From an optimization exercise on the open Yosys and OpenROAD flow, aimed at small area, a short achievable clock period and few clock cycles; shortcuts taken in it are not production practice.
RTL that was checked went through simulation tests only; none was proved equivalent to the original.
Some runs may be left out. An edit can pass the tests and still lose a function that they never use.
Function not checked in runs 2, 3 and 5 to 7: the RTL went through the layout flow alone.

File: design.v
`timescale 1ns/1ps
module mux16_1 #(
    parameter DATA_WIDTH = 32
)(
    input   [DATA_WIDTH - 1:0] in0, in1, in2, in3, in4, in5, in6, in7, in8, in9
,   input   [DATA_WIDTH - 1:0] in10, in11, in12, in13, in14, in15
,   input   [3:0]               sel
,   output reg  [DATA_WIDTH - 1:0] res
);
    always @(*) begin
        case (sel)
            4'd0:       res = in0;
            4'd1:       res = in1;
            4'd2:       res = in2;
            4'd3:       res = in3;
            4'd4:       res = in4;    
            4'd5:       res = in5;
            4'd6:       res = in6;
            4'd7:       res = in7;
            4'd8:       res = in8;
            4'd9:       res = in9;
            4'd10:      res = in10;
            4'd11:      res = in11;
            4'd12:      res = in12;
            4'd13:      res = in13;
            4'd14:      res = in14;
            4'd15:      res = in15;
            default:    res = {32{1'b0}};
        endcase
    end 
endmodule
`timescale 1ns/1ps
module booth_decode #(
    parameter DATA_WIDH = 32
)(
    input   [DATA_WIDH - 1:0] A
,   input   [3:0]             sel
,   input   is_signed
,   output  [DATA_WIDH + 1:0] res
);
    wire [DATA_WIDH + 1:0] pp;
    wire [DATA_WIDH + 1:0] A_ex;
    assign A_ex = (is_signed) ? {{2{A[DATA_WIDH-1]}}, A} : {2'b0, A};
    mux16_1 #(.DATA_WIDTH(DATA_WIDH + 2)) mux16_1_inst (
        .in0({(DATA_WIDH + 2){1'b0}}),                     
        .in1(A_ex),                         
        .in2(A_ex),                         
        .in3(A_ex << 1),                    
        .in4(A_ex << 1),                    
        .in5((A_ex << 1) + A_ex),                
        .in6((A_ex << 1) + A_ex),                
        .in7(A_ex << 2),                    
        .in8(~(A_ex << 2) + 1'b1),          
        .in9(~(A_ex << 1) - A_ex + 1'b1),      
        .in10(~(A_ex << 1) - A_ex + 1'b1),     
        .in11(~(A_ex << 1) + 1'b1),         
        .in12(~(A_ex << 1) + 1'b1),         
        .in13(~(A_ex) + 1'b1),              
        .in14(~(A_ex) + 1'b1),              
        .in15({(DATA_WIDH + 2){1'b0}}),                    
        .sel(sel),
        .res(pp)
    );
    assign res = pp;
endmodule
`timescale 1ns/1ps
module csa #(
    parameter WIDTH = 32
)(
	input  [WIDTH - 1:0] x, y, z
,   output [WIDTH - 1:0] sum, carry
);
	wire [WIDTH - 1:0] carry_stage;
	genvar i;
	generate
		for (i = 0; i < WIDTH; i = i + 1) begin : CSA_STAGE
			fulladder fa (
				.a(x[i]),
				.b(y[i]),
				.cin(z[i]),
				.sum(sum[i]),
				.carry(carry_stage[i])
			);
		end
	endgenerate
	assign carry = carry_stage;
endmodule
module fulladder (
	input a, b, cin
,   output sum, carry
);
	assign {carry, sum} = a + b + cin;
endmodule
`timescale 1ns/1ps
module mul32 #(
    parameter DATA_WIDH = 32
)(
    input   clk, rst_n, valid_input
,   input   [1:0] is_unsigned         
,   input   [DATA_WIDH - 1:0] a, b
,   output  [DATA_WIDH - 1:0] R_high, R_low
,   output  valid_output 
,   output  reg is_busy
);
    localparam IDLE = 0, COMPUTE = 1, DONE = 2;
    localparam num_reg = 6;
    localparam OUTW    = DATA_WIDH*2;
    wire [OUTW-1:0] pp      [0:10];
    wire [OUTW-1:0] sum     [0:0];
    wire [OUTW-1:0] carry   [0:0];
    wire [61:0]     A_ex;
    wire sign_fill;
    reg [1:0]           state;
    reg [OUTW-1:0]      tmp         [0:num_reg-1];
    reg [OUTW-1:0]      result;
    reg [DATA_WIDH-1:0] reg_rs1, reg_rs2;
    reg [2:0]           compute_count;
    assign sign_fill = (is_unsigned == 2'b01) ? reg_rs2[DATA_WIDH-1] : 1'b0;
    integer i;
    always @(posedge clk or negedge rst_n) begin
        if (~rst_n) begin
            for (i = 0; i < num_reg; i = i + 1'b1) begin
                tmp[i] <= 64'd0;
            end
            state           <= IDLE;
            result          <= 64'd0;
            reg_rs1         <= 32'd0;
            reg_rs2         <= 32'd0;
            compute_count   <= 3'd0;
            is_busy         <= 1'b0;
        end
        else begin
            case(state)
                IDLE: begin
                    tmp[0]          <= 64'd0;
                    tmp[1]          <= 64'd0;
                    tmp[2]          <= 64'd0;
                    tmp[3]          <= 64'd0;
                    tmp[4]          <= 64'd0;
                    tmp[5]          <= 64'd0;
                    reg_rs1         <= 32'd0;
                    reg_rs2         <= 32'd0;
                    compute_count   <= 3'd0;
                    is_busy         <= 1'b0;
                    if (valid_input) begin
                        reg_rs1 <= a;
                        reg_rs2 <= b;
                        state   <= COMPUTE;
                        is_busy <= 1'b1;
                    end 
                end 
                COMPUTE: begin
                    compute_count   <= compute_count + 1'b1;
                    case(compute_count)
                        3'd0: begin
                            tmp[0]  <= pp[0]         + (pp[1] << 3);
                            tmp[1]  <= (pp[2] << 6)  + (pp[3] << 9);
                            tmp[2]  <= (pp[4] << 12) + (pp[5] << 15);
                            tmp[3]  <= (pp[6] << 18) + (pp[7] << 21);
                            tmp[4]  <= (pp[8] << 24) + (pp[9] << 27);
                            tmp[5]  <= (pp[10] << 30);
                        end
                        3'd1: begin
                            tmp[0]  <= tmp[0] + tmp[1];
                            tmp[1]  <= tmp[2] + tmp[3];
                            tmp[2]  <= tmp[4] + tmp[5];        
                        end 
                        3'd2: begin
                            tmp[0]  <= sum[0];
                            tmp[1]  <= carry[0] << 1;
                        end
                        3'd3: begin
                            result  <= tmp[0] + tmp[1];
                            state   <= DONE;
                        end  
                    endcase
                end 
                DONE: begin
                    state           <= IDLE;
                    is_busy         <= 1'b0;
                    compute_count   <= 3'd0;
                end
            endcase
        end 
    end 
    assign R_high       = result[63:32];
    assign R_low        = result[31:0];
    assign valid_output = (state == DONE) ? 1'b1 : 1'b0;
    wire [3:0] sel0  = {reg_rs2[2:0],  1'b0};
    wire [3:0] sel1  = reg_rs2[5:2];
    wire [3:0] sel2  = reg_rs2[8:5];
    wire [3:0] sel3  = reg_rs2[11:8];
    wire [3:0] sel4  = reg_rs2[14:11];
    wire [3:0] sel5  = reg_rs2[17:14];
    wire [3:0] sel6  = reg_rs2[20:17];
    wire [3:0] sel7  = reg_rs2[23:20];
    wire [3:0] sel8  = reg_rs2[26:23];
    wire [3:0] sel9  = reg_rs2[29:26];
    wire [3:0] sel10 = {sign_fill, reg_rs2[31:29]};
    assign A_ex = (is_unsigned[0]) ? {{30{reg_rs1[31]}}, reg_rs1} : {30'd0, reg_rs1};
    booth_decode #(.DATA_WIDH(62)) u_bd0  (.A(A_ex), .is_signed(is_unsigned[0]), .sel(sel0),  .res(pp[0]));
    booth_decode #(.DATA_WIDH(62)) u_bd1  (.A(A_ex), .is_signed(is_unsigned[0]), .sel(sel1),  .res(pp[1]));
    booth_decode #(.DATA_WIDH(62)) u_bd2  (.A(A_ex), .is_signed(is_unsigned[0]), .sel(sel2),  .res(pp[2]));
    booth_decode #(.DATA_WIDH(62)) u_bd3  (.A(A_ex), .is_signed(is_unsigned[0]), .sel(sel3),  .res(pp[3]));
    booth_decode #(.DATA_WIDH(62)) u_bd4  (.A(A_ex), .is_signed(is_unsigned[0]), .sel(sel4),  .res(pp[4]));
    booth_decode #(.DATA_WIDH(62)) u_bd5  (.A(A_ex), .is_signed(is_unsigned[0]), .sel(sel5),  .res(pp[5]));
    booth_decode #(.DATA_WIDH(62)) u_bd6  (.A(A_ex), .is_signed(is_unsigned[0]), .sel(sel6),  .res(pp[6]));
    booth_decode #(.DATA_WIDH(62)) u_bd7  (.A(A_ex), .is_signed(is_unsigned[0]), .sel(sel7),  .res(pp[7]));
    booth_decode #(.DATA_WIDH(62)) u_bd8  (.A(A_ex), .is_signed(is_unsigned[0]), .sel(sel8),  .res(pp[8]));
    booth_decode #(.DATA_WIDH(62)) u_bd9  (.A(A_ex), .is_signed(is_unsigned[0]), .sel(sel9),  .res(pp[9]));
    booth_decode #(.DATA_WIDH(62)) u_bd10 (.A(A_ex), .is_signed(is_unsigned[0]), .sel(sel10), .res(pp[10]));
    csa #(.WIDTH(OUTW)) csa0(.x(tmp[0]), .y(tmp[1]), .z(tmp[2]), .sum(sum[0]), .carry(carry[0]));
endmodule
`timescale 1ns/1ps
module Div_unit #(
    parameter DATA_WIDTH = 32
)(
    input   [DATA_WIDTH:0]      A, M
,   input   [DATA_WIDTH - 1:0]  Q
,   output  [DATA_WIDTH:0]      A_new
,   output  [DATA_WIDTH - 1:0]  Q_new
);
    wire [DATA_WIDTH:0]     A_tmp;
    wire [DATA_WIDTH - 1:0] Q_tmp;
    assign {A_tmp, Q_tmp}   = {A[DATA_WIDTH-1:0], Q, 1'b0};
    assign A_new            = (A[DATA_WIDTH] ? A_tmp + M : A_tmp - M);
    assign Q_new            = {Q_tmp[DATA_WIDTH-1:1], (~A_new[DATA_WIDTH])};
endmodule
module DivStageK #(
  parameter W = 32,
  parameter K = 3
)(
  input  [W:0]    A_in
,   input  [W:0]    M_in
,   input  [W-1:0]  Q_in
,   output [W:0]    A_out
,   output [W-1:0]  Q_out
);
  wire [W:0]    A_bus [0:K];
  wire [W-1:0]  Q_bus [0:K];
  assign A_bus[0] = A_in;
  assign Q_bus[0] = Q_in;
  genvar i;
  generate
    for (i = 0; i < K; i = i + 1) begin : G
      Div_unit u_div_unit (
        .A     (A_bus[i]),
        .M     (M_in),
        .Q     (Q_bus[i]),
        .A_new (A_bus[i+1]),
        .Q_new (Q_bus[i+1])
      );
    end
  endgenerate
  assign A_out = A_bus[K];
  assign Q_out = Q_bus[K];
endmodule
`timescale 1ns/1ps
module non_restore #(
    parameter DATA_WIDTH = 32
)(
    input   clk, rst_n, is_unsigned, valid_input
,   input   [DATA_WIDTH - 1:0] dividend, divisor
,   output  [DATA_WIDTH - 1:0] quotient, remainder
,   output  valid_output
,   output  reg is_busy
);
    localparam IDLE = 0, INIT = 1, CALC = 2, DONE = 3;
    localparam num_reg = 17;
    localparam num_tmp = 17;
    reg [1:0]               state;
    reg [DATA_WIDTH-1:0]    reg_a, reg_b;
    reg [DATA_WIDTH:0]      M;
    reg [DATA_WIDTH:0]      A, A_res;
    reg [DATA_WIDTH-1:0]    Q, Q_res;
    reg                     sign;
    reg                     sign_r;
    reg [4:0]               count_calc;
    wire [DATA_WIDTH:0]     A_new [0:1];
    wire [DATA_WIDTH-1:0]   Q_new [0:1];
    wire [DATA_WIDTH:0]     divisor_ex;
    wire sign_a;
    wire sign_b;
    wire [DATA_WIDTH-1:0] abs_a, abs_b;
    wire [DATA_WIDTH:0] M0;
    assign divisor_ex   = (is_unsigned) ? {1'b0, reg_b} : {reg_b[DATA_WIDTH-1], reg_b};
    assign sign_a       = ~is_unsigned & reg_a[DATA_WIDTH-1];
    assign sign_b       = ~is_unsigned & reg_b [DATA_WIDTH-1];
    assign abs_a        = sign_a ? (~reg_a + 1'b1) : reg_a;
    assign abs_b        = sign_b ? (~reg_b  + 1'b1) : reg_b;
    assign M0           = {1'b0, abs_b};
    integer i;
    always @(posedge clk or negedge rst_n) begin
        if (~rst_n) begin
            for (i = 0; i < num_reg; i = i + 1) begin
                Q[i] <= {DATA_WIDTH{1'b0}};
                M[i] <= {(DATA_WIDTH + 1){1'b0}};
                A[i] <= {(DATA_WIDTH + 1){1'b0}};
            end 
            A           <= {(DATA_WIDTH + 1){1'b0}};
            A_res       <= {(DATA_WIDTH + 1){1'b0}};
            M           <= {(DATA_WIDTH + 1){1'b0}};
            reg_a       <= {(DATA_WIDTH){1'b0}};
            reg_b       <= {(DATA_WIDTH){1'b0}};
            Q           <= {DATA_WIDTH{1'b0}};
            Q_res       <= {DATA_WIDTH{1'b0}};
            state       <= IDLE;
            count_calc  <= 5'd0;
            is_busy     <= 1'b0;
            sign        <= 1'b0;
            sign_r      <= 1'b0;
        end 
        else begin
            case(state)
                IDLE: begin
                    A       <= {(DATA_WIDTH + 1){1'b0}};
                    reg_a   <= {(DATA_WIDTH){1'b0}};
                    reg_b   <= {(DATA_WIDTH){1'b0}};
                    Q       <= {DATA_WIDTH{1'b0}};
                    is_busy <= 1'b0;
                    if (valid_input) begin
                        reg_a   <= dividend;
                        reg_b   <= divisor;
                        state   <= INIT;
                        is_busy <= 1'b1;
                    end 
                end
                INIT: begin
                    M       <= M0;
                    Q       <= abs_a;
                    sign    <= (sign_a ^ sign_b) & (|reg_b);
                    sign_r  <= sign_a;
                    state   <= CALC;
                end 
                CALC: begin
                    count_calc  <= count_calc + 1'b1;
                    if (count_calc == 5'd0) begin
                        A   <= A_new[0];
                        Q   <= Q_new[0];
                    end
                    else if (count_calc <= 5'd15) begin
                        A   <= A_new[1];
                        Q   <= Q_new[1];
                    end
                    else begin
                        A_res   <= A_new[0];
                        Q_res   <= Q_new[0];
                        state   <= DONE;
                    end
                end
                DONE: begin
                    count_calc  <= 5'd0;
                    is_busy     <= 1'b0;
                    state       <= IDLE;
                end
            endcase
        end 
    end 
    wire [DATA_WIDTH-1:0] rem_abs;
    assign rem_abs      = (A_res[DATA_WIDTH])   ? A_res + M         : A_res;
    assign quotient     = (sign)                ? ~Q_res + 1'b1     : Q_res;
    assign remainder    = (sign_r)              ? ~rem_abs + 1'b1   : rem_abs;
    assign valid_output = (state == DONE);
    Div_unit u_stage_first (
        .A(A),
        .M(M),
        .Q(Q),
        .A_new(A_new[0]),
        .Q_new(Q_new[0])
    );
    DivStageK #(.W(DATA_WIDTH), .K(2)) stg(
        .A_in(A),
        .M_in(M),
        .Q_in(Q),
        .A_out(A_new[1]),
        .Q_out(Q_new[1]) 
    );
endmodule
`timescale 1ns/1ps
module MDU #(
    parameter DATA_WIDTH = 32
)(
    input   clk, rst_n, is_high, valid_input
,   input   [1:0]                   Mul_Div_unsigned 
,   input   [1:0]                   MulDivControl
,   input   [DATA_WIDTH - 1:0]      rs1, rs2
,   output reg [DATA_WIDTH - 1:0]   OutData
,   output stall
);
    wire    [DATA_WIDTH - 1:0]  E_MulHigh, E_MulLow;
    wire    [DATA_WIDTH - 1:0]  E_quotient, E_remainder;
    wire    mul_busy, div_busy, done;
    wire    valid_outputMul, valid_outputDiv;
    reg                         valid_inputMul, valid_inputDiv;
    reg     [1:0]               reg_control;
    reg     [DATA_WIDTH-1:0]    A, B;
    assign done = valid_outputDiv | valid_outputMul;
    assign stall = ((mul_busy | div_busy | valid_input) & (~done));
    always @(*) begin
        case(MulDivControl)
            2'b00: begin
                valid_inputMul  = valid_input;
                valid_inputDiv  = 1'b0;
                OutData         = (is_high) ? E_MulHigh : E_MulLow;
            end 
            2'b01: begin
                valid_inputMul  = 1'b0;
                valid_inputDiv  = valid_input;
                OutData         = E_quotient;
            end 
            2'b10: begin
                valid_inputMul  = 1'b0;
                valid_inputDiv  = valid_input;
                OutData         = E_remainder;
            end
            default: begin
                valid_inputMul = 1'b0;
                valid_inputDiv = 1'b0;
                OutData        = 32'd0;
            end
        endcase
    end
    mul32 mul_inst(
       .clk(clk),
       .rst_n(rst_n),
       .valid_input(valid_inputMul),
       .is_unsigned(Mul_Div_unsigned),
       .a(rs1),
       .b(rs2),
       .valid_output(valid_outputMul),
       .R_high(E_MulHigh),
       .R_low(E_MulLow),
       .is_busy(mul_busy)
    );
    non_restore div_inst(
       .clk(clk),
       .rst_n(rst_n),
       .valid_input(valid_inputDiv),
       .is_unsigned(Mul_Div_unsigned[0]),
       .dividend(rs1),
       .divisor(rs2),
       .valid_output(valid_outputDiv),
       .quotient(E_quotient),
       .remainder(E_remainder),
       .is_busy(div_busy)
    );
endmodule
File: run.sh
#!/bin/bash
# synth_recipe.tcl (not shown) runs the flow's synth.tcl, then flattens the netlist and writes it again
# the make line also repeats each setting of config.mk as NAME=value (left out here)
make -C /OpenROAD-flow-scripts/flow DESIGN_CONFIG=/design/flow/config.mk WORK_HOME=/design/flow/orfs CLKGATE_MAP_FILE= SYNTH_SCRIPT=/design/flow/synth_recipe.tcl finish
File: config.mk
export PLATFORM = sky130hd
export DESIGN_NAME = MDU
export DESIGN_NICKNAME = MDU
export VERILOG_FILES = /design/flow/design.v
export SDC_FILE = /design/flow/constraint.sdc
export NUM_CORES = 4
export LEC_CHECK = 0
export CAP_MARGIN = 20
export CELL_PAD_IN_SITES_DETAIL_PLACEMENT = 1
export CELL_PAD_IN_SITES_GLOBAL_PLACEMENT = 2
export CORE_MARGIN = 2
export CORE_UTILIZATION = 30
export PLACE_DENSITY = 0.5
export SLEW_MARGIN = 20
File: constraint.sdc
create_clock -name core_clock -period 10.0 [get_ports {clk}]
set_input_delay 2.0000 -clock core_clock [delete_from_list [all_inputs] [get_ports {clk}]]
set_output_delay 2.0000 -clock core_clock [all_outputs]
set_load 0.01 [all_outputs]
### Ports around the boundary, run 1

Scale bar: 200 um. Pins as bars across the die edge, other pins in gray.
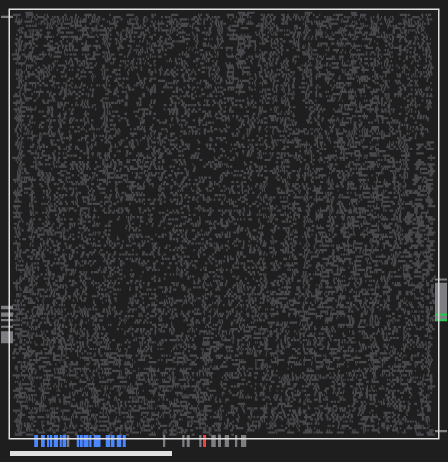
Red marks `stall`, pins 1, direction output, edge bottom. Blue marks `rs1`, pins 32, direction input, edge bottom. Green marks `MulDivControl`, pins 2, direction input, edge right.
die height: 530 um
Buffers on Ports: 104
die width: 530 um

### The routed nets, run 1

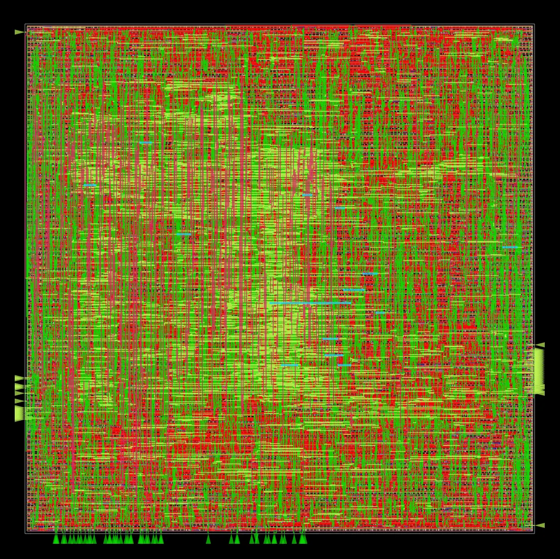
final WL: 565000 um
post-detailed-route wirelength per cell: 38.0 um

==> flow_results.org, run 1 <==
** Clocking
- TritonCTS clock tree :: done
- Buffers inserted during clock tree synthesis total 100.
- Clock transition at the register clock pins on the worst setup and hold paths after CTS :: 0.06 ns
- Number of H-tree branching levels :: 3
- Sink Count :: 664

** Cells and area
- Measured on the final layout, the clock distribution area share stands at 3.57%.
- Seq/total area :: 17.7%
- Flip-flop count of the largest register after layout :: 294
- In the layout the tool counted multi-input logic cells amounting to 9143.
- More flip-flops sit in one register than any other, and that register is mul_inst.tmp.
- Area of combinational cells with multiple inputs :: 61800 um2

** Drt
- The count of nets left with antenna violations once routing finished came out at 0.
- The routed layout has 97300 vias.
- Iteration count of the initial detailed-routing pass :: 9
- Met2 WL post-DR :: 228000 um
- Highest metal layer used by the detailed router :: met5

** Yosys
- Number of synthesized flops with an enable pin :: 0
- Mean post-synth cell area :: 7.40 um2
- Mux share of post-synthesis cell area :: 2.45%
- Number of warnings issued by yosys :: 7
- Counting flops with an async set or reset pin after synthesis yields a share of 100%.

** Placed design
- Routability cong. :: 1.01
- Cell Area, Placed :: 90400 um2

** Hold path
- In this run the most critical hold path is launched from mul_inst.tmp[0][5]$_DFFE_PN0P_.
- The path with the worst hold slack has its endpoint at mul_inst.result[5]$_DFFE_PN0P_.

** Critical path
- Reg-to-reg startpoint :: div_inst.M[1]$_DFFE_PN0P_
- Worst Path Class, Setup :: reg2reg
- For this design, the slowest cell found on the critical path is sky130_fd_sc_hd__or4_4.
- In this run the worst path has a maximum fanout of 9.

** Floorplan
- Ports :: 105
- Tapcell count :: 3705

** Global route
- Entering global routing, the biggest net connects 143 pins.
- Remaining Overflow, GRT :: 0
- Number of global-route vias before repair :: 95600
- Global route hottest layer :: met2
- The first global-routing pass estimated 782000 um of wire.

** Run status
- The flow ran to the end and the layout has no timing, DRC or antenna violations.

** Timing
- Endpoints failing setup :: 0
- Worst Max-Slew Pin Slew :: 1.26 ns
- Final hold analysis gives a worst-case slack of 0.448 ns.
- The clock period could shrink to 9.46 ns.

** Flow run
- Max-cap violations in this run came to 0.
Testbench counts for the RTL of run 1, summed over its fixed seeds: cycles 104,602.
### Where the registers sit, run 1

Scale bar: 200 um. Other sequential cells in the stronger gray, the rest of the logic in the fainter gray.
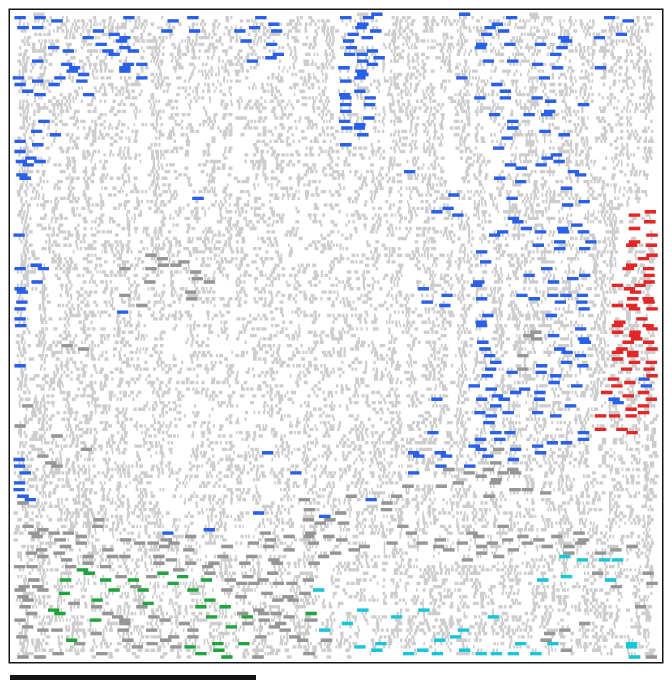
Green marks `div_inst.Q`, sequential cells 32, where bottom left. Red marks `mul_inst.result`, sequential cells 64, where right middle. Cyan marks `div_inst.A`, sequential cells 33. Blue marks `mul_inst.tmp`, sequential cells 294, where spread over the die.
Another 241 sequential cells are not colored.
Core Util, Final: 34.0%
sequential cell area: 16600 um2

### Routing congestion map, run 1

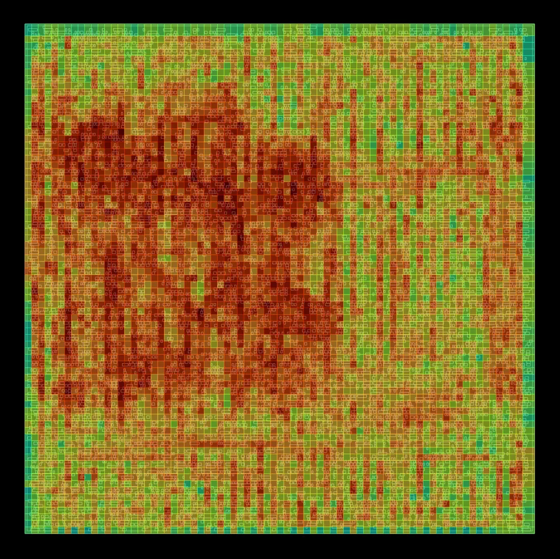
met2 usage: 55.9%
GRT Total Usage: 38.9%
met1 track demand over resource: 54.6%
met3 Track Usage GR: 8.75%

--- run 2 (changed files replaced; the others as in run 1) ---
==> design.v <==
`timescale 1ns/1ps
module MDU #(
    parameter DATA_WIDTH = 32
)(
    input   clk, rst_n, is_high, valid_input
,   input   [1:0]                   Mul_Div_unsigned
,   input   [1:0]                   MulDivControl
,   input   [DATA_WIDTH - 1:0]      rs1, rs2
,   output  [DATA_WIDTH - 1:0]      OutData
,   output  stall
);
    localparam S_IDLE = 3'd0, S_NEG = 3'd1, S_SKIP = 3'd2, S_STEP = 3'd3,
               S_ALIGN = 3'd4, S_COPY = 3'd5, S_NEGR = 3'd6, S_DONE = 3'd7;
    reg [2:0]  state;
    reg [4:0]  cnt;
    reg [2:0]  jc;
    reg        mdiv, mrem, negres, selH, bprev, bext, nostep, done;
    reg [34:0] H;
    reg [31:0] L;
    reg [32:0] D;
    wire is_div = MulDivControl[0] | MulDivControl[1];
    wire is_rem = MulDivControl[1];
    wire dsg    = ~Mul_Div_unsigned[0];
    wire a_sg   = is_div ? dsg : (~is_high | Mul_Div_unsigned[0]);
    wire b_sg   = is_div ? dsg : (~is_high | (Mul_Div_unsigned[0] & ~Mul_Div_unsigned[1]));
    wire [32:0] A33 = {a_sg & rs1[31], rs1};
    wire [32:0] B33 = {b_sg & rs2[31], rs2};
    function [2:0] jof(input [32:0] v);
        begin
            if      (&v[32:1]  | ~|v[32:1])  jof = 3'd4;
            else if (&v[32:9]  | ~|v[32:9])  jof = 3'd3;
            else if (&v[32:17] | ~|v[32:17]) jof = 3'd2;
            else if (&v[32:25] | ~|v[32:25]) jof = 3'd1;
            else                             jof = 3'd0;
        end
    endfunction
    function [3:0] lzn(input [31:0] x);
        integer i;
        begin
            lzn = 4'd8;
            for (i = 0; i < 8; i = i + 1)
                if (|x[4*i +: 4]) lzn = 4'd7 - i;
        end
    endfunction
    wire [2:0] ja   = jof(A33);
    wire [2:0] jb   = jof(B33);
    wire       swap = ja > jb;
    wire [2:0] jm   = swap ? ja : jb;
    wire       negA  = dsg & rs1[31];
    wire       bneg  = dsg & rs2[31];
    wire       bzero = ~|rs2;
    wire [3:0] za    = lzn(rs1 ^ {32{negA}});
    wire [3:0] zb    = lzn(rs2 ^ {32{bneg}});
    wire [4:0] nsk   = {1'b0, za} + 5'd7 - {1'b0, zb} - {4'd0, negA};
    wire [2:0] jd    = (bzero | nsk[4]) ? 3'd0 : ((nsk[3] & (nsk[2] | nsk[1])) ? 3'd4 : nsk[3:1]);
    wire       negq  = dsg & (rs1[31] ^ rs2[31]) & ~bzero;
    wire       selA  = (state == S_IDLE) & (is_div ? negA : ~swap);
    wire       selL1 = is_div | swap;
    wire [32:0] Din  = selA ? A33 : B33;
    wire step   = (state == S_STEP);
    wire xdiv   = mdiv & step;
    wire mstep  = ~mdiv & step;
    wire last17 = mstep & (cnt == 5'd0) & (jc == 3'd0);
    wire b1     = last17 ? bext : L[1];
    wire b0     = last17 ? bext : L[0];
    wire bone   = b0 ^ bprev;
    wire btwo   = (~b1 & b0 & bprev) | (b1 & ~b0 & ~bprev);
    wire bneg_d = b1 & ~(b0 & bprev);
    wire one  = mstep ? bone   : 1'b1;
    wire two  = mstep ? btwo   : 1'b0;
    wire inv  = mstep ? bneg_d : (xdiv ? ~D[32] : 1'b1);
    wire [34:0] D35 = {{2{D[32]}}, D};
    wire [34:0] Y   = (one ? D35 : (two ? {D35[33:0], 1'b0} : 35'd0)) ^ {35{inv}};
    wire [34:0] X   = xdiv ? {H[33:0], L[31]} : {{2{H[34]}}, H[34:2]};
    wire [34:0] S   = X + Y + {34'd0, inv};
    wire nxt_done = (state == S_NEGR)
                  | ((state == S_SKIP)  & (jc == 3'd1) & nostep & ~negres)
                  | ((state == S_STEP)  & (cnt == 5'd0) & (mdiv ? ~negres : (jc == 3'd0)))
                  | ((state == S_ALIGN) & (jc == 3'd1));
    always @(posedge clk or negedge rst_n) begin
        if (~rst_n) begin
            state <= S_IDLE;
            done  <= 1'b0;
        end else begin
            done <= nxt_done;
            case (state)
                S_IDLE:  if (valid_input)
                             state <= is_div ? (negA ? S_NEG : (jd != 3'd0 ? S_SKIP : S_STEP)) : S_STEP;
                S_NEG:   state <= (jc != 3'd0) ? S_SKIP : S_STEP;
                S_SKIP:  if (jc == 3'd1) state <= nostep ? (negres ? S_COPY : S_DONE) : S_STEP;
                S_STEP:  if (cnt == 5'd0)
                             state <= mdiv ? (negres ? S_COPY : S_DONE)
                                           : (jc != 3'd0 ? S_ALIGN : S_DONE);
                S_ALIGN: if (jc == 3'd1) state <= S_DONE;
                S_COPY:  state <= S_NEGR;
                S_NEGR:  state <= S_DONE;
                default: state <= S_IDLE;
            endcase
        end
    end
    always @(posedge clk) begin
        case (state)
            S_IDLE, S_DONE: begin
                H      <= 35'd0;
                L      <= selL1 ? rs1 : rs2;
                D      <= Din;
                mdiv   <= is_div;
                mrem   <= is_rem;
                bext   <= swap ? A33[32] : B33[32];
                bprev  <= 1'b0;
                selH   <= is_div ? is_rem : is_high;
                negres <= is_rem ? negA : negq;
                nostep <= jd[2];
                if (is_div) begin
                    jc  <= jd;
                    cnt <= 5'd31 - {jd[1:0], 3'd0};
                end else begin
                    jc  <= jm;
                    cnt <= 5'd16 - {jm, 2'd0};
                end
            end
            S_NEG: begin
                H <= 35'd0;
                L <= S[31:0];
                D <= Din;
            end
            S_SKIP: begin
                H  <= {H[26:0], L[31:24]};
                L  <= {L[23:0], 8'd0};
                jc <= jc - 3'd1;
            end
            S_STEP: begin
                cnt   <= cnt - 5'd1;
                bprev <= L[1];
                if (mdiv) begin
                    H <= S[34] ? X : S;
                    L <= {L[30:0], ~S[34]};
                end else begin
                    H <= S;
                    L <= {H[1:0], L[31:2]};
                end
            end
            S_ALIGN: begin
                H  <= {{8{H[34]}}, H[34:8]};
                L  <= {H[7:0], L[31:8]};
                jc <= jc - 3'd1;
            end
            S_COPY: begin
                D <= {1'b0, mrem ? H[31:0] : L};
                H <= 35'd0;
                L <= S[31:0];
            end
            default: begin  
                H    <= 35'd0;
                L    <= S[31:0];
                selH <= 1'b0;
            end
        endcase
    end
    assign OutData = selH ? H[31:0] : L;
    assign stall   = valid_input & ~done;
endmodule
==> config.mk <==
export PLATFORM = sky130hd
export DESIGN_NAME = MDU
export DESIGN_NICKNAME = MDU
export VERILOG_FILES = /design/flow/design.v
export SDC_FILE = /design/flow/constraint.sdc
export NUM_CORES = 4
export LEC_CHECK = 0
export ABC_CLOCK_PERIOD_IN_PS = 4500
export CAP_MARGIN = 20
export CELL_PAD_IN_SITES_DETAIL_PLACEMENT = 1
export CELL_PAD_IN_SITES_GLOBAL_PLACEMENT = 2
export CORE_MARGIN = 2
export CORE_UTILIZATION = 30
export PLACE_DENSITY = 0.5
export SETUP_SLACK_MARGIN = 5
export SLEW_MARGIN = 20
### The routed nets, run 2

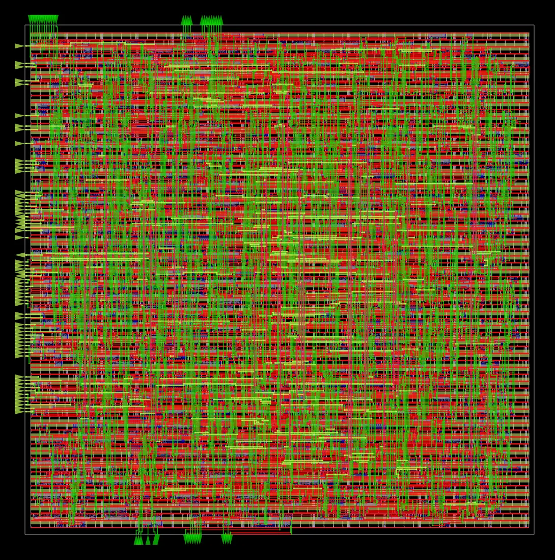
met2 WL post-DR: 29800 um
highest metal layer used by the detailed router: met4
GRT Total Usage: 32.6%
routed via count: 13100
final WL: 65200 um

### Routing congestion map, run 2

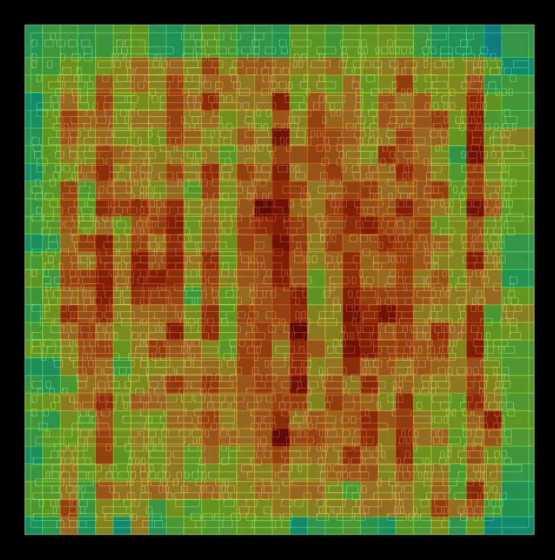
met3 Track Usage GR: 3.19%
met2 usage: 51.6%
post-detailed-route wirelength per cell: 29.7 um
met1 track demand over resource: 46.7%
global route hottest layer: met2

### Where the registers sit, run 2

Scale bar: 50 um. Other sequential cells in the stronger gray, the rest of the logic in the fainter gray.
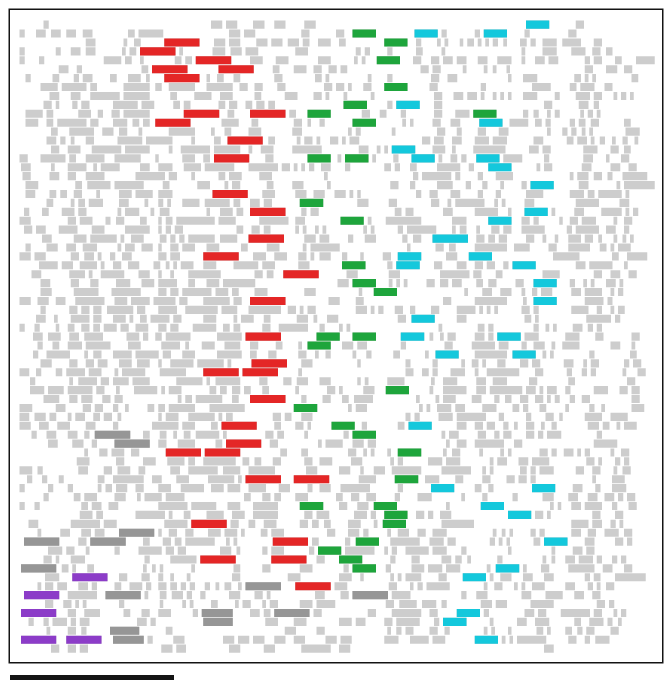
Red marks `D`, sequential cells 33. Cyan marks `H`, sequential cells 35, where a vertical strip on the right. Green marks `L`, sequential cells 32, where a vertical strip down the middle. Purple marks `cnt`, sequential cells 5, where bottom left.
Another 14 sequential cells are not colored.
Seq/total area: 17.0%
sequential cell area: 2900 um2
Core Util, Final: 45.4%

==> flow_results.org, run 2 <==
** Hold path
- The path with the worst hold slack has its endpoint at H[24]$_DFF_P_.
- Hold_sp :: H[32]$_DFF_P_

** Timing
- Endpoints failing setup :: 0 (unchanged)
- Post-route worst hold slack :: 0.579 ns (+0.131 ns)
- The slew at the pin closest to its max-slew limit was 1.10 ns (-0.160 ns).
- The final critical path time including I/O delays and setup is 5.68 ns (-3.78 ns).

** Yosys
- The fraction of synthesized area in multiplexers came to 8.38% (+5.9 points).
- The async set-reset flop share out of synthesis came to 3.36% (-97 points).
- The count of yosys warnings during synthesis came to 1 (-6).
- Mean post-synth cell area :: 7.71 um2 (+4.2%)
- Number of synthesized flops with an enable pin :: 49 (+49)

** Global route
- Pin count of the biggest net entering global routing :: 66 (-54%)
- The final global-route overflow total came to 0 (unchanged).
- The first-pass GRT wire length was 93300 um (-88%).
- The number of global-route vias before repair is 13400 (-86%).

** Critical path
- Reg-to-reg startpoint :: cnt[0]$_DFFE_PP_
- Max stage delay cell, worst path :: sky130_fd_sc_hd__or4b_4

** Placed design
- The area after detailed placement is 13100 um2 (-86%).
- Routability cong. :: 0.869 (-14%)

** Cells and area
- The multi-input combinational gate total is 1232 (-87%).
- Area of combinational cells with multiple inputs :: 10000 um2 (-84%)

** Clocking
- The clock-pin slew on the worst setup and hold paths came to 0.06 ns (about the same).
- Sink Count :: 119 (-82%)
- TritonCTS clock tree :: done

** Drt
- The number of iterations in the first detailed-routing pass was 7 (-2).

** Flow run
- The count of max-cap constraint violations was 0 (unchanged).

** Floorplan
- Ports :: 105 (unchanged)

** Run status
- Status :: finished clean
--- run 3 (diff from run 2) ---
--- a/config.mk
+++ b/config.mk
@@ -5,7 +5,6 @@
 export SDC_FILE = /design/flow/constraint.sdc
 export NUM_CORES = 4
 export LEC_CHECK = 0
-export ABC_CLOCK_PERIOD_IN_PS = 4500
 export CAP_MARGIN = 20
 export CELL_PAD_IN_SITES_DETAIL_PLACEMENT = 1
 export CELL_PAD_IN_SITES_GLOBAL_PLACEMENT = 2
### Gate families picked out, run 3

Scale bar: 50 um.
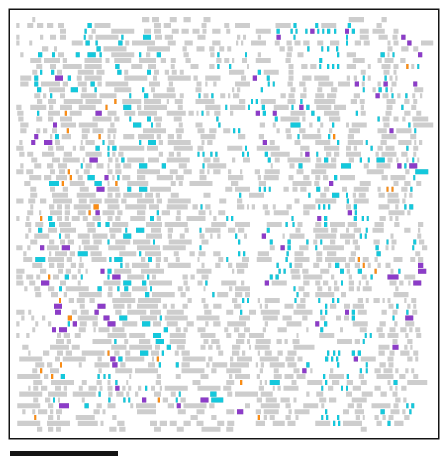
Orange marks inverters, cells 31, most used inv_1, where spread over the die. Cyan marks NAND gates, cells 337, most used nand2_1, where spread over the die. Purple marks AND and OR gates, cells 67, most used or3_1, where spread over the die.
most frequent standard cell in the layout excluding fill and tap cells: sky130_fd_sc_hd__nand2_1
number of standard cells in the final layout excluding fillers: 2191
multi-input combinational area share: 58.9%

### Sizing map, run 3

Scale bar: 50 um.
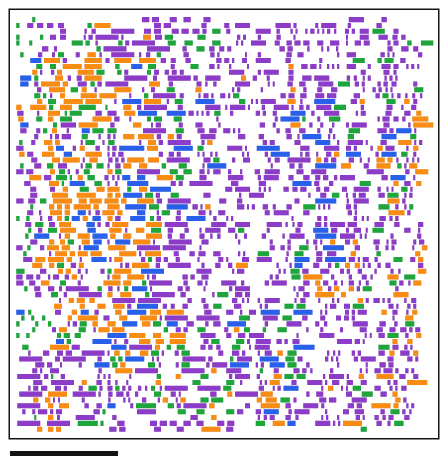
Blue marks _6 and larger, cells 83. Purple marks _0 and _1 cells, cells 1107. Orange marks _3 and _4 cells, cells 262. Green marks _2 cells, cells 228.
area of all placed cells without fillers: 17000 um2
Final Worst Setup Slack: 4.32 ns

==> flow_results.org, run 3 <==
** Run status
- The run finished with no timing, DRC or antenna violations.

** Global route
- The overall track demand over capacity in global routing is 32.6% (unchanged).
- Pin count of the biggest net entering global routing :: 66 (unchanged)
- The met2 routing resource usage after global routing is 51.6% (unchanged).
- Met3 Track Usage GR :: 3.19% (unchanged)
- Global route hottest layer :: met2
- The global routing usage on met1 was 46.7% (unchanged).
- The first-pass GRT wire length was 93300 um (unchanged).
- The final global-route overflow total came to 0 (unchanged).

** Clocking
- The number of clock sinks came to 119 (unchanged).
- TritonCTS clock tree :: done
- Number of gates resized after CTS :: 405
- The clock-pin slew on the worst setup and hold paths was 0.06 ns (about the same).

** Cells and area
- Sequential cell area :: 2900 um2 (unchanged)
- Core Util, Final :: 45.4% (unchanged)
- Multi-input combinational cell count :: 1232 (unchanged)
- Flip-flop count of the largest register after layout :: 35
- Seq/total area :: 17.0% (unchanged)

** Placed design
- The area after detailed placement came to 13100 um2 (unchanged).
- The HPWL after detailed placement is 45700 um.

** Critical path
- Max stage delay cell, worst path :: sky130_fd_sc_hd__or4b_4
- The number of cells on the worst reg-to-reg path is 25.
- Largest incremental delay on the critical path :: 0.52 ns
- Reg-to-reg startpoint :: cnt[0]$_DFFE_PP_
- STA classifies the critical path endpoint as a register.

** Flow run
- The count of max-cap constraint violations came to 0 (unchanged).

** Yosys
- Ys async rst share :: 3.36% (unchanged)
- Counting flops and latches in the post-synthesis netlist gives 119.
- The number of flops mapped to enable cells by yosys was 49 (unchanged).
- The fraction of synthesized area in multiplexers is 8.38% (unchanged).
- Number of warnings issued by yosys :: 1 (unchanged)
- The post-synthesis average cell area came to 7.71 um2 (unchanged).

** Hold path
- In this run the most critical hold path is launched from H[32]$_DFF_P_.

** Drt
- The detailed-route wire length is 65200 um (unchanged).
- Post-detailed-route wirelength per cell :: 29.7 um (unchanged)
- Detailed Route Iter0 Violations :: 1388
- The total number of vias came to 13100 (unchanged).
- Iteration count of the initial detailed-routing pass :: 7 (unchanged)
- Met2 WL post-DR :: 29800 um (unchanged)

** Timing
- Unrepaired setup endpoints after global routing :: true
- Post-route worst hold slack :: 0.579 ns (unchanged)
- The slew at the pin closest to its max-slew limit came to 1.10 ns (unchanged).
- Period minus WS final :: 5.68 ns (unchanged)
- The number of failing setup endpoints in the final timing report was 0 (unchanged).

** Floorplan
- The count of boundary I/O pins came to 105 (unchanged).
### Ports around the boundary, run 3

Scale bar: 50 um. Pins as bars across the die edge, other pins in gray.
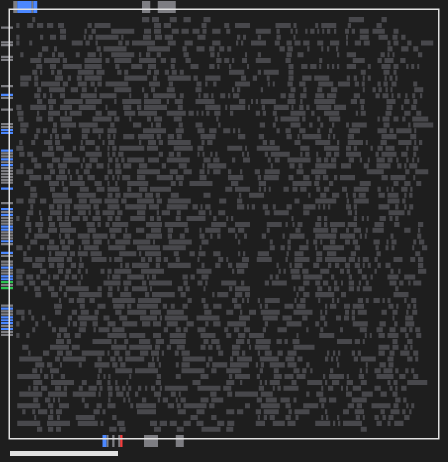
Red marks `stall`, pins 1, direction output, edge bottom. Green marks `MulDivControl`, pins 2, direction input, edge left. Blue marks `rs1`, pins 32, direction input, edge 21 left, 9 top, 2 bottom.
die height: 199 um
die width: 199 um

--- run 4 (diff from run 3) ---
--- a/design.v
+++ b/design.v
@@ -14,7 +14,7 @@
     reg [2:0]  state;
     reg [4:0]  cnt;
     reg [2:0]  jc;
-    reg        mdiv, mrem, negres, selH, bprev, bext, nostep, done;
+    reg        mdiv, mrem, negres, selH, bprev, bext, nostep;
     reg [34:0] H;
     reg [31:0] L;
     reg [32:0] D;
@@ -34,12 +34,12 @@
             else                             jof = 3'd0;
         end
     endfunction
-    function [3:0] lzn(input [31:0] x);
+    function [5:0] bitlen(input [31:0] x);
         integer i;
         begin
-            lzn = 4'd8;
-            for (i = 0; i < 8; i = i + 1)
-                if (|x[4*i +: 4]) lzn = 4'd7 - i;
+            bitlen = 6'd0;
+            for (i = 0; i < 32; i = i + 1)
+                if (x[i]) bitlen = i + 1;
         end
     endfunction
     wire [2:0] ja   = jof(A33);
@@ -49,10 +49,10 @@
     wire       negA  = dsg & rs1[31];
     wire       bneg  = dsg & rs2[31];
     wire       bzero = ~|rs2;
-    wire [3:0] za    = lzn(rs1 ^ {32{negA}});
-    wire [3:0] zb    = lzn(rs2 ^ {32{bneg}});
-    wire [4:0] nsk   = {1'b0, za} + 5'd7 - {1'b0, zb} - {4'd0, negA};
-    wire [2:0] jd    = (bzero | nsk[4]) ? 3'd0 : ((nsk[3] & (nsk[2] | nsk[1])) ? 3'd4 : nsk[3:1]);
+    wire [5:0] bla   = bitlen(rs1 ^ {32{negA}}) + {5'd0, negA};
+    wire [5:0] blb   = bitlen(rs2 ^ {32{bneg}});
+    wire [6:0] nsk   = 7'd31 + {1'b0, blb} - {1'b0, bla};
+    wire [2:0] jd    = bzero ? 3'd0 : (nsk[6] ? 3'd0 : (nsk[5] ? 3'd4 : {1'b0, nsk[4:3]}));
     wire       negq  = dsg & (rs1[31] ^ rs2[31]) & ~bzero;
     wire       selA  = (state == S_IDLE) & (is_div ? negA : ~swap);
     wire       selL1 = is_div | swap;
@@ -73,16 +73,10 @@
     wire [34:0] Y   = (one ? D35 : (two ? {D35[33:0], 1'b0} : 35'd0)) ^ {35{inv}};
     wire [34:0] X   = xdiv ? {H[33:0], L[31]} : {{2{H[34]}}, H[34:2]};
     wire [34:0] S   = X + Y + {34'd0, inv};
-    wire nxt_done = (state == S_NEGR)
-                  | ((state == S_SKIP)  & (jc == 3'd1) & nostep & ~negres)
-                  | ((state == S_STEP)  & (cnt == 5'd0) & (mdiv ? ~negres : (jc == 3'd0)))
-                  | ((state == S_ALIGN) & (jc == 3'd1));
     always @(posedge clk or negedge rst_n) begin
         if (~rst_n) begin
             state <= S_IDLE;
-            done  <= 1'b0;
         end else begin
-            done <= nxt_done;
             case (state)
                 S_IDLE:  if (valid_input)
                              state <= is_div ? (negA ? S_NEG : (jd != 3'd0 ? S_SKIP : S_STEP)) : S_STEP;
@@ -100,7 +94,7 @@
     end
     always @(posedge clk) begin
         case (state)
-            S_IDLE, S_DONE: begin
+            S_IDLE: if (valid_input) begin
                 H      <= 35'd0;
                 L      <= selL1 ? rs1 : rs2;
                 D      <= Din;
@@ -120,7 +114,6 @@
                 end
             end
             S_NEG: begin
-                H <= 35'd0;
                 L <= S[31:0];
                 D <= Din;
             end
@@ -148,15 +141,14 @@
             S_COPY: begin
                 D <= {1'b0, mrem ? H[31:0] : L};
                 H <= 35'd0;
-                L <= S[31:0];
             end
-            default: begin  
-                H    <= 35'd0;
+            S_NEGR: begin
                 L    <= S[31:0];
                 selH <= 1'b0;
             end
+            default: ;
         endcase
     end
     assign OutData = selH ? H[31:0] : L;
-    assign stall   = valid_input & ~done;
+    assign stall   = valid_input & (state != S_DONE);
 endmodule
--- a/config.mk
+++ b/config.mk
@@ -11,5 +11,4 @@
 export CORE_MARGIN = 2
 export CORE_UTILIZATION = 30
 export PLACE_DENSITY = 0.5
-export SETUP_SLACK_MARGIN = 5
 export SLEW_MARGIN = 20
### Sizing map, run 4

Scale bar: 50 um.
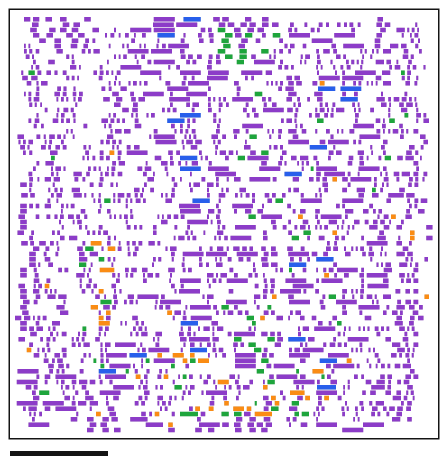
Blue marks _6 and larger, cells 21. Orange marks _3 and _4 cells, cells 48. Green marks _2 cells, cells 68. Purple marks _0 and _1 cells, cells 1705.
area of all placed cells without fillers: 16000 um2
layout overhead on the synthesized area: 16.0%
Non-clk bufs: 140
Final Worst Setup Slack: 2.15 ns

### Where the registers sit, run 4

Scale bar: 50 um. Other sequential cells in the stronger gray, the rest of the logic in the fainter gray.
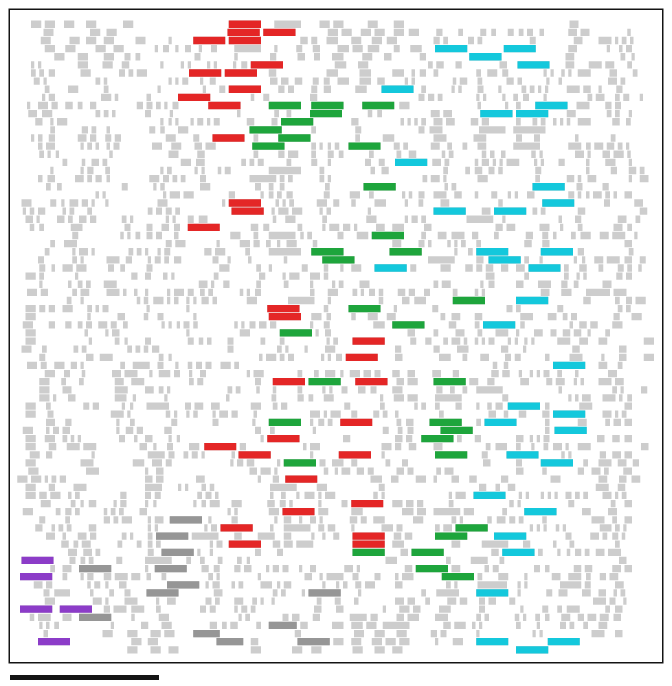
Cyan marks `H`, sequential cells 35, where a vertical strip on the right. Green marks `L`, sequential cells 32. Red marks `D`, sequential cells 33. Purple marks `cnt`, sequential cells 5, where bottom left.
Another 13 sequential cells are not colored.
sequential cell area: 3530 um2
Core Util, Final: 35.2%

==> flow_results.org, run 4 <==
** Timing
- Endpoints failing setup :: 0 (unchanged)
- Worst Max-Slew Pin Slew :: 1.01 ns (-0.0916 ns)
- The final critical path time including I/O delays and setup came to 7.85 ns (+2.17 ns).
- Setup repair after global routing left no endpoint under its margin.
- The worst hold slack was 0.612 ns (+0.0333 ns).

** Yosys
- The post-synthesis average cell area came to 7.56 um2 (-2.0%).
- The count of yosys warnings during synthesis is 1 (unchanged).
- The async set-reset flop share out of synthesis came to 2.54% (-0.82 points).
- Number of synthesized flops with an enable pin :: 115 (+130%)
- The post-synthesis sequential element count came to 118 (-0.84%).

** Drt
- Detailed Route Iter0 Violations :: 1374 (-1.0%)
- Post-detailed-route wirelength per cell :: 29.6 um (-0.36%)
- The detailed-route wire length was 72400 um (+11%).
- The total number of vias is 14900 (+13%).
- The routed length on met2 is 34100 um (+15%).

** Global route
- The layer flagged by global routing as most heavily used is met2.
- Met2 usage :: 49.7% (-1.9 points)
- The first-pass GRT wire length is 105000 um (+12%).
- The overall track demand over capacity in global routing was 30.1% (-2.5 points).
- The global-route track usage on met3 came to 2.30% (-0.89 points).

** Clocking
- TritonCTS built the clock tree.
- Clock transition at the register clock pins on the worst setup and hold paths after CTS :: 0.06 ns (about the same)
- Number of gates resized after CTS :: 0 (-100%)

** Flow run
- The count of max-cap constraint violations is 0 (unchanged).

** Placed design
- Post-DP HPWL :: 54600 um (+19%)
- Cell Area, Placed :: 15400 um2 (+17%)

** Cells and area
- Flip-flop count of the largest register after layout :: 35 (unchanged)
- The sequential share of cell area came to 22.1% (+5.1 points).
- Most frequent standard cell in the layout excluding fill and tap cells :: sky130_fd_sc_hd__nand2_1
- The multi-input combinational gate total came to 1512 (+23%).

** Critical path
- Largest incremental delay on the critical path :: 0.75 ns (+0.23 ns)
- The largest individual stage delay along the critical path comes from the cell sky130_fd_sc_hd__clkdlybuf4s50_1.
- Reg-to-reg startpoint :: state[1]$_DFFE_PN0P_
- The logic depth of the worst register-to-register path is 22 (-12%).
- STA classifies the critical path endpoint as a register.

** Floorplan
- The horizontal extent of the die came to 218 um (+9.7%).
- Ports :: 105 (unchanged)

** Run status
- The flow ran to the end and the layout has no timing, DRC or antenna violations.
Testbench counts for the RTL of run 4, summed over its fixed seeds: cycles 112,443.
### Gate families picked out, run 4

Scale bar: 50 um.
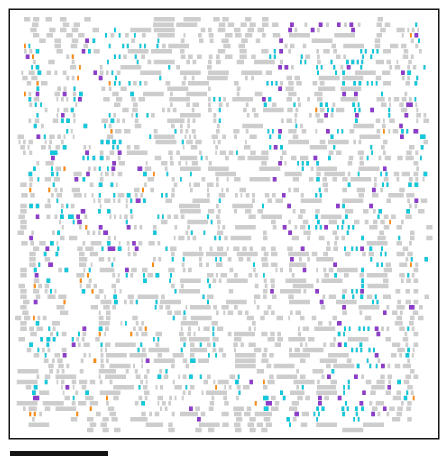
Cyan marks NAND gates, cells 389, most used nand2_1, where spread over the die. Purple marks AND and OR gates, cells 116, most used and3_1, where spread over the die. Orange marks inverters, cells 40, most used inv_1, where spread over the die.
multi-input combinational area share: 60.3%
number of standard cells in the final layout excluding fillers: 2444

### Ports around the boundary, run 4

Scale bar: 50 um. Pins as bars across the die edge, other pins in gray.
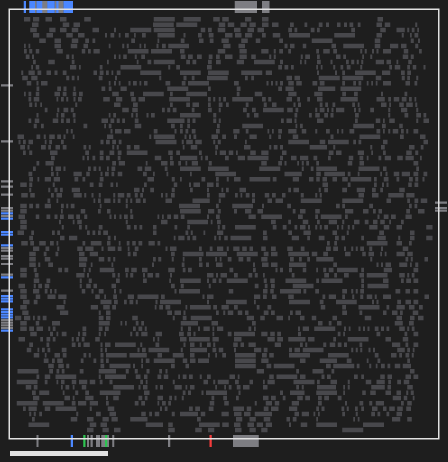

--- run 5 (changed files replaced; the others as in run 4) ---
==> design.v <==
`timescale 1ns/1ps
module MDU #(
    parameter DATA_WIDTH = 32
)(
    input   clk, rst_n, is_high, valid_input
,   input   [1:0]                   Mul_Div_unsigned
,   input   [1:0]                   MulDivControl
,   input   [DATA_WIDTH - 1:0]      rs1, rs2
,   output  [DATA_WIDTH - 1:0]      OutData
,   output  stall
);
    localparam S_IDLE = 4'd0, S_NEG = 4'd1, S_SKIP = 4'd2, S_STEP = 4'd3,
               S_ALIGN = 4'd4, S_FIX = 4'd5, S_COPY = 4'd6, S_NEGR = 4'd7,
               S_DONE = 4'd8, S_SWAP = 4'd9;
    reg [3:0]  state, nstate;
    reg        done;
    reg [4:0]  cnt;
    reg [2:0]  jc;
    reg        mdiv, mrem, negres, selH, bext, nostep, bneg_r;
    reg        one_r, two_r, inv_r;
    reg [34:0] H;
    reg [31:0] L;
    reg [32:0] D;
    wire is_div = MulDivControl[0] | MulDivControl[1];
    wire is_rem = MulDivControl[1];
    wire dsg    = ~Mul_Div_unsigned[0];
    wire a_sg   = is_div ? dsg : (~is_high | Mul_Div_unsigned[0]);
    wire b_sg   = is_div ? dsg : (~is_high | (Mul_Div_unsigned[0] & ~Mul_Div_unsigned[1]));
    wire [32:0] A33 = {a_sg & rs1[31], rs1};
    wire [32:0] B33 = {b_sg & rs2[31], rs2};
    function [2:0] jof(input [32:0] v);
        begin
            if      (&v[32:1]  | ~|v[32:1])  jof = 3'd4;
            else if (&v[32:9]  | ~|v[32:9])  jof = 3'd3;
            else if (&v[32:17] | ~|v[32:17]) jof = 3'd2;
            else if (&v[32:25] | ~|v[32:25]) jof = 3'd1;
            else                             jof = 3'd0;
        end
    endfunction
    function [3:0] lzn(input [31:0] x);
        integer i;
        begin
            lzn = 4'd8;
            for (i = 0; i < 8; i = i + 1)
                if (|x[4*i +: 4]) lzn = 4'd7 - i;
        end
    endfunction
    wire [2:0] ja   = jof(A33);
    wire [2:0] jb   = jof(B33);
    wire       swap = ja > jb;
    wire [2:0] jm   = swap ? ja : jb;
    wire       negA  = dsg & rs1[31];
    wire       bneg  = dsg & rs2[31];
    wire       bzero = ~|rs2;
    wire [3:0] za    = lzn(rs1 ^ {32{negA}});
    wire [3:0] zb    = lzn(rs2 ^ {32{bneg}});
    wire [4:0] nsk   = {1'b0, za} + 5'd7 - {1'b0, zb} - {4'd0, negA};
    wire [2:0] jd    = (bzero | nsk[4]) ? 3'd0 : ((nsk[3] & (nsk[2] | nsk[1])) ? 3'd4 : nsk[3:1]);
    wire       negq  = dsg & (rs1[31] ^ rs2[31]) & ~bzero;
    wire        idle  = (state == S_IDLE) | (state == S_DONE);
    wire        st_swap = (state == S_SWAP);
    wire        selA  = idle & (~is_div | negA);
    wire        selL1 = is_div | st_swap;
    wire [32:0] Din   = selA ? A33 : B33;
    wire [31:0] Lin   = selL1 ? rs1 : rs2;
    wire st_step = (state == S_STEP);
    wire xdiv    = mdiv & st_step;
    wire xfix    = (state == S_FIX);
    wire [34:0] D35 = {{2{D[32]}}, D};
    wire [34:0] Y   = (one_r ? D35 : (two_r ? {D35[33:0], 1'b0} : 35'd0)) ^ {35{inv_r}};
    wire [34:0] X   = xdiv ? {H[33:0], L[31]} : (xfix ? H : {{2{H[34]}}, H[34:2]});
    wire [34:0] S   = X + Y + {34'd0, inv_r};
    always @(*) begin
        case (state)
            S_IDLE:  nstate = valid_input ? (is_div ? (negA ? S_NEG : (jd != 3'd0 ? S_SKIP : S_STEP))
                                                    : (swap ? S_SWAP : S_STEP))
                                          : S_IDLE;
            S_SWAP:  nstate = S_STEP;
            S_NEG:   nstate = (jc != 3'd0) ? S_SKIP : S_STEP;
            S_SKIP:  nstate = (jc != 3'd1) ? S_SKIP : (nostep ? (negres ? S_COPY : S_DONE) : S_STEP);
            S_STEP:  nstate = (cnt != 5'd0) ? S_STEP
                            : (mdiv ? ((mrem & S[34]) ? S_FIX : (negres ? S_COPY : S_DONE))
                                    : (jc != 3'd0 ? S_ALIGN : S_DONE));
            S_ALIGN: nstate = (jc != 3'd1) ? S_ALIGN : S_DONE;
            S_FIX:   nstate = negres ? S_COPY : S_DONE;
            S_COPY:  nstate = S_NEGR;
            S_NEGR:  nstate = S_DONE;
            default: nstate = S_IDLE;
        endcase
    end
    wire        last17 = (cnt == 5'd1) & (jc == 3'd0);
    wire [1:0]  nb     = idle ? (swap ? rs1[1:0] : rs2[1:0]) : (st_swap ? rs1[1:0] : (last17 ? {bext, bext} : L[3:2]));
    wire        np     = (idle | st_swap) ? 1'b0 : L[1];
    wire        bk_one = nb[0] ^ np;
    wire        bk_two = (~nb[1] & nb[0] & np) | (nb[1] & ~nb[0] & ~np);
    wire        bk_neg = nb[1] & ~(nb[0] & np);
    reg n_one, n_two, n_inv;
    always @(*) begin
        n_one = 1'b1; n_two = 1'b0; n_inv = 1'b1;
        case (state)
            S_IDLE, S_DONE:
                if (~is_div) begin
                    n_one = bk_one; n_two = bk_two; n_inv = bk_neg;
                end else
                    n_inv = negA | ~bneg;
            S_NEG, S_SKIP:
                n_inv = ~bneg_r;
            S_STEP, S_SWAP:
                if (~mdiv) begin
                    n_one = bk_one; n_two = bk_two; n_inv = bk_neg;
                end else
                    n_inv = (cnt != 5'd0) ? ~(bneg_r ^ S[34]) : bneg_r;
            default: ;
        endcase
    end
    always @(posedge clk or negedge rst_n) begin
        if (~rst_n) begin
            state <= S_IDLE;
            done  <= 1'b0;
        end else begin
            state <= nstate;
            done  <= (nstate == S_DONE);
        end
    end
    always @(posedge clk) begin
        one_r <= n_one;
        two_r <= n_two;
        inv_r <= n_inv;
        case (state)
            S_IDLE, S_DONE: begin
                H      <= 35'd0;
                L      <= Lin;
                D      <= Din;
                mdiv   <= is_div;
                mrem   <= is_rem;
                bneg_r <= bneg;
                bext   <= swap ? A33[32] : B33[32];
                selH   <= is_div ? is_rem : is_high;
                negres <= is_rem ? negA : negq;
                nostep <= jd[2];
                if (is_div) begin
                    jc  <= jd;
                    cnt <= 5'd31 - {jd[1:0], 3'd0};
                end else begin
                    jc  <= jm;
                    cnt <= 5'd16 - {jm, 2'd0};
                end
            end
            S_SWAP: begin
                H <= 35'd0;
                L <= Lin;
                D <= Din;
            end
            S_NEG: begin
                H <= 35'd0;
                L <= S[31:0];
                D <= Din;
            end
            S_SKIP: begin
                H  <= {H[26:0], L[31:24]};
                L  <= {L[23:0], 8'd0};
                jc <= jc - 3'd1;
            end
            S_STEP: begin
                cnt <= cnt - 5'd1;
                H   <= S;
                if (mdiv) L <= {L[30:0], ~S[34]};
                else      L <= {H[1:0], L[31:2]};
            end
            S_ALIGN: begin
                H  <= {{8{H[34]}}, H[34:8]};
                L  <= {H[7:0], L[31:8]};
                jc <= jc - 3'd1;
            end
            S_FIX: begin
                H <= S;
                L <= S[31:0];
            end
            S_COPY: begin
                D <= {1'b0, mrem ? H[31:0] : L};
                H <= 35'd0;
                L <= S[31:0];
            end
            default: begin  
                H    <= 35'd0;
                L    <= S[31:0];
                selH <= 1'b0;
            end
        endcase
    end
    assign OutData = selH ? H[31:0] : L;
    assign stall   = valid_input & ~done;
endmodule
==> config.mk <==
export PLATFORM = sky130hd
export DESIGN_NAME = MDU
export DESIGN_NICKNAME = MDU
export VERILOG_FILES = /design/flow/design.v
export SDC_FILE = /design/flow/constraint.sdc
export NUM_CORES = 4
export LEC_CHECK = 0
export CAP_MARGIN = 20
export CELL_PAD_IN_SITES_DETAIL_PLACEMENT = 1
export CELL_PAD_IN_SITES_GLOBAL_PLACEMENT = 2
export CORE_MARGIN = 2
export CORE_UTILIZATION = 30
export PLACE_DENSITY = 0.5
export SETUP_SLACK_MARGIN = 5
export SLEW_MARGIN = 20
### Ports around the boundary, run 5

Scale bar: 50 um. Pins as bars across the die edge, other pins in gray.
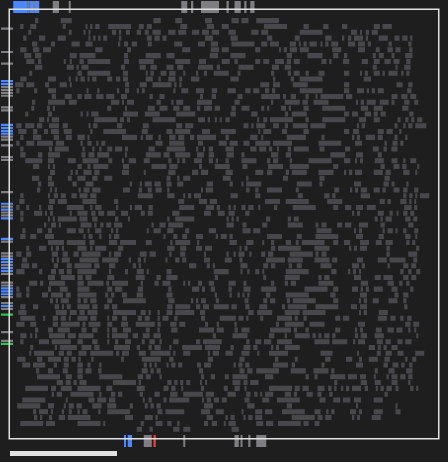
Red marks `stall`, pins 1, direction output, edge bottom. Blue marks `rs1`, pins 32, direction input, edge 18 left, 11 top, 3 bottom. Green marks `MulDivControl`, pins 2, direction input, edge left.
die height: 199 um
die width: 199 um

### The routed nets, run 5

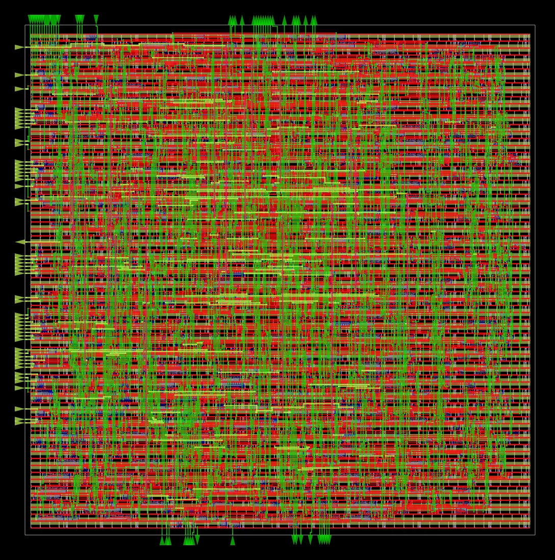
met2 WL post-DR: 26400 um
length of routed wiring on met1: 27900 um

==> flow_results.org, run 5 <==
** Drt
- The detailed-route wire length is 57800 um (-20%).
- The first-iteration detailed-routing DRC count came to 897 (-35%).
- The count of nets left with antenna violations once routing finished came out at 0.
- Routed via count :: 12000 (-19%)

** Global route
- After global routing the overflow that remains totals 0.
- Met3 Track Usage GR :: 3.41% (+1.1 points)
- Global route hottest layer :: met2
- GRT Total Usage :: 29.0% (-1.1 points)
- Met2 usage :: 45.6% (-4.2 points)
- The first-pass GRT wire length is 83800 um (-20%).

** Cells and area
- Flip-flop count of the largest register after layout :: 35 (unchanged)
- Area of all placed cells without fillers :: 14700 um2 (-8.0%)
- Leaving out fill and tap cells, the most frequent cell in the layout is sky130_fd_sc_hd__nand2_1.
- Sequential cell area :: 2980 um2 (-15%)
- Leaving out the clock tree, the finished layout contains an inverter count of 34.
- Layout overhead on the synthesized area :: 28.3%
- Non-clk bufs :: 180 (+29%)
- Core Util, Final :: 39.0% (+3.8 points)
- Multi-input combinational cell count :: 1173 (-22%)
- Seq/total area :: 20.3% (-1.8 points)

** Critical path
- Reg-to-reg startpoint :: state[2]$_DFF_PN0_
- R2R cell count :: 16 (-27%)
- Counting buffers and inverters, the worst setup path is 17 cells deep.
- Largest incremental delay on the critical path :: 0.55 ns (-0.20 ns)
- For this design, the slowest cell found on the critical path is sky130_fd_sc_hd__or4b_4.
- Kind of capture point of the worst setup path :: register
- Worst path buffer plus inverter count :: 2

** Timing
- Post-route worst hold slack :: 0.595 ns (-0.0175 ns)
- The final worst slack came to 4.98 ns (+2.84 ns).
- Period minus WS final :: 5.02 ns (-2.84 ns)
- The number of failing setup endpoints in the final timing report was 0 (unchanged).
- The slew at the pin closest to its max-slew limit came to 0.797 ns (-0.216 ns).
- Unrepaired setup endpoints after global routing :: true

** Floorplan
- Tapcell count :: 511
- Area of the placeable core :: 37700 um2

** Placed design
- Counting tap cells, the placed design contains a total of 1962 instances.
- Cell Area, Placed :: 13100 um2 (-15%)
- Post-DP HPWL :: 42500 um (-22%)

** Clocking
- TritonCTS clock tree :: done
- Clock transition at the register clock pins on the worst setup and hold paths after CTS :: 0.06 ns (about the same)
- The number of instances resized during post-cts repair came to 354 (+354).

** Run status
- The run finished with no timing, DRC or antenna violations.

** Flow run
- The count of max-cap constraint violations came to 0 (unchanged).

** Yosys
- The count of yosys warnings during synthesis came to 1 (unchanged).
- Synth Register Bits :: 123 (+4.2%)
- Number of synthesized flops with an enable pin :: 49 (-57%)
- Mean post-synth cell area :: 8.03 um2 (+6.3%)
- The async set-reset flop share out of synthesis is 4.07% (+1.5 points).
### Gate families picked out, run 5

Scale bar: 50 um.
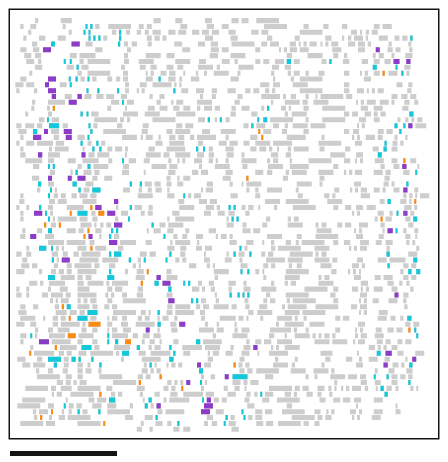
Purple marks AND and OR gates, cells 52, most used and3_1, where spread over the die. Orange marks inverters, cells 34, most used inv_1. Cyan marks NAND gates, cells 175, most used nand2_1, where spread over the die.
multi-input combinational area share: 60.0%
number of standard cells in the final layout excluding fillers: 2053

### Where the registers sit, run 5

Scale bar: 50 um. Other sequential cells in the stronger gray, the rest of the logic in the fainter gray.
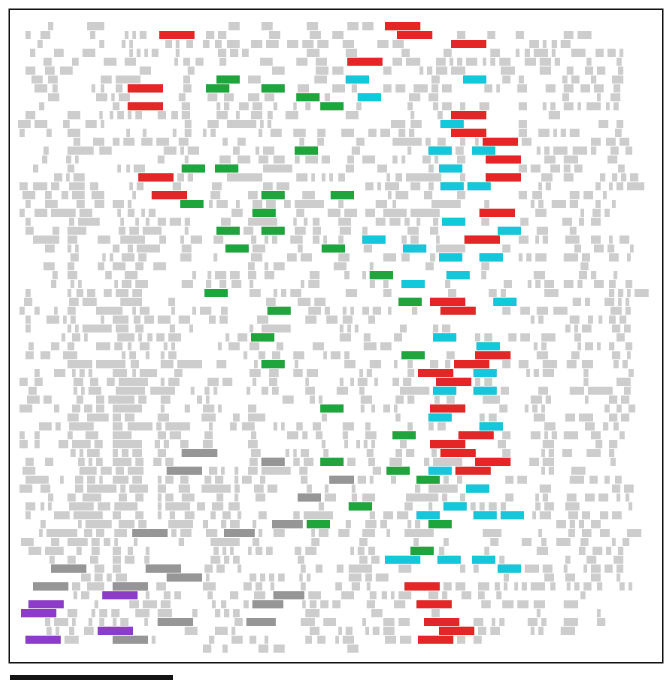

--- run 6 (diff from run 5) ---
--- a/config.mk
+++ b/config.mk
@@ -11,5 +11,5 @@
 export CORE_MARGIN = 2
 export CORE_UTILIZATION = 30
 export PLACE_DENSITY = 0.5
-export SETUP_SLACK_MARGIN = 5
+export SETUP_SLACK_MARGIN = 4
 export SLEW_MARGIN = 20
### Where the registers sit, run 6

Scale bar: 50 um. Other sequential cells in the stronger gray, the rest of the logic in the fainter gray.
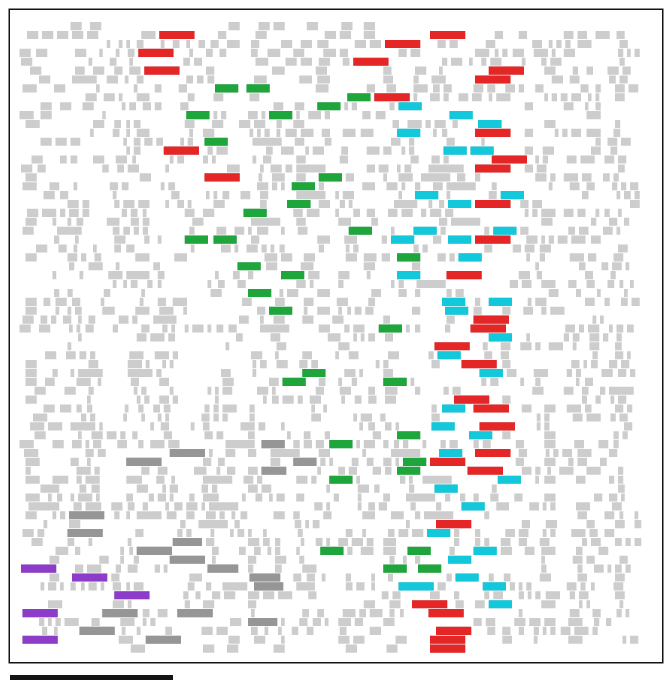
Purple marks `cnt`, sequential cells 5, where bottom left. Green marks `L`, sequential cells 32. Cyan marks `H`, sequential cells 35. Red marks `D`, sequential cells 33.
Another 18 sequential cells are not colored.
Seq/total area: 21.5%
Core Util, Final: 36.7%
sequential cell area: 2980 um2

### Sizing map, run 6

Scale bar: 50 um.
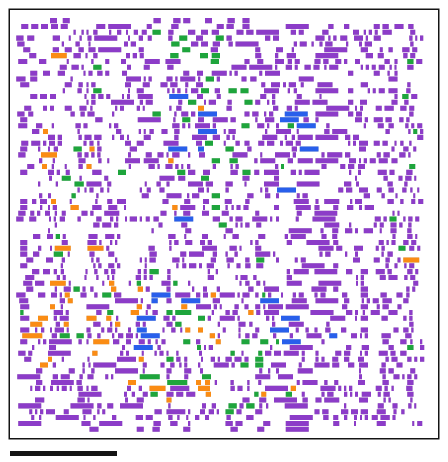
Blue marks _6 and larger, cells 23. Purple marks _0 and _1 cells, cells 1338. Orange marks _3 and _4 cells, cells 51. Green marks _2 cells, cells 81.
Final Worst Setup Slack: 4.18 ns
Non-clk bufs: 132
area of all placed cells without fillers: 13800 um2
layout overhead on the synthesized area: 20.8%

==> flow_results.org, run 6 <==
** Drt
- The first-iteration detailed-routing DRC count is 952 (+6.1%).
- The detailed-route wire length is 56700 um (-1.8%).
- Antenna viol nets, final :: 0 (unchanged)

** Cells and area
- Multi-input combinational cell count :: 1172 (-0.085%)
- Leaving out fill and tap cells, the most frequent cell in the layout is sky130_fd_sc_hd__nand2_1.
- The number of non-filler instances in the completed layout is 2004 (-2.4%).

** Critical path
- The worst setup path is captured at a register.
- Reg-to-reg startpoint :: state[0]$_DFF_PN0_
- The count of cell instances traversed by the critical path is 17 (unchanged).
- The logic depth of the worst register-to-register path is 16 (unchanged).

** Global route
- In this run the most used layer during global routing was met2.
- The final global-route overflow total was 0 (unchanged).

** Yosys
- Number of warnings issued by yosys :: 1 (unchanged)
- Synth Register Bits :: 123 (unchanged)
- Ys async rst share :: 4.07% (unchanged)

** Run status
- The run finished with no timing, DRC or antenna violations.

** Timing
- The final critical path time including I/O delays and setup came to 5.82 ns (+0.809 ns).
- Worst Max-Slew Pin Slew :: 1.12 ns (+0.320 ns)
- The worst hold slack was 0.608 ns (+0.0138 ns).
- The number of failing setup endpoints in the final timing report came to 0 (unchanged).

** Placed design
- The area after detailed placement came to 13000 um2 (-1.4%).
- Post-DP HPWL :: 42900 um (+0.84%)

** Floorplan
- Die height :: 199 um (unchanged)

** Flow run
- Reported max-cap violation count :: 0 (unchanged)
### Ports around the boundary, run 6

Scale bar: 50 um. Pins as bars across the die edge, other pins in gray.
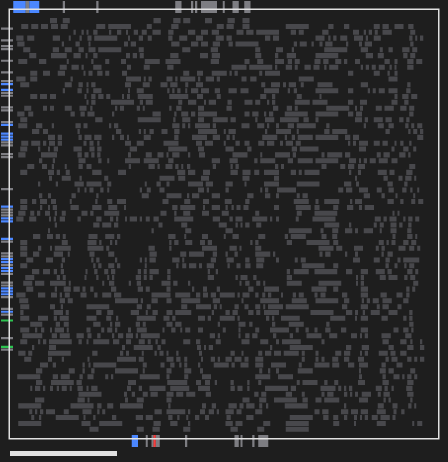
Red marks `stall`, pins 1, direction output, edge bottom. Green marks `MulDivControl`, pins 2, direction input, edge left. Blue marks `rs1`, pins 32, direction input, edge 18 left, 11 top, 3 bottom.

### Gate families picked out, run 6

Scale bar: 50 um.
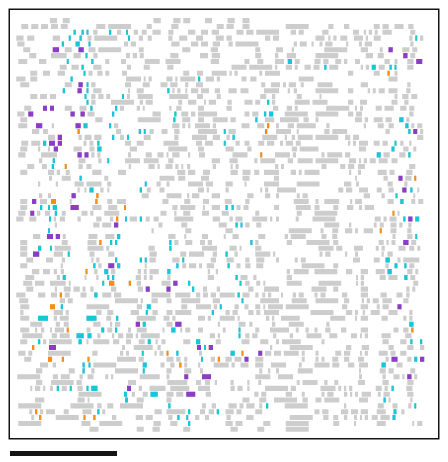

==> run 7: a larger rewrite; changed files in full <==
==> design.v <==
`timescale 1ns/1ps
module MDU #(
    parameter DATA_WIDTH = 32
)(
    input   clk, rst_n, is_high, valid_input
,   input   [1:0]                   Mul_Div_unsigned
,   input   [1:0]                   MulDivControl
,   input   [DATA_WIDTH - 1:0]      rs1, rs2
,   output  [DATA_WIDTH - 1:0]      OutData
,   output  stall
);
    localparam S_IDLE = 4'd0, S_NEG = 4'd1, S_SKIP = 4'd2, S_MSTEP = 4'd3,
               S_ALIGN = 4'd4, S_FIX = 4'd5, S_COPY = 4'd6, S_NEGR = 4'd7,
               S_DONE = 4'd8, S_SWAP = 4'd9, S_DSTEP = 4'd10;
    reg [3:0]  state, nstate;
    reg        done;
    reg [4:0]  cnt;
    reg [2:0]  jc;
    reg        mdiv, mrem, negres, selH, bext, nostep, bneg_r;
    reg        one_r, two_r, inv_r;
    reg        c_ld, c_dld, c_dcp, c_hS, c_lS, c_skip, c_align, c_mstep, c_dstep, c_xfix;
    reg [34:0] H;
    reg [31:0] L;
    reg [32:0] D;
    wire is_div = MulDivControl[0] | MulDivControl[1];
    wire is_rem = MulDivControl[1];
    wire dsg    = ~Mul_Div_unsigned[0];
    wire a_sg   = is_div ? dsg : (~is_high | Mul_Div_unsigned[0]);
    wire b_sg   = is_div ? dsg : (~is_high | (Mul_Div_unsigned[0] & ~Mul_Div_unsigned[1]));
    wire [32:0] A33 = {a_sg & rs1[31], rs1};
    wire [32:0] B33 = {b_sg & rs2[31], rs2};
    function [3:0] jtherm(input [31:0] x, input sg);
        begin
            jtherm[3] = ~|x[31:1]  | (sg & &x[31:1]);
            jtherm[2] = ~|x[31:9]  | (sg & &x[31:9]);
            jtherm[1] = ~|x[31:17] | (sg & &x[31:17]);
            jtherm[0] = ~|x[31:25] | (sg & &x[31:25]);
        end
    endfunction
    function [7:0] nzt(input [31:0] x);
        integer k;
        begin
            for (k = 1; k <= 8; k = k + 1)
                nzt[k-1] = ~|(x >> (32 - 4*k));
        end
    endfunction
    wire [3:0] ta    = jtherm(rs1, a_sg);
    wire [3:0] tb    = jtherm(rs2, b_sg);
    wire       swap  = |(ta & ~tb);
    wire [3:0] tm    = swap ? ta : tb;    
    wire [2:0] jm    = {tm[3], tm[1] & ~tm[3], (tm[0] & ~tm[1]) | (tm[2] & ~tm[3])};
    wire       negA  = dsg & rs1[31];
    wire       bneg  = dsg & rs2[31];
    wire       bzero = ~|rs2;
    wire [7:0] tap   = nzt(rs1);
    wire [7:0] tan   = nzt(~rs1);
    wire [7:0] tza   = negA ? tan : tap;
    wire [7:0] tzb   = nzt(rs2 ^ {32{bneg}});
    function zge(input [7:0] t, input integer n);
        zge = (n <= 0) ? 1'b1 : ((n > 8) ? 1'b0 : t[n-1]);
    endfunction
    function dle(input [7:0] ta_, input [7:0] tb_, input integer d);
        integer n;
        begin
            dle = 1'b1;
            for (n = 1; n <= 10; n = n + 1)
                if (zge(tb_, n + d) & ~zge(ta_, n)) dle = 1'b0;
        end
    endfunction
    wire [3:0] tjd_p = {dle(tza, tzb, -1), dle(tza, tzb, 1), dle(tza, tzb, 3), dle(tza, tzb, 5)};
    wire [3:0] tjd_n = {dle(tza, tzb, -2), dle(tza, tzb, 0), dle(tza, tzb, 2), dle(tza, tzb, 4)};
    wire [3:0] tjd   = bzero ? 4'd0 : (negA ? tjd_n : tjd_p);
    wire [2:0] jd    = {tjd[3], tjd[1] & ~tjd[3], (tjd[0] & ~tjd[1]) | (tjd[2] & ~tjd[3])};
    wire       negq  = dsg & (rs1[31] ^ rs2[31]) & ~bzero;
    wire        idle    = (state == S_IDLE) | (state == S_DONE);
    wire        st_swap = (state == S_SWAP);
    wire        selA    = idle & (~is_div | negA);
    wire        selL1   = is_div | st_swap;
    wire [32:0] Din     = selA ? A33 : B33;
    wire [31:0] Lin     = selL1 ? rs1 : rs2;
    wire [34:0] D35 = {{2{D[32]}}, D};
    wire [34:0] Y   = (one_r ? D35 : (two_r ? {D35[33:0], 1'b0} : 35'd0)) ^ {35{inv_r}};
    wire [34:0] X   = c_dstep ? {H[33:0], L[31]} : (c_xfix ? H : {{2{H[34]}}, H[34:2]});
    wire [34:0] S   = X + Y + {34'd0, inv_r};
    always @(*) begin
        case (state)
            S_IDLE:  nstate = ~valid_input ? S_IDLE
                            : (is_div ? (negA ? S_NEG : (tjd[0] ? S_SKIP : S_DSTEP))
                                      : (swap ? S_SWAP : S_MSTEP));
            S_SWAP:  nstate = S_MSTEP;
            S_NEG:   nstate = (jc != 3'd0) ? S_SKIP : S_DSTEP;
            S_SKIP:  nstate = (jc != 3'd1) ? S_SKIP : (nostep ? (negres ? S_COPY : S_DONE) : S_DSTEP);
            S_MSTEP: nstate = (cnt != 5'd0) ? S_MSTEP : (jc != 3'd0 ? S_ALIGN : S_DONE);
            S_DSTEP: nstate = (cnt != 5'd0) ? S_DSTEP
                            : ((mrem & S[34]) ? S_FIX : (negres ? S_COPY : S_DONE));
            S_ALIGN: nstate = (jc != 3'd1) ? S_ALIGN : S_DONE;
            S_FIX:   nstate = negres ? S_COPY : S_DONE;
            S_COPY:  nstate = S_NEGR;
            S_NEGR:  nstate = S_DONE;
            default: nstate = S_IDLE;
        endcase
    end
    wire        last17 = (cnt == 5'd1) & (jc == 3'd0);
    wire [1:0]  nb     = idle ? rs2[1:0] : (st_swap ? rs1[1:0] : (last17 ? {bext, bext} : L[3:2]));
    wire        np     = (idle | st_swap) ? 1'b0 : L[1];
    wire        bk_one = nb[0] ^ np;
    wire        bk_two = (~nb[1] & nb[0] & np) | (nb[1] & ~nb[0] & ~np);
    wire        bk_neg = nb[1] & ~(nb[0] & np);
    reg n_one, n_two, n_inv;
    always @(*) begin
        n_one = 1'b1; n_two = 1'b0; n_inv = 1'b1;
        case (state)
            S_IDLE, S_DONE:
                if (~is_div) begin
                    n_one = bk_one; n_two = bk_two; n_inv = bk_neg;
                end else
                    n_inv = negA | ~bneg;
            S_NEG, S_SKIP:
                n_inv = ~bneg_r;
            S_MSTEP, S_SWAP: begin
                n_one = bk_one; n_two = bk_two; n_inv = bk_neg;
            end
            S_DSTEP:
                n_inv = (cnt != 5'd0) ? ~(bneg_r ^ S[34]) : bneg_r;
            default: ;
        endcase
    end
    always @(posedge clk or negedge rst_n) begin
        if (~rst_n) begin
            state   <= S_IDLE;
            done    <= 1'b0;
            c_ld    <= 1'b1;
            c_dld   <= 1'b1;
            c_dcp   <= 1'b0;
            c_hS    <= 1'b0;
            c_lS    <= 1'b0;
            c_skip  <= 1'b0;
            c_align <= 1'b0;
            c_mstep <= 1'b0;
            c_dstep <= 1'b0;
            c_xfix  <= 1'b0;
        end else begin
            state   <= nstate;
            done    <= (nstate == S_DONE);
            c_ld    <= (nstate == S_IDLE) | (nstate == S_DONE) | (nstate == S_SWAP);
            c_dld   <= (nstate == S_IDLE) | (nstate == S_DONE) | (nstate == S_SWAP) | (nstate == S_NEG);
            c_dcp   <= (nstate == S_COPY);
            c_hS    <= (nstate == S_MSTEP) | (nstate == S_DSTEP) | (nstate == S_FIX);
            c_lS    <= (nstate == S_NEG) | (nstate == S_FIX) | (nstate == S_COPY) | (nstate == S_NEGR);
            c_skip  <= (nstate == S_SKIP);
            c_align <= (nstate == S_ALIGN);
            c_mstep <= (nstate == S_MSTEP);
            c_dstep <= (nstate == S_DSTEP);
            c_xfix  <= (nstate == S_FIX);
        end
    end
    always @(posedge clk) begin
        one_r <= n_one;
        two_r <= n_two;
        inv_r <= n_inv;
        H <= ({35{c_hS}}    & S)
           | ({35{c_skip}}  & {H[26:0], L[31:24]})
           | ({35{c_align}} & {{8{H[34]}}, H[34:8]});
        L <= ({32{c_ld}}    & Lin)
           | ({32{c_lS}}    & S[31:0])
           | ({32{c_dstep}} & {L[30:0], ~S[34]})
           | ({32{c_mstep}} & {H[1:0], L[31:2]})
           | ({32{c_skip}}  & {L[23:0], 8'd0})
           | ({32{c_align}} & {H[7:0], L[31:8]});
        if (c_dld)        D <= Din;
        else if (c_dcp)   D <= {1'b0, mrem ? H[31:0] : L};
        if (idle) begin
            mdiv   <= is_div;
            mrem   <= is_rem;
            bneg_r <= bneg;
            bext   <= swap ? A33[32] : B33[32];
            selH   <= is_div ? is_rem : is_high;
            negres <= is_rem ? negA : negq;
            nostep <= jd[2];
            if (is_div) begin
                jc  <= jd;
                cnt <= 5'd31 - {jd[1:0], 3'd0};
            end else begin
                jc  <= jm;
                cnt <= 5'd16 - {jm, 2'd0};
            end
        end else begin
            if (c_mstep | c_dstep)   cnt <= cnt - 5'd1;
            if (c_skip | c_align)    jc  <= jc - 3'd1;
            if (state == S_NEGR)     selH <= 1'b0;
        end
    end
    assign OutData = selH ? H[31:0] : L;
    assign stall   = valid_input & ~done;
endmodule
==> config.mk <==
export PLATFORM = sky130hd
export DESIGN_NAME = MDU
export DESIGN_NICKNAME = MDU
export VERILOG_FILES = /design/flow/design.v
export SDC_FILE = /design/flow/constraint.sdc
export NUM_CORES = 4
export LEC_CHECK = 0
export CAP_MARGIN = 20
export CELL_PAD_IN_SITES_DETAIL_PLACEMENT = 1
export CELL_PAD_IN_SITES_GLOBAL_PLACEMENT = 2
export CORE_MARGIN = 2
export CORE_UTILIZATION = 30
export PLACE_DENSITY = 0.5
export SETUP_SLACK_MARGIN = 5
export SLEW_MARGIN = 20
### Gate families picked out, run 7

Scale bar: 50 um.
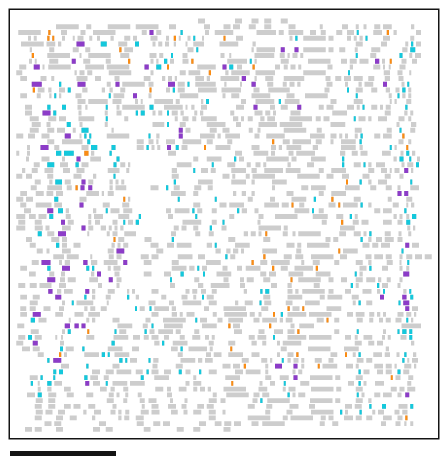
Cyan marks NAND gates, cells 192, most used nand2_1, where spread over the die. Purple marks AND and OR gates, cells 65, most used and3_1, where spread over the die. Orange marks inverters, cells 53, most used inv_1, where spread over the die.
multi-input combinational area share: 58.3%
number of standard cells in the final layout excluding fillers: 2018

### Ports around the boundary, run 7

Scale bar: 50 um. Pins as bars across the die edge, other pins in gray.
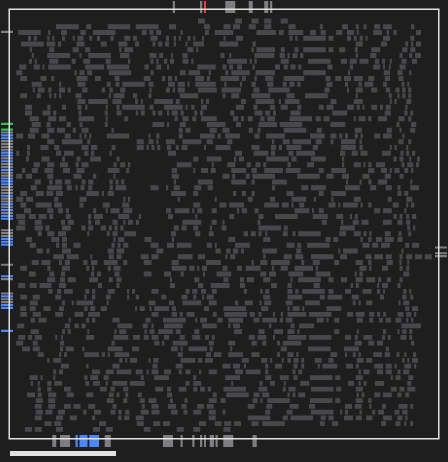
Green marks `MulDivControl`, pins 2, direction input, edge left. Blue marks `rs1`, pins 32, direction input, edge 22 left, 10 bottom. Red marks `stall`, pins 1, direction output, edge top.
All pins by edge: 50 left, 39 bottom, 13 top, 3 right.
die width: 202 um
die height: 202 um

==> flow_results.org, run 7 <==
** Placed design
- The HPWL reported at the end of detailed placement came to 43900 um (+2.2%).

** Drt
- The first-iteration detailed-routing DRC count came to 942 (-1.1%).

** Cells and area
- The multi-input combinational gate total came to 1141 (-2.6%).
- Core Util, Final :: 37.3% (+0.60 points)
- Layout overhead on the synthesized area :: 22.4%
- The final instance area came to 14500 um2 (+4.5%).
- Sequential cell area :: 3200 um2 (+7.3%)
- The non-clock buffer total of the final layout came to 142 (+7.6%).
- Leaving out fill and tap cells, the most frequent cell in the layout is sky130_fd_sc_hd__nand2_1.
- Seq/total area :: 22.1% (+0.57 points)

** Timing
- The worst hold slack was 0.602 ns (-0.00684 ns).
- The final worst slack was 5.02 ns (+0.847 ns).
- Period minus WS final :: 4.98 ns (-0.847 ns)
- Endpoints failing setup :: 0 (unchanged)
- Worst Max-Slew Pin Slew :: 0.896 ns (-0.220 ns)

** Yosys
- Of the total synthesized cell area, the portion taken by AND, OR, NAND and NOR gates is 17.6%.
- The async set-reset flop share out of synthesis is 11.4% (+7.3 points).
- The post-synthesis sequential element count was 132 (+7.3%).
- The count of yosys warnings during synthesis is 1 (unchanged).

** Global route
- Global route hottest layer :: met2
- The final global-route overflow total came to 0 (unchanged).

** Critical path
- In this run the critical register-to-register path is launched from one_r$_DFF_P_.
- Most used cell, CP :: sky130_fd_sc_hd__o21ai_0
- The count of cell instances traversed by the critical path came to 11 (-6).
- STA classifies the critical path endpoint as a register.
- R2R cell count :: 17 (+1)

** Flow run
- The count of max-cap constraint violations came to 0 (unchanged).

** Run status
- The flow ran to the end and the layout has no timing, DRC or antenna violations.
### The routed nets, run 7

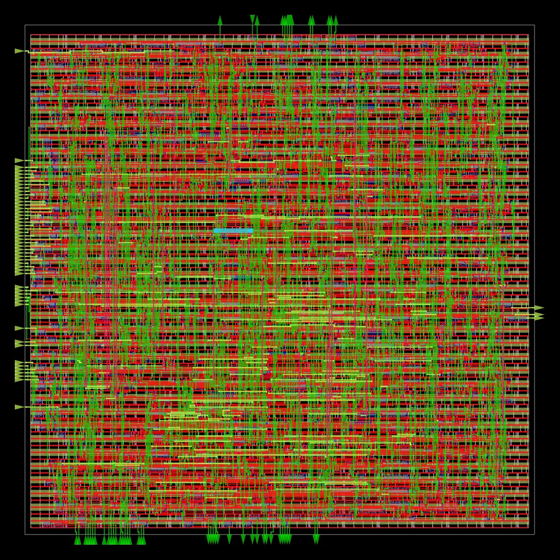
met2 WL post-DR: 26000 um
GRT Total Usage: 27.6%
final WL: 57600 um
length of routed wiring on met1: 27500 um

### Sizing map, run 7

Scale bar: 50 um.
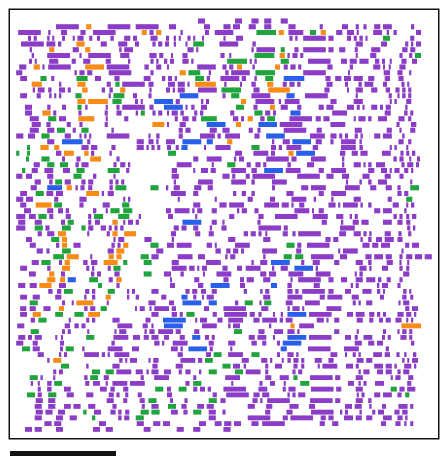

## Run 8: files that changed since run 7, shown whole
removed: run.sh
==> design.v <==
`timescale 1ns/1ps
module MDU #(
    parameter DATA_WIDTH = 32
)(
    input   clk, rst_n, is_high, valid_input
,   input   [1:0]                   Mul_Div_unsigned
,   input   [1:0]                   MulDivControl
,   input   [DATA_WIDTH - 1:0]      rs1, rs2
,   output  [DATA_WIDTH - 1:0]      OutData
,   output  stall
);
    localparam S_IDLE = 4'd0, S_NEG = 4'd1, S_SKIP = 4'd2, S_MSTEP = 4'd3,
               S_ALIGN = 4'd4, S_FIX = 4'd5, S_COPY = 4'd6, S_NEGR = 4'd7,
               S_DONE = 4'd8, S_SWAP = 4'd9, S_DSTEP = 4'd10;
    reg [3:0]  state, nstate;
    reg        done;
    reg [4:0]  cnt;
    reg [3:0]  jt;       
    reg        ov_swp, ov_skp, bz_r;
    reg        mdiv, mrem, negres, selH, bext, nostep, bneg_r;
    reg        one_r, two_r, inv_r;
    reg        c_ld, c_dld, c_dcp, c_hS, c_lS, c_skip, c_align, c_mstep, c_dstep, c_xfix;
    reg [34:0] H;
    reg [31:0] L;
    reg [32:0] D;
    wire is_div = MulDivControl[0] | MulDivControl[1];
    wire is_rem = MulDivControl[1];
    wire dsg    = ~Mul_Div_unsigned[0];
    wire a_sg   = is_div ? dsg : (~is_high | Mul_Div_unsigned[0]);
    wire b_sg   = is_div ? dsg : (~is_high | (Mul_Div_unsigned[0] & ~Mul_Div_unsigned[1]));
    wire [32:0] A33 = {a_sg & rs1[31], rs1};
    wire [32:0] B33 = {b_sg & rs2[31], rs2};
    function [3:0] jtherm(input [31:0] x, input sg);
        begin
            jtherm[3] = ~|x[31:1]  | (sg & &x[31:1]);
            jtherm[2] = ~|x[31:9]  | (sg & &x[31:9]);
            jtherm[1] = ~|x[31:17] | (sg & &x[31:17]);
            jtherm[0] = ~|x[31:25] | (sg & &x[31:25]);
        end
    endfunction
    function [7:0] nzt(input [31:0] x);
        integer k;
        begin
            for (k = 1; k <= 8; k = k + 1)
                nzt[k-1] = ~|(x >> (32 - 4*k));
        end
    endfunction
    wire        st_swap;
    wire [3:0] ta    = jtherm(rs1, a_sg);
    wire [3:0] tb    = jtherm(rs2, b_sg);
    wire       swap  = |(ta & ~tb);
    wire       negA  = dsg & rs1[31];
    wire       bneg  = dsg & rs2[31];
    wire       bzero = ~|rs2;
    wire [7:0] tap   = nzt(rs1);
    wire [7:0] tan   = nzt(~rs1);
    wire [7:0] tza   = negA ? tan : tap;
    wire [7:0] tzb   = nzt(rs2 ^ {32{bneg}});
    function zge(input [7:0] t, input integer n);
        zge = (n <= 0) ? 1'b1 : ((n > 8) ? 1'b0 : t[n-1]);
    endfunction
    function dle(input [7:0] ta_, input [7:0] tb_, input integer d);
        integer n;
        begin
            dle = 1'b1;
            for (n = 1; n <= 10; n = n + 1)
                if (zge(tb_, n + d) & ~zge(ta_, n)) dle = 1'b0;
        end
    endfunction
    wire [3:0] tjd_p = {dle(tza, tzb, -1), dle(tza, tzb, 1), dle(tza, tzb, 3), dle(tza, tzb, 5)};
    wire [3:0] tjd_n = {dle(tza, tzb, -2), dle(tza, tzb, 0), dle(tza, tzb, 2), dle(tza, tzb, 4)};
    wire [3:0] tjd   = negA ? tjd_n : tjd_p;
    wire       negq  = dsg & (rs1[31] ^ rs2[31]) & ~bzero;
    wire        idle    = (state == S_IDLE) | (state == S_DONE);
    assign      st_swap = (state == S_SWAP);
    wire        selA    = idle & (~is_div | negA);
    wire        selL1   = is_div | st_swap;
    wire [32:0] Din     = selA ? A33 : B33;
    wire [31:0] Lin     = selL1 ? rs1 : rs2;
    wire [34:0] D35 = {{2{D[32]}}, D};
    wire [34:0] Y   = (one_r ? D35 : (two_r ? {D35[33:0], 1'b0} : 35'd0)) ^ {35{inv_r}};
    wire [34:0] X   = e_dstep ? {H[33:0], L[31]} : (c_xfix ? H : {{2{H[34]}}, H[34:2]});
    wire [34:0] S   = X + Y + {34'd0, inv_r};
    always @(*) begin
        case (state)
            S_IDLE:  nstate = ~valid_input ? S_IDLE
                            : (is_div ? (negA ? S_NEG : (tjd[0] ? S_SKIP : S_DSTEP))
                                      : (swap ? S_SWAP : S_MSTEP));
            S_SWAP:  nstate = S_MSTEP;
            S_NEG:   nstate = jt[0] ? S_SKIP : S_DSTEP;
            S_SKIP:  nstate = jt[1] ? S_SKIP : (nostep ? (mrem ? S_FIX : (negres ? S_COPY : S_DONE)) : S_DSTEP);
            S_MSTEP: nstate = (cnt != 5'd0) ? S_MSTEP : (jt[0] ? S_ALIGN : S_DONE);
            S_DSTEP: nstate = (cnt != 5'd0) ? S_DSTEP
                            : (mrem ? S_FIX : (negres ? S_COPY : S_DONE));
            S_ALIGN: nstate = jt[1] ? S_ALIGN : S_DONE;
            S_FIX:   nstate = negres ? S_COPY : S_DONE;
            S_COPY:  nstate = S_NEGR;
            S_NEGR:  nstate = S_DONE;
            default: nstate = S_IDLE;
        endcase
    end
    wire        last17 = (cnt == 5'd1) & ~jt[0];
    wire [1:0]  nb     = idle ? rs2[1:0] : (st_swap ? rs1[1:0] : (last17 ? {bext, bext} : L[3:2]));
    wire        np     = (idle | st_swap) ? 1'b0 : L[1];
    wire        bk_one = nb[0] ^ np;
    wire        bk_two = (~nb[1] & nb[0] & np) | (nb[1] & ~nb[0] & ~np);
    wire        bk_neg = nb[1] & ~(nb[0] & np);
    reg n_one, n_two, n_inv;
    always @(*) begin
        n_one = 1'b1; n_two = 1'b0; n_inv = 1'b1;
        case (state)
            S_IDLE, S_DONE:
                if (~is_div) begin
                    n_one = bk_one; n_two = bk_two; n_inv = bk_neg;
                end else
                    n_inv = negA | ~bneg;
            S_NEG:
                n_inv = ~bneg_r;
            S_SKIP:
                if (nostep & ~jt[1]) begin       
                    n_one = 1'b0; n_inv = 1'b0;
                end else
                    n_inv = ~bneg_r;
            S_MSTEP, S_SWAP: begin
                n_one = bk_one; n_two = bk_two; n_inv = bk_neg;
            end
            S_DSTEP:
                if (cnt != 5'd0)
                    n_inv = ~(bneg_r ^ S[34]);
                else begin                       
                    n_one = S[34]; n_inv = bneg_r & S[34];
                end
            default: ;
        endcase
    end
    wire st_idle = (state == S_IDLE);
    wire [3:0] nsel = (st_idle & valid_input & ~is_div) ? S_MSTEP
                    : ((st_idle & valid_input & ~negA) ? S_DSTEP : nstate);
    always @(posedge clk or negedge rst_n) begin
        if (~rst_n) begin
            ov_swp  <= 1'b0;
            ov_skp  <= 1'b0;
            state   <= S_IDLE;
            done    <= 1'b0;
        end else begin
            state   <= nstate;
            done    <= (nstate == S_DONE);
            ov_swp  <= (state == S_IDLE) & valid_input & ~is_div & swap;
            ov_skp  <= (state == S_IDLE) & valid_input & is_div & ~negA & tjd[0];
        end
    end
    wire e_ld    = c_ld | ov_swp;
    wire e_dld   = c_dld | ov_swp;
    wire e_hS    = c_hS & ~(ov_swp | ov_skp);
    wire e_mstep = c_mstep & ~ov_swp;
    wire e_dstep = c_dstep & ~ov_skp;
    wire e_skip  = c_skip | ov_skp;
    always @(posedge clk) begin
            c_ld    <= (nsel == S_IDLE) | (nsel == S_DONE) | (nsel == S_SWAP);
            c_dld   <= (nsel == S_IDLE) | (nsel == S_DONE) | (nsel == S_SWAP) | (nsel == S_NEG);
            c_dcp   <= (nsel == S_COPY);
            c_hS    <= (nsel == S_MSTEP) | (nsel == S_DSTEP) | (nsel == S_FIX);
            c_lS    <= (nsel == S_NEG) | (nsel == S_FIX) | (nsel == S_COPY) | (nsel == S_NEGR);
            c_skip  <= (nsel == S_SKIP);
            c_align <= (nsel == S_ALIGN);
            c_mstep <= (nsel == S_MSTEP);
            c_dstep <= (nsel == S_DSTEP);
            c_xfix  <= (nsel == S_FIX);
        one_r <= n_one;
        two_r <= n_two;
        inv_r <= n_inv;
        H <= ({35{e_hS}}    & S)
           | ({35{e_skip}}  & {H[26:0], L[31:24]})
           | ({35{c_align}} & {{8{H[34]}}, H[34:8]});
        L <= ({32{e_ld}}    & Lin)
           | ({32{c_lS}}    & S[31:0])
           | ({32{e_dstep}} & {L[30:0], ~S[34]})
           | ({32{e_mstep}} & {H[1:0], L[31:2]})
           | ({32{e_skip}}  & {L[23:0], {8{bz_r}}})
           | ({32{c_align}} & {H[7:0], L[31:8]});
        if (e_dld)        D <= Din;
        else if (c_dcp)   D <= {1'b0, L};
        if (idle) begin
            mdiv   <= is_div;
            mrem   <= is_rem;
            bneg_r <= bneg;
            bz_r   <= bzero;
            bext   <= B33[32];
            selH   <= ~is_div & is_high;
            negres <= is_rem ? negA : negq;
            nostep <= tjd[3];
            if (is_div) begin
                jt  <= tjd;
                cnt <= 5'd31;
            end else begin
                jt  <= tb;
                cnt <= {~tb[0], tb[0] & ~tb[2], (tb[0] & ~tb[1]) | (tb[2] & ~tb[3]), 2'b00};
            end
        end else if (st_swap) begin
            bext <= A33[32];
            jt   <= ta;
            cnt  <= {~ta[0], ta[0] & ~ta[2], (ta[0] & ~ta[1]) | (ta[2] & ~ta[3]), 2'b00};
        end else begin
            if (e_mstep | e_dstep)   cnt <= cnt - 5'd1;
            if (e_skip)              cnt <= cnt - 5'd8;
            if (e_skip | c_align)    jt  <= {1'b0, jt[3:1]};
        end
    end
    assign OutData = selH ? H[31:0] : L;
    assign stall   = valid_input & ~done;
endmodule
==> flow/run.sh <==
#!/bin/bash
# Standard ORFS layout, with these changes to how it is made:
#  - ports are buffered with buf_1 instead of the delay cell buffer_ports
#    picks by default;
set -e
export BUFFER_PORTS_ARGS="-buffer_cell sky130_fd_sc_hd__buf_1"
SETUP_SLACK_MARGIN=4 bash standard.sh synth floorplan > standard_floorplan.log 2>&1
SETUP_SLACK_MARGIN=5.6 bash standard.sh > standard.log 2>&1
==> standard.sh <==
#!/bin/bash
# synth_recipe.tcl (not shown) runs the flow's synth.tcl, then flattens the netlist and writes it again
# the make line also repeats each setting of config.mk as NAME=value (left out here)
make -C /OpenROAD-flow-scripts/flow DESIGN_CONFIG=/design/flow/config.mk WORK_HOME=/design/flow/orfs CLKGATE_MAP_FILE= SYNTH_SCRIPT=/design/flow/synth_recipe.tcl "${@:-finish}"
==> config.mk <==
export PLATFORM = sky130hd
export DESIGN_NAME = MDU
export DESIGN_NICKNAME = MDU
export VERILOG_FILES = /design/flow/design.v
export SDC_FILE = /design/flow/constraint.sdc
export NUM_CORES = 4
export LEC_CHECK = 0
export CAP_MARGIN = 20
export CELL_PAD_IN_SITES_DETAIL_PLACEMENT = 1
export CELL_PAD_IN_SITES_GLOBAL_PLACEMENT = 2
export CORE_MARGIN = 2
export CORE_UTILIZATION = 45
export CTS_BUF_LIST = sky130_fd_sc_hd__clkbuf_4 sky130_fd_sc_hd__clkbuf_8
export CTS_CLUSTER_SIZE = 30
export PLACE_DENSITY = 0.65
export SLEW_MARGIN = 20
### Sizing map, run 8

Scale bar: 50 um.
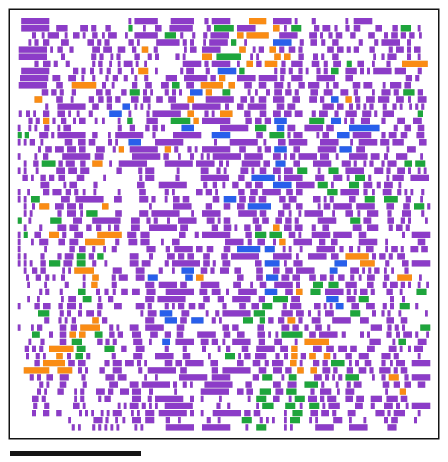
Orange marks _3 and _4 cells, cells 64. Blue marks _6 and larger, cells 37. Purple marks _0 and _1 cells, cells 1274. Green marks _2 cells, cells 87.
Non-clk bufs: 146
Final Worst Setup Slack: 5.61 ns
area of all placed cells without fillers: 13100 um2
layout overhead on the synthesized area: 14.5%

### The routed nets, run 8

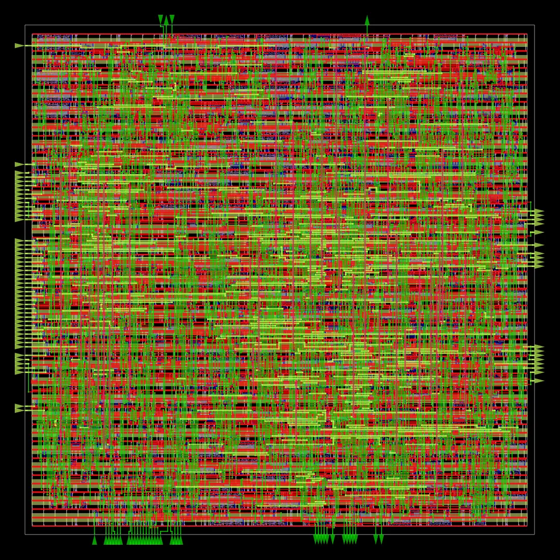
length of routed wiring on met1: 21500 um
GRT Total Usage: 36.8%
final WL: 50800 um
routed via count: 12300
met2 WL post-DR: 23400 um

==> flow_results.org, run 8 <==
** Placed design
- At the placement stage, the worst setup path has a slack of 4.51 ns.
- Post-DP HPWL :: 37000 um (-16%)

** Cells and area
- Core Util, Final :: 52.3% (+15 points)
- Sequential cell area :: 3260 um2 (+1.9%)
- Measured on the final layout, buffering overhead outside the clock network stands at 6.41%.
- Most frequent standard cell in the layout excluding fill and tap cells :: sky130_fd_sc_hd__nand2_1
- The sequential share of cell area is 24.9% (+2.8 points).
- Number of standard cells in the final layout excluding fillers :: 1794 (-11%)
- The multi-input combinational gate total came to 1111 (-2.6%).
- Multi-input combinational area share :: 61.6% (+3.2 points)

** Floorplan
- Ports :: 105

** Yosys
- Synth Register Bits :: 136 (+3.0%)
- The synthesized-area fraction occupied by and/or/nand/nor cells is 16.5% (-1.1 points).
- The async set-reset flop share out of synthesis came to 5.15% (-6.2 points).
- The count of yosys warnings during synthesis was 1 (unchanged).

** Drt
- Detailed Route Iter0 Violations :: 1354 (+44%)

** Global route
- Remaining Overflow, GRT :: 0 (unchanged)
- Global route hottest layer :: met2

** Timing
- The final critical path time including I/O delays and setup came to 4.39 ns (-0.590 ns).
- The number of failing setup endpoints in the final timing report came to 0 (unchanged).
- Worst Max-Slew Pin Slew :: 1.06 ns (+0.161 ns)
- Post-route worst hold slack :: 0.582 ns (-0.0196 ns)

** Run status
- Status :: finished clean

** Flow run
- The count of max-cap constraint violations was 0 (unchanged).

** Critical path
- Reg-to-reg startpoint :: L[31]$_DFF_P_
- The logic depth of the worst register-to-register path came to 19 (+2).
- The count of cell instances traversed by the critical path is 3 (-8).
- The largest individual stage delay along the critical path comes from the cell sky130_fd_sc_hd__nor2b_1.
- Kind of capture point of the worst setup path :: primary output
Testbench counts for the RTL of run 8, summed over its fixed seeds: cycles 120,523.
### Ports around the boundary, run 8

Scale bar: 50 um. Pins as bars across the die edge, other pins in gray.
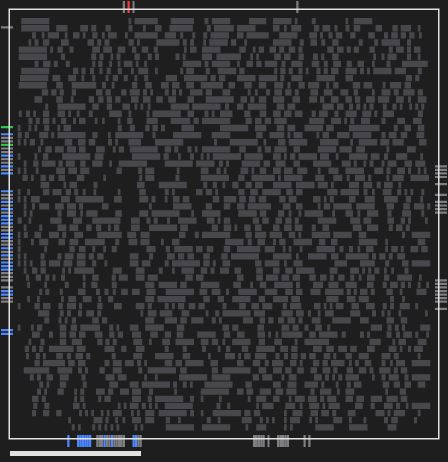
Blue marks `rs1`, pins 32, direction input, edge 21 left, 11 bottom. Green marks `MulDivControl`, pins 2, direction input, edge left. Red marks `stall`, pins 1, direction output, edge top.
die width: 163 um
die height: 163 um

==> afterwards: timing with drivers on the ports <==
The results above use ideal ports. As a check the final layouts listed here were re-extracted and re-timed, cells and wires unchanged. Step 1 sets driving cells, clkbuf_16 on the clock port and buf_2 on the other inputs (assumed; they add their load-dependent delay and slew). Step 2, shift: input delay + t, output delay - t, t = (earliest + latest rising clock arrival at the registers) / 2. This alone moves slack from input paths to output paths. Three values: ideal ports, drivers, drivers and shift; two values: the first two.
run | t (ns) | setup WS [ns] | hold WS [ns] | clock arrival spread, ns | worst slew at a driven data input, ns
run 1 | 0.976 | 0.542 / 0.509 / 0.542 | 0.448 / 0.448 / 0.448 | 0.103 / 0.103 | 0.07
run 2 | 0.484 | 4.318 / 4.318 / 3.942 | 0.579 / 0.579 / 0.579 | 0.010 / 0.010 | 0.05
run 3 | 0.484 | 4.318 / 4.318 / 3.942 | 0.579 / 0.579 / 0.579 | 0.010 / 0.010 | 0.05
run 4 | 0.501 | 2.146 / 2.180 / 1.679 | 0.612 / 0.612 / 0.612 | 0.011 / 0.010 | 0.06
run 5 | 0.490 | 4.985 / 5.005 / 4.514 | 0.595 / 0.595 / 0.595 | 0.014 / 0.013 | 0.06
run 6 | 0.481 | 4.176 / 4.201 / 3.720 | 0.608 / 0.608 / 0.608 | 0.019 / 0.018 | 0.04
run 7 | 0.483 | 5.023 / 5.043 / 4.560 | 0.602 / 0.602 / 0.602 | 0.021 / 0.021 | 0.04
run 8 | 0.514 | 5.613 / 5.587 / 5.161 | 0.582 / 0.582 / 0.582 | 0.023 / 0.023 | 0.04
After both steps every run listed still meets setup and hold. The setup slack of run 5, which loses most, moves by +0.020 ns with the drivers and by -0.471 ns with both steps.
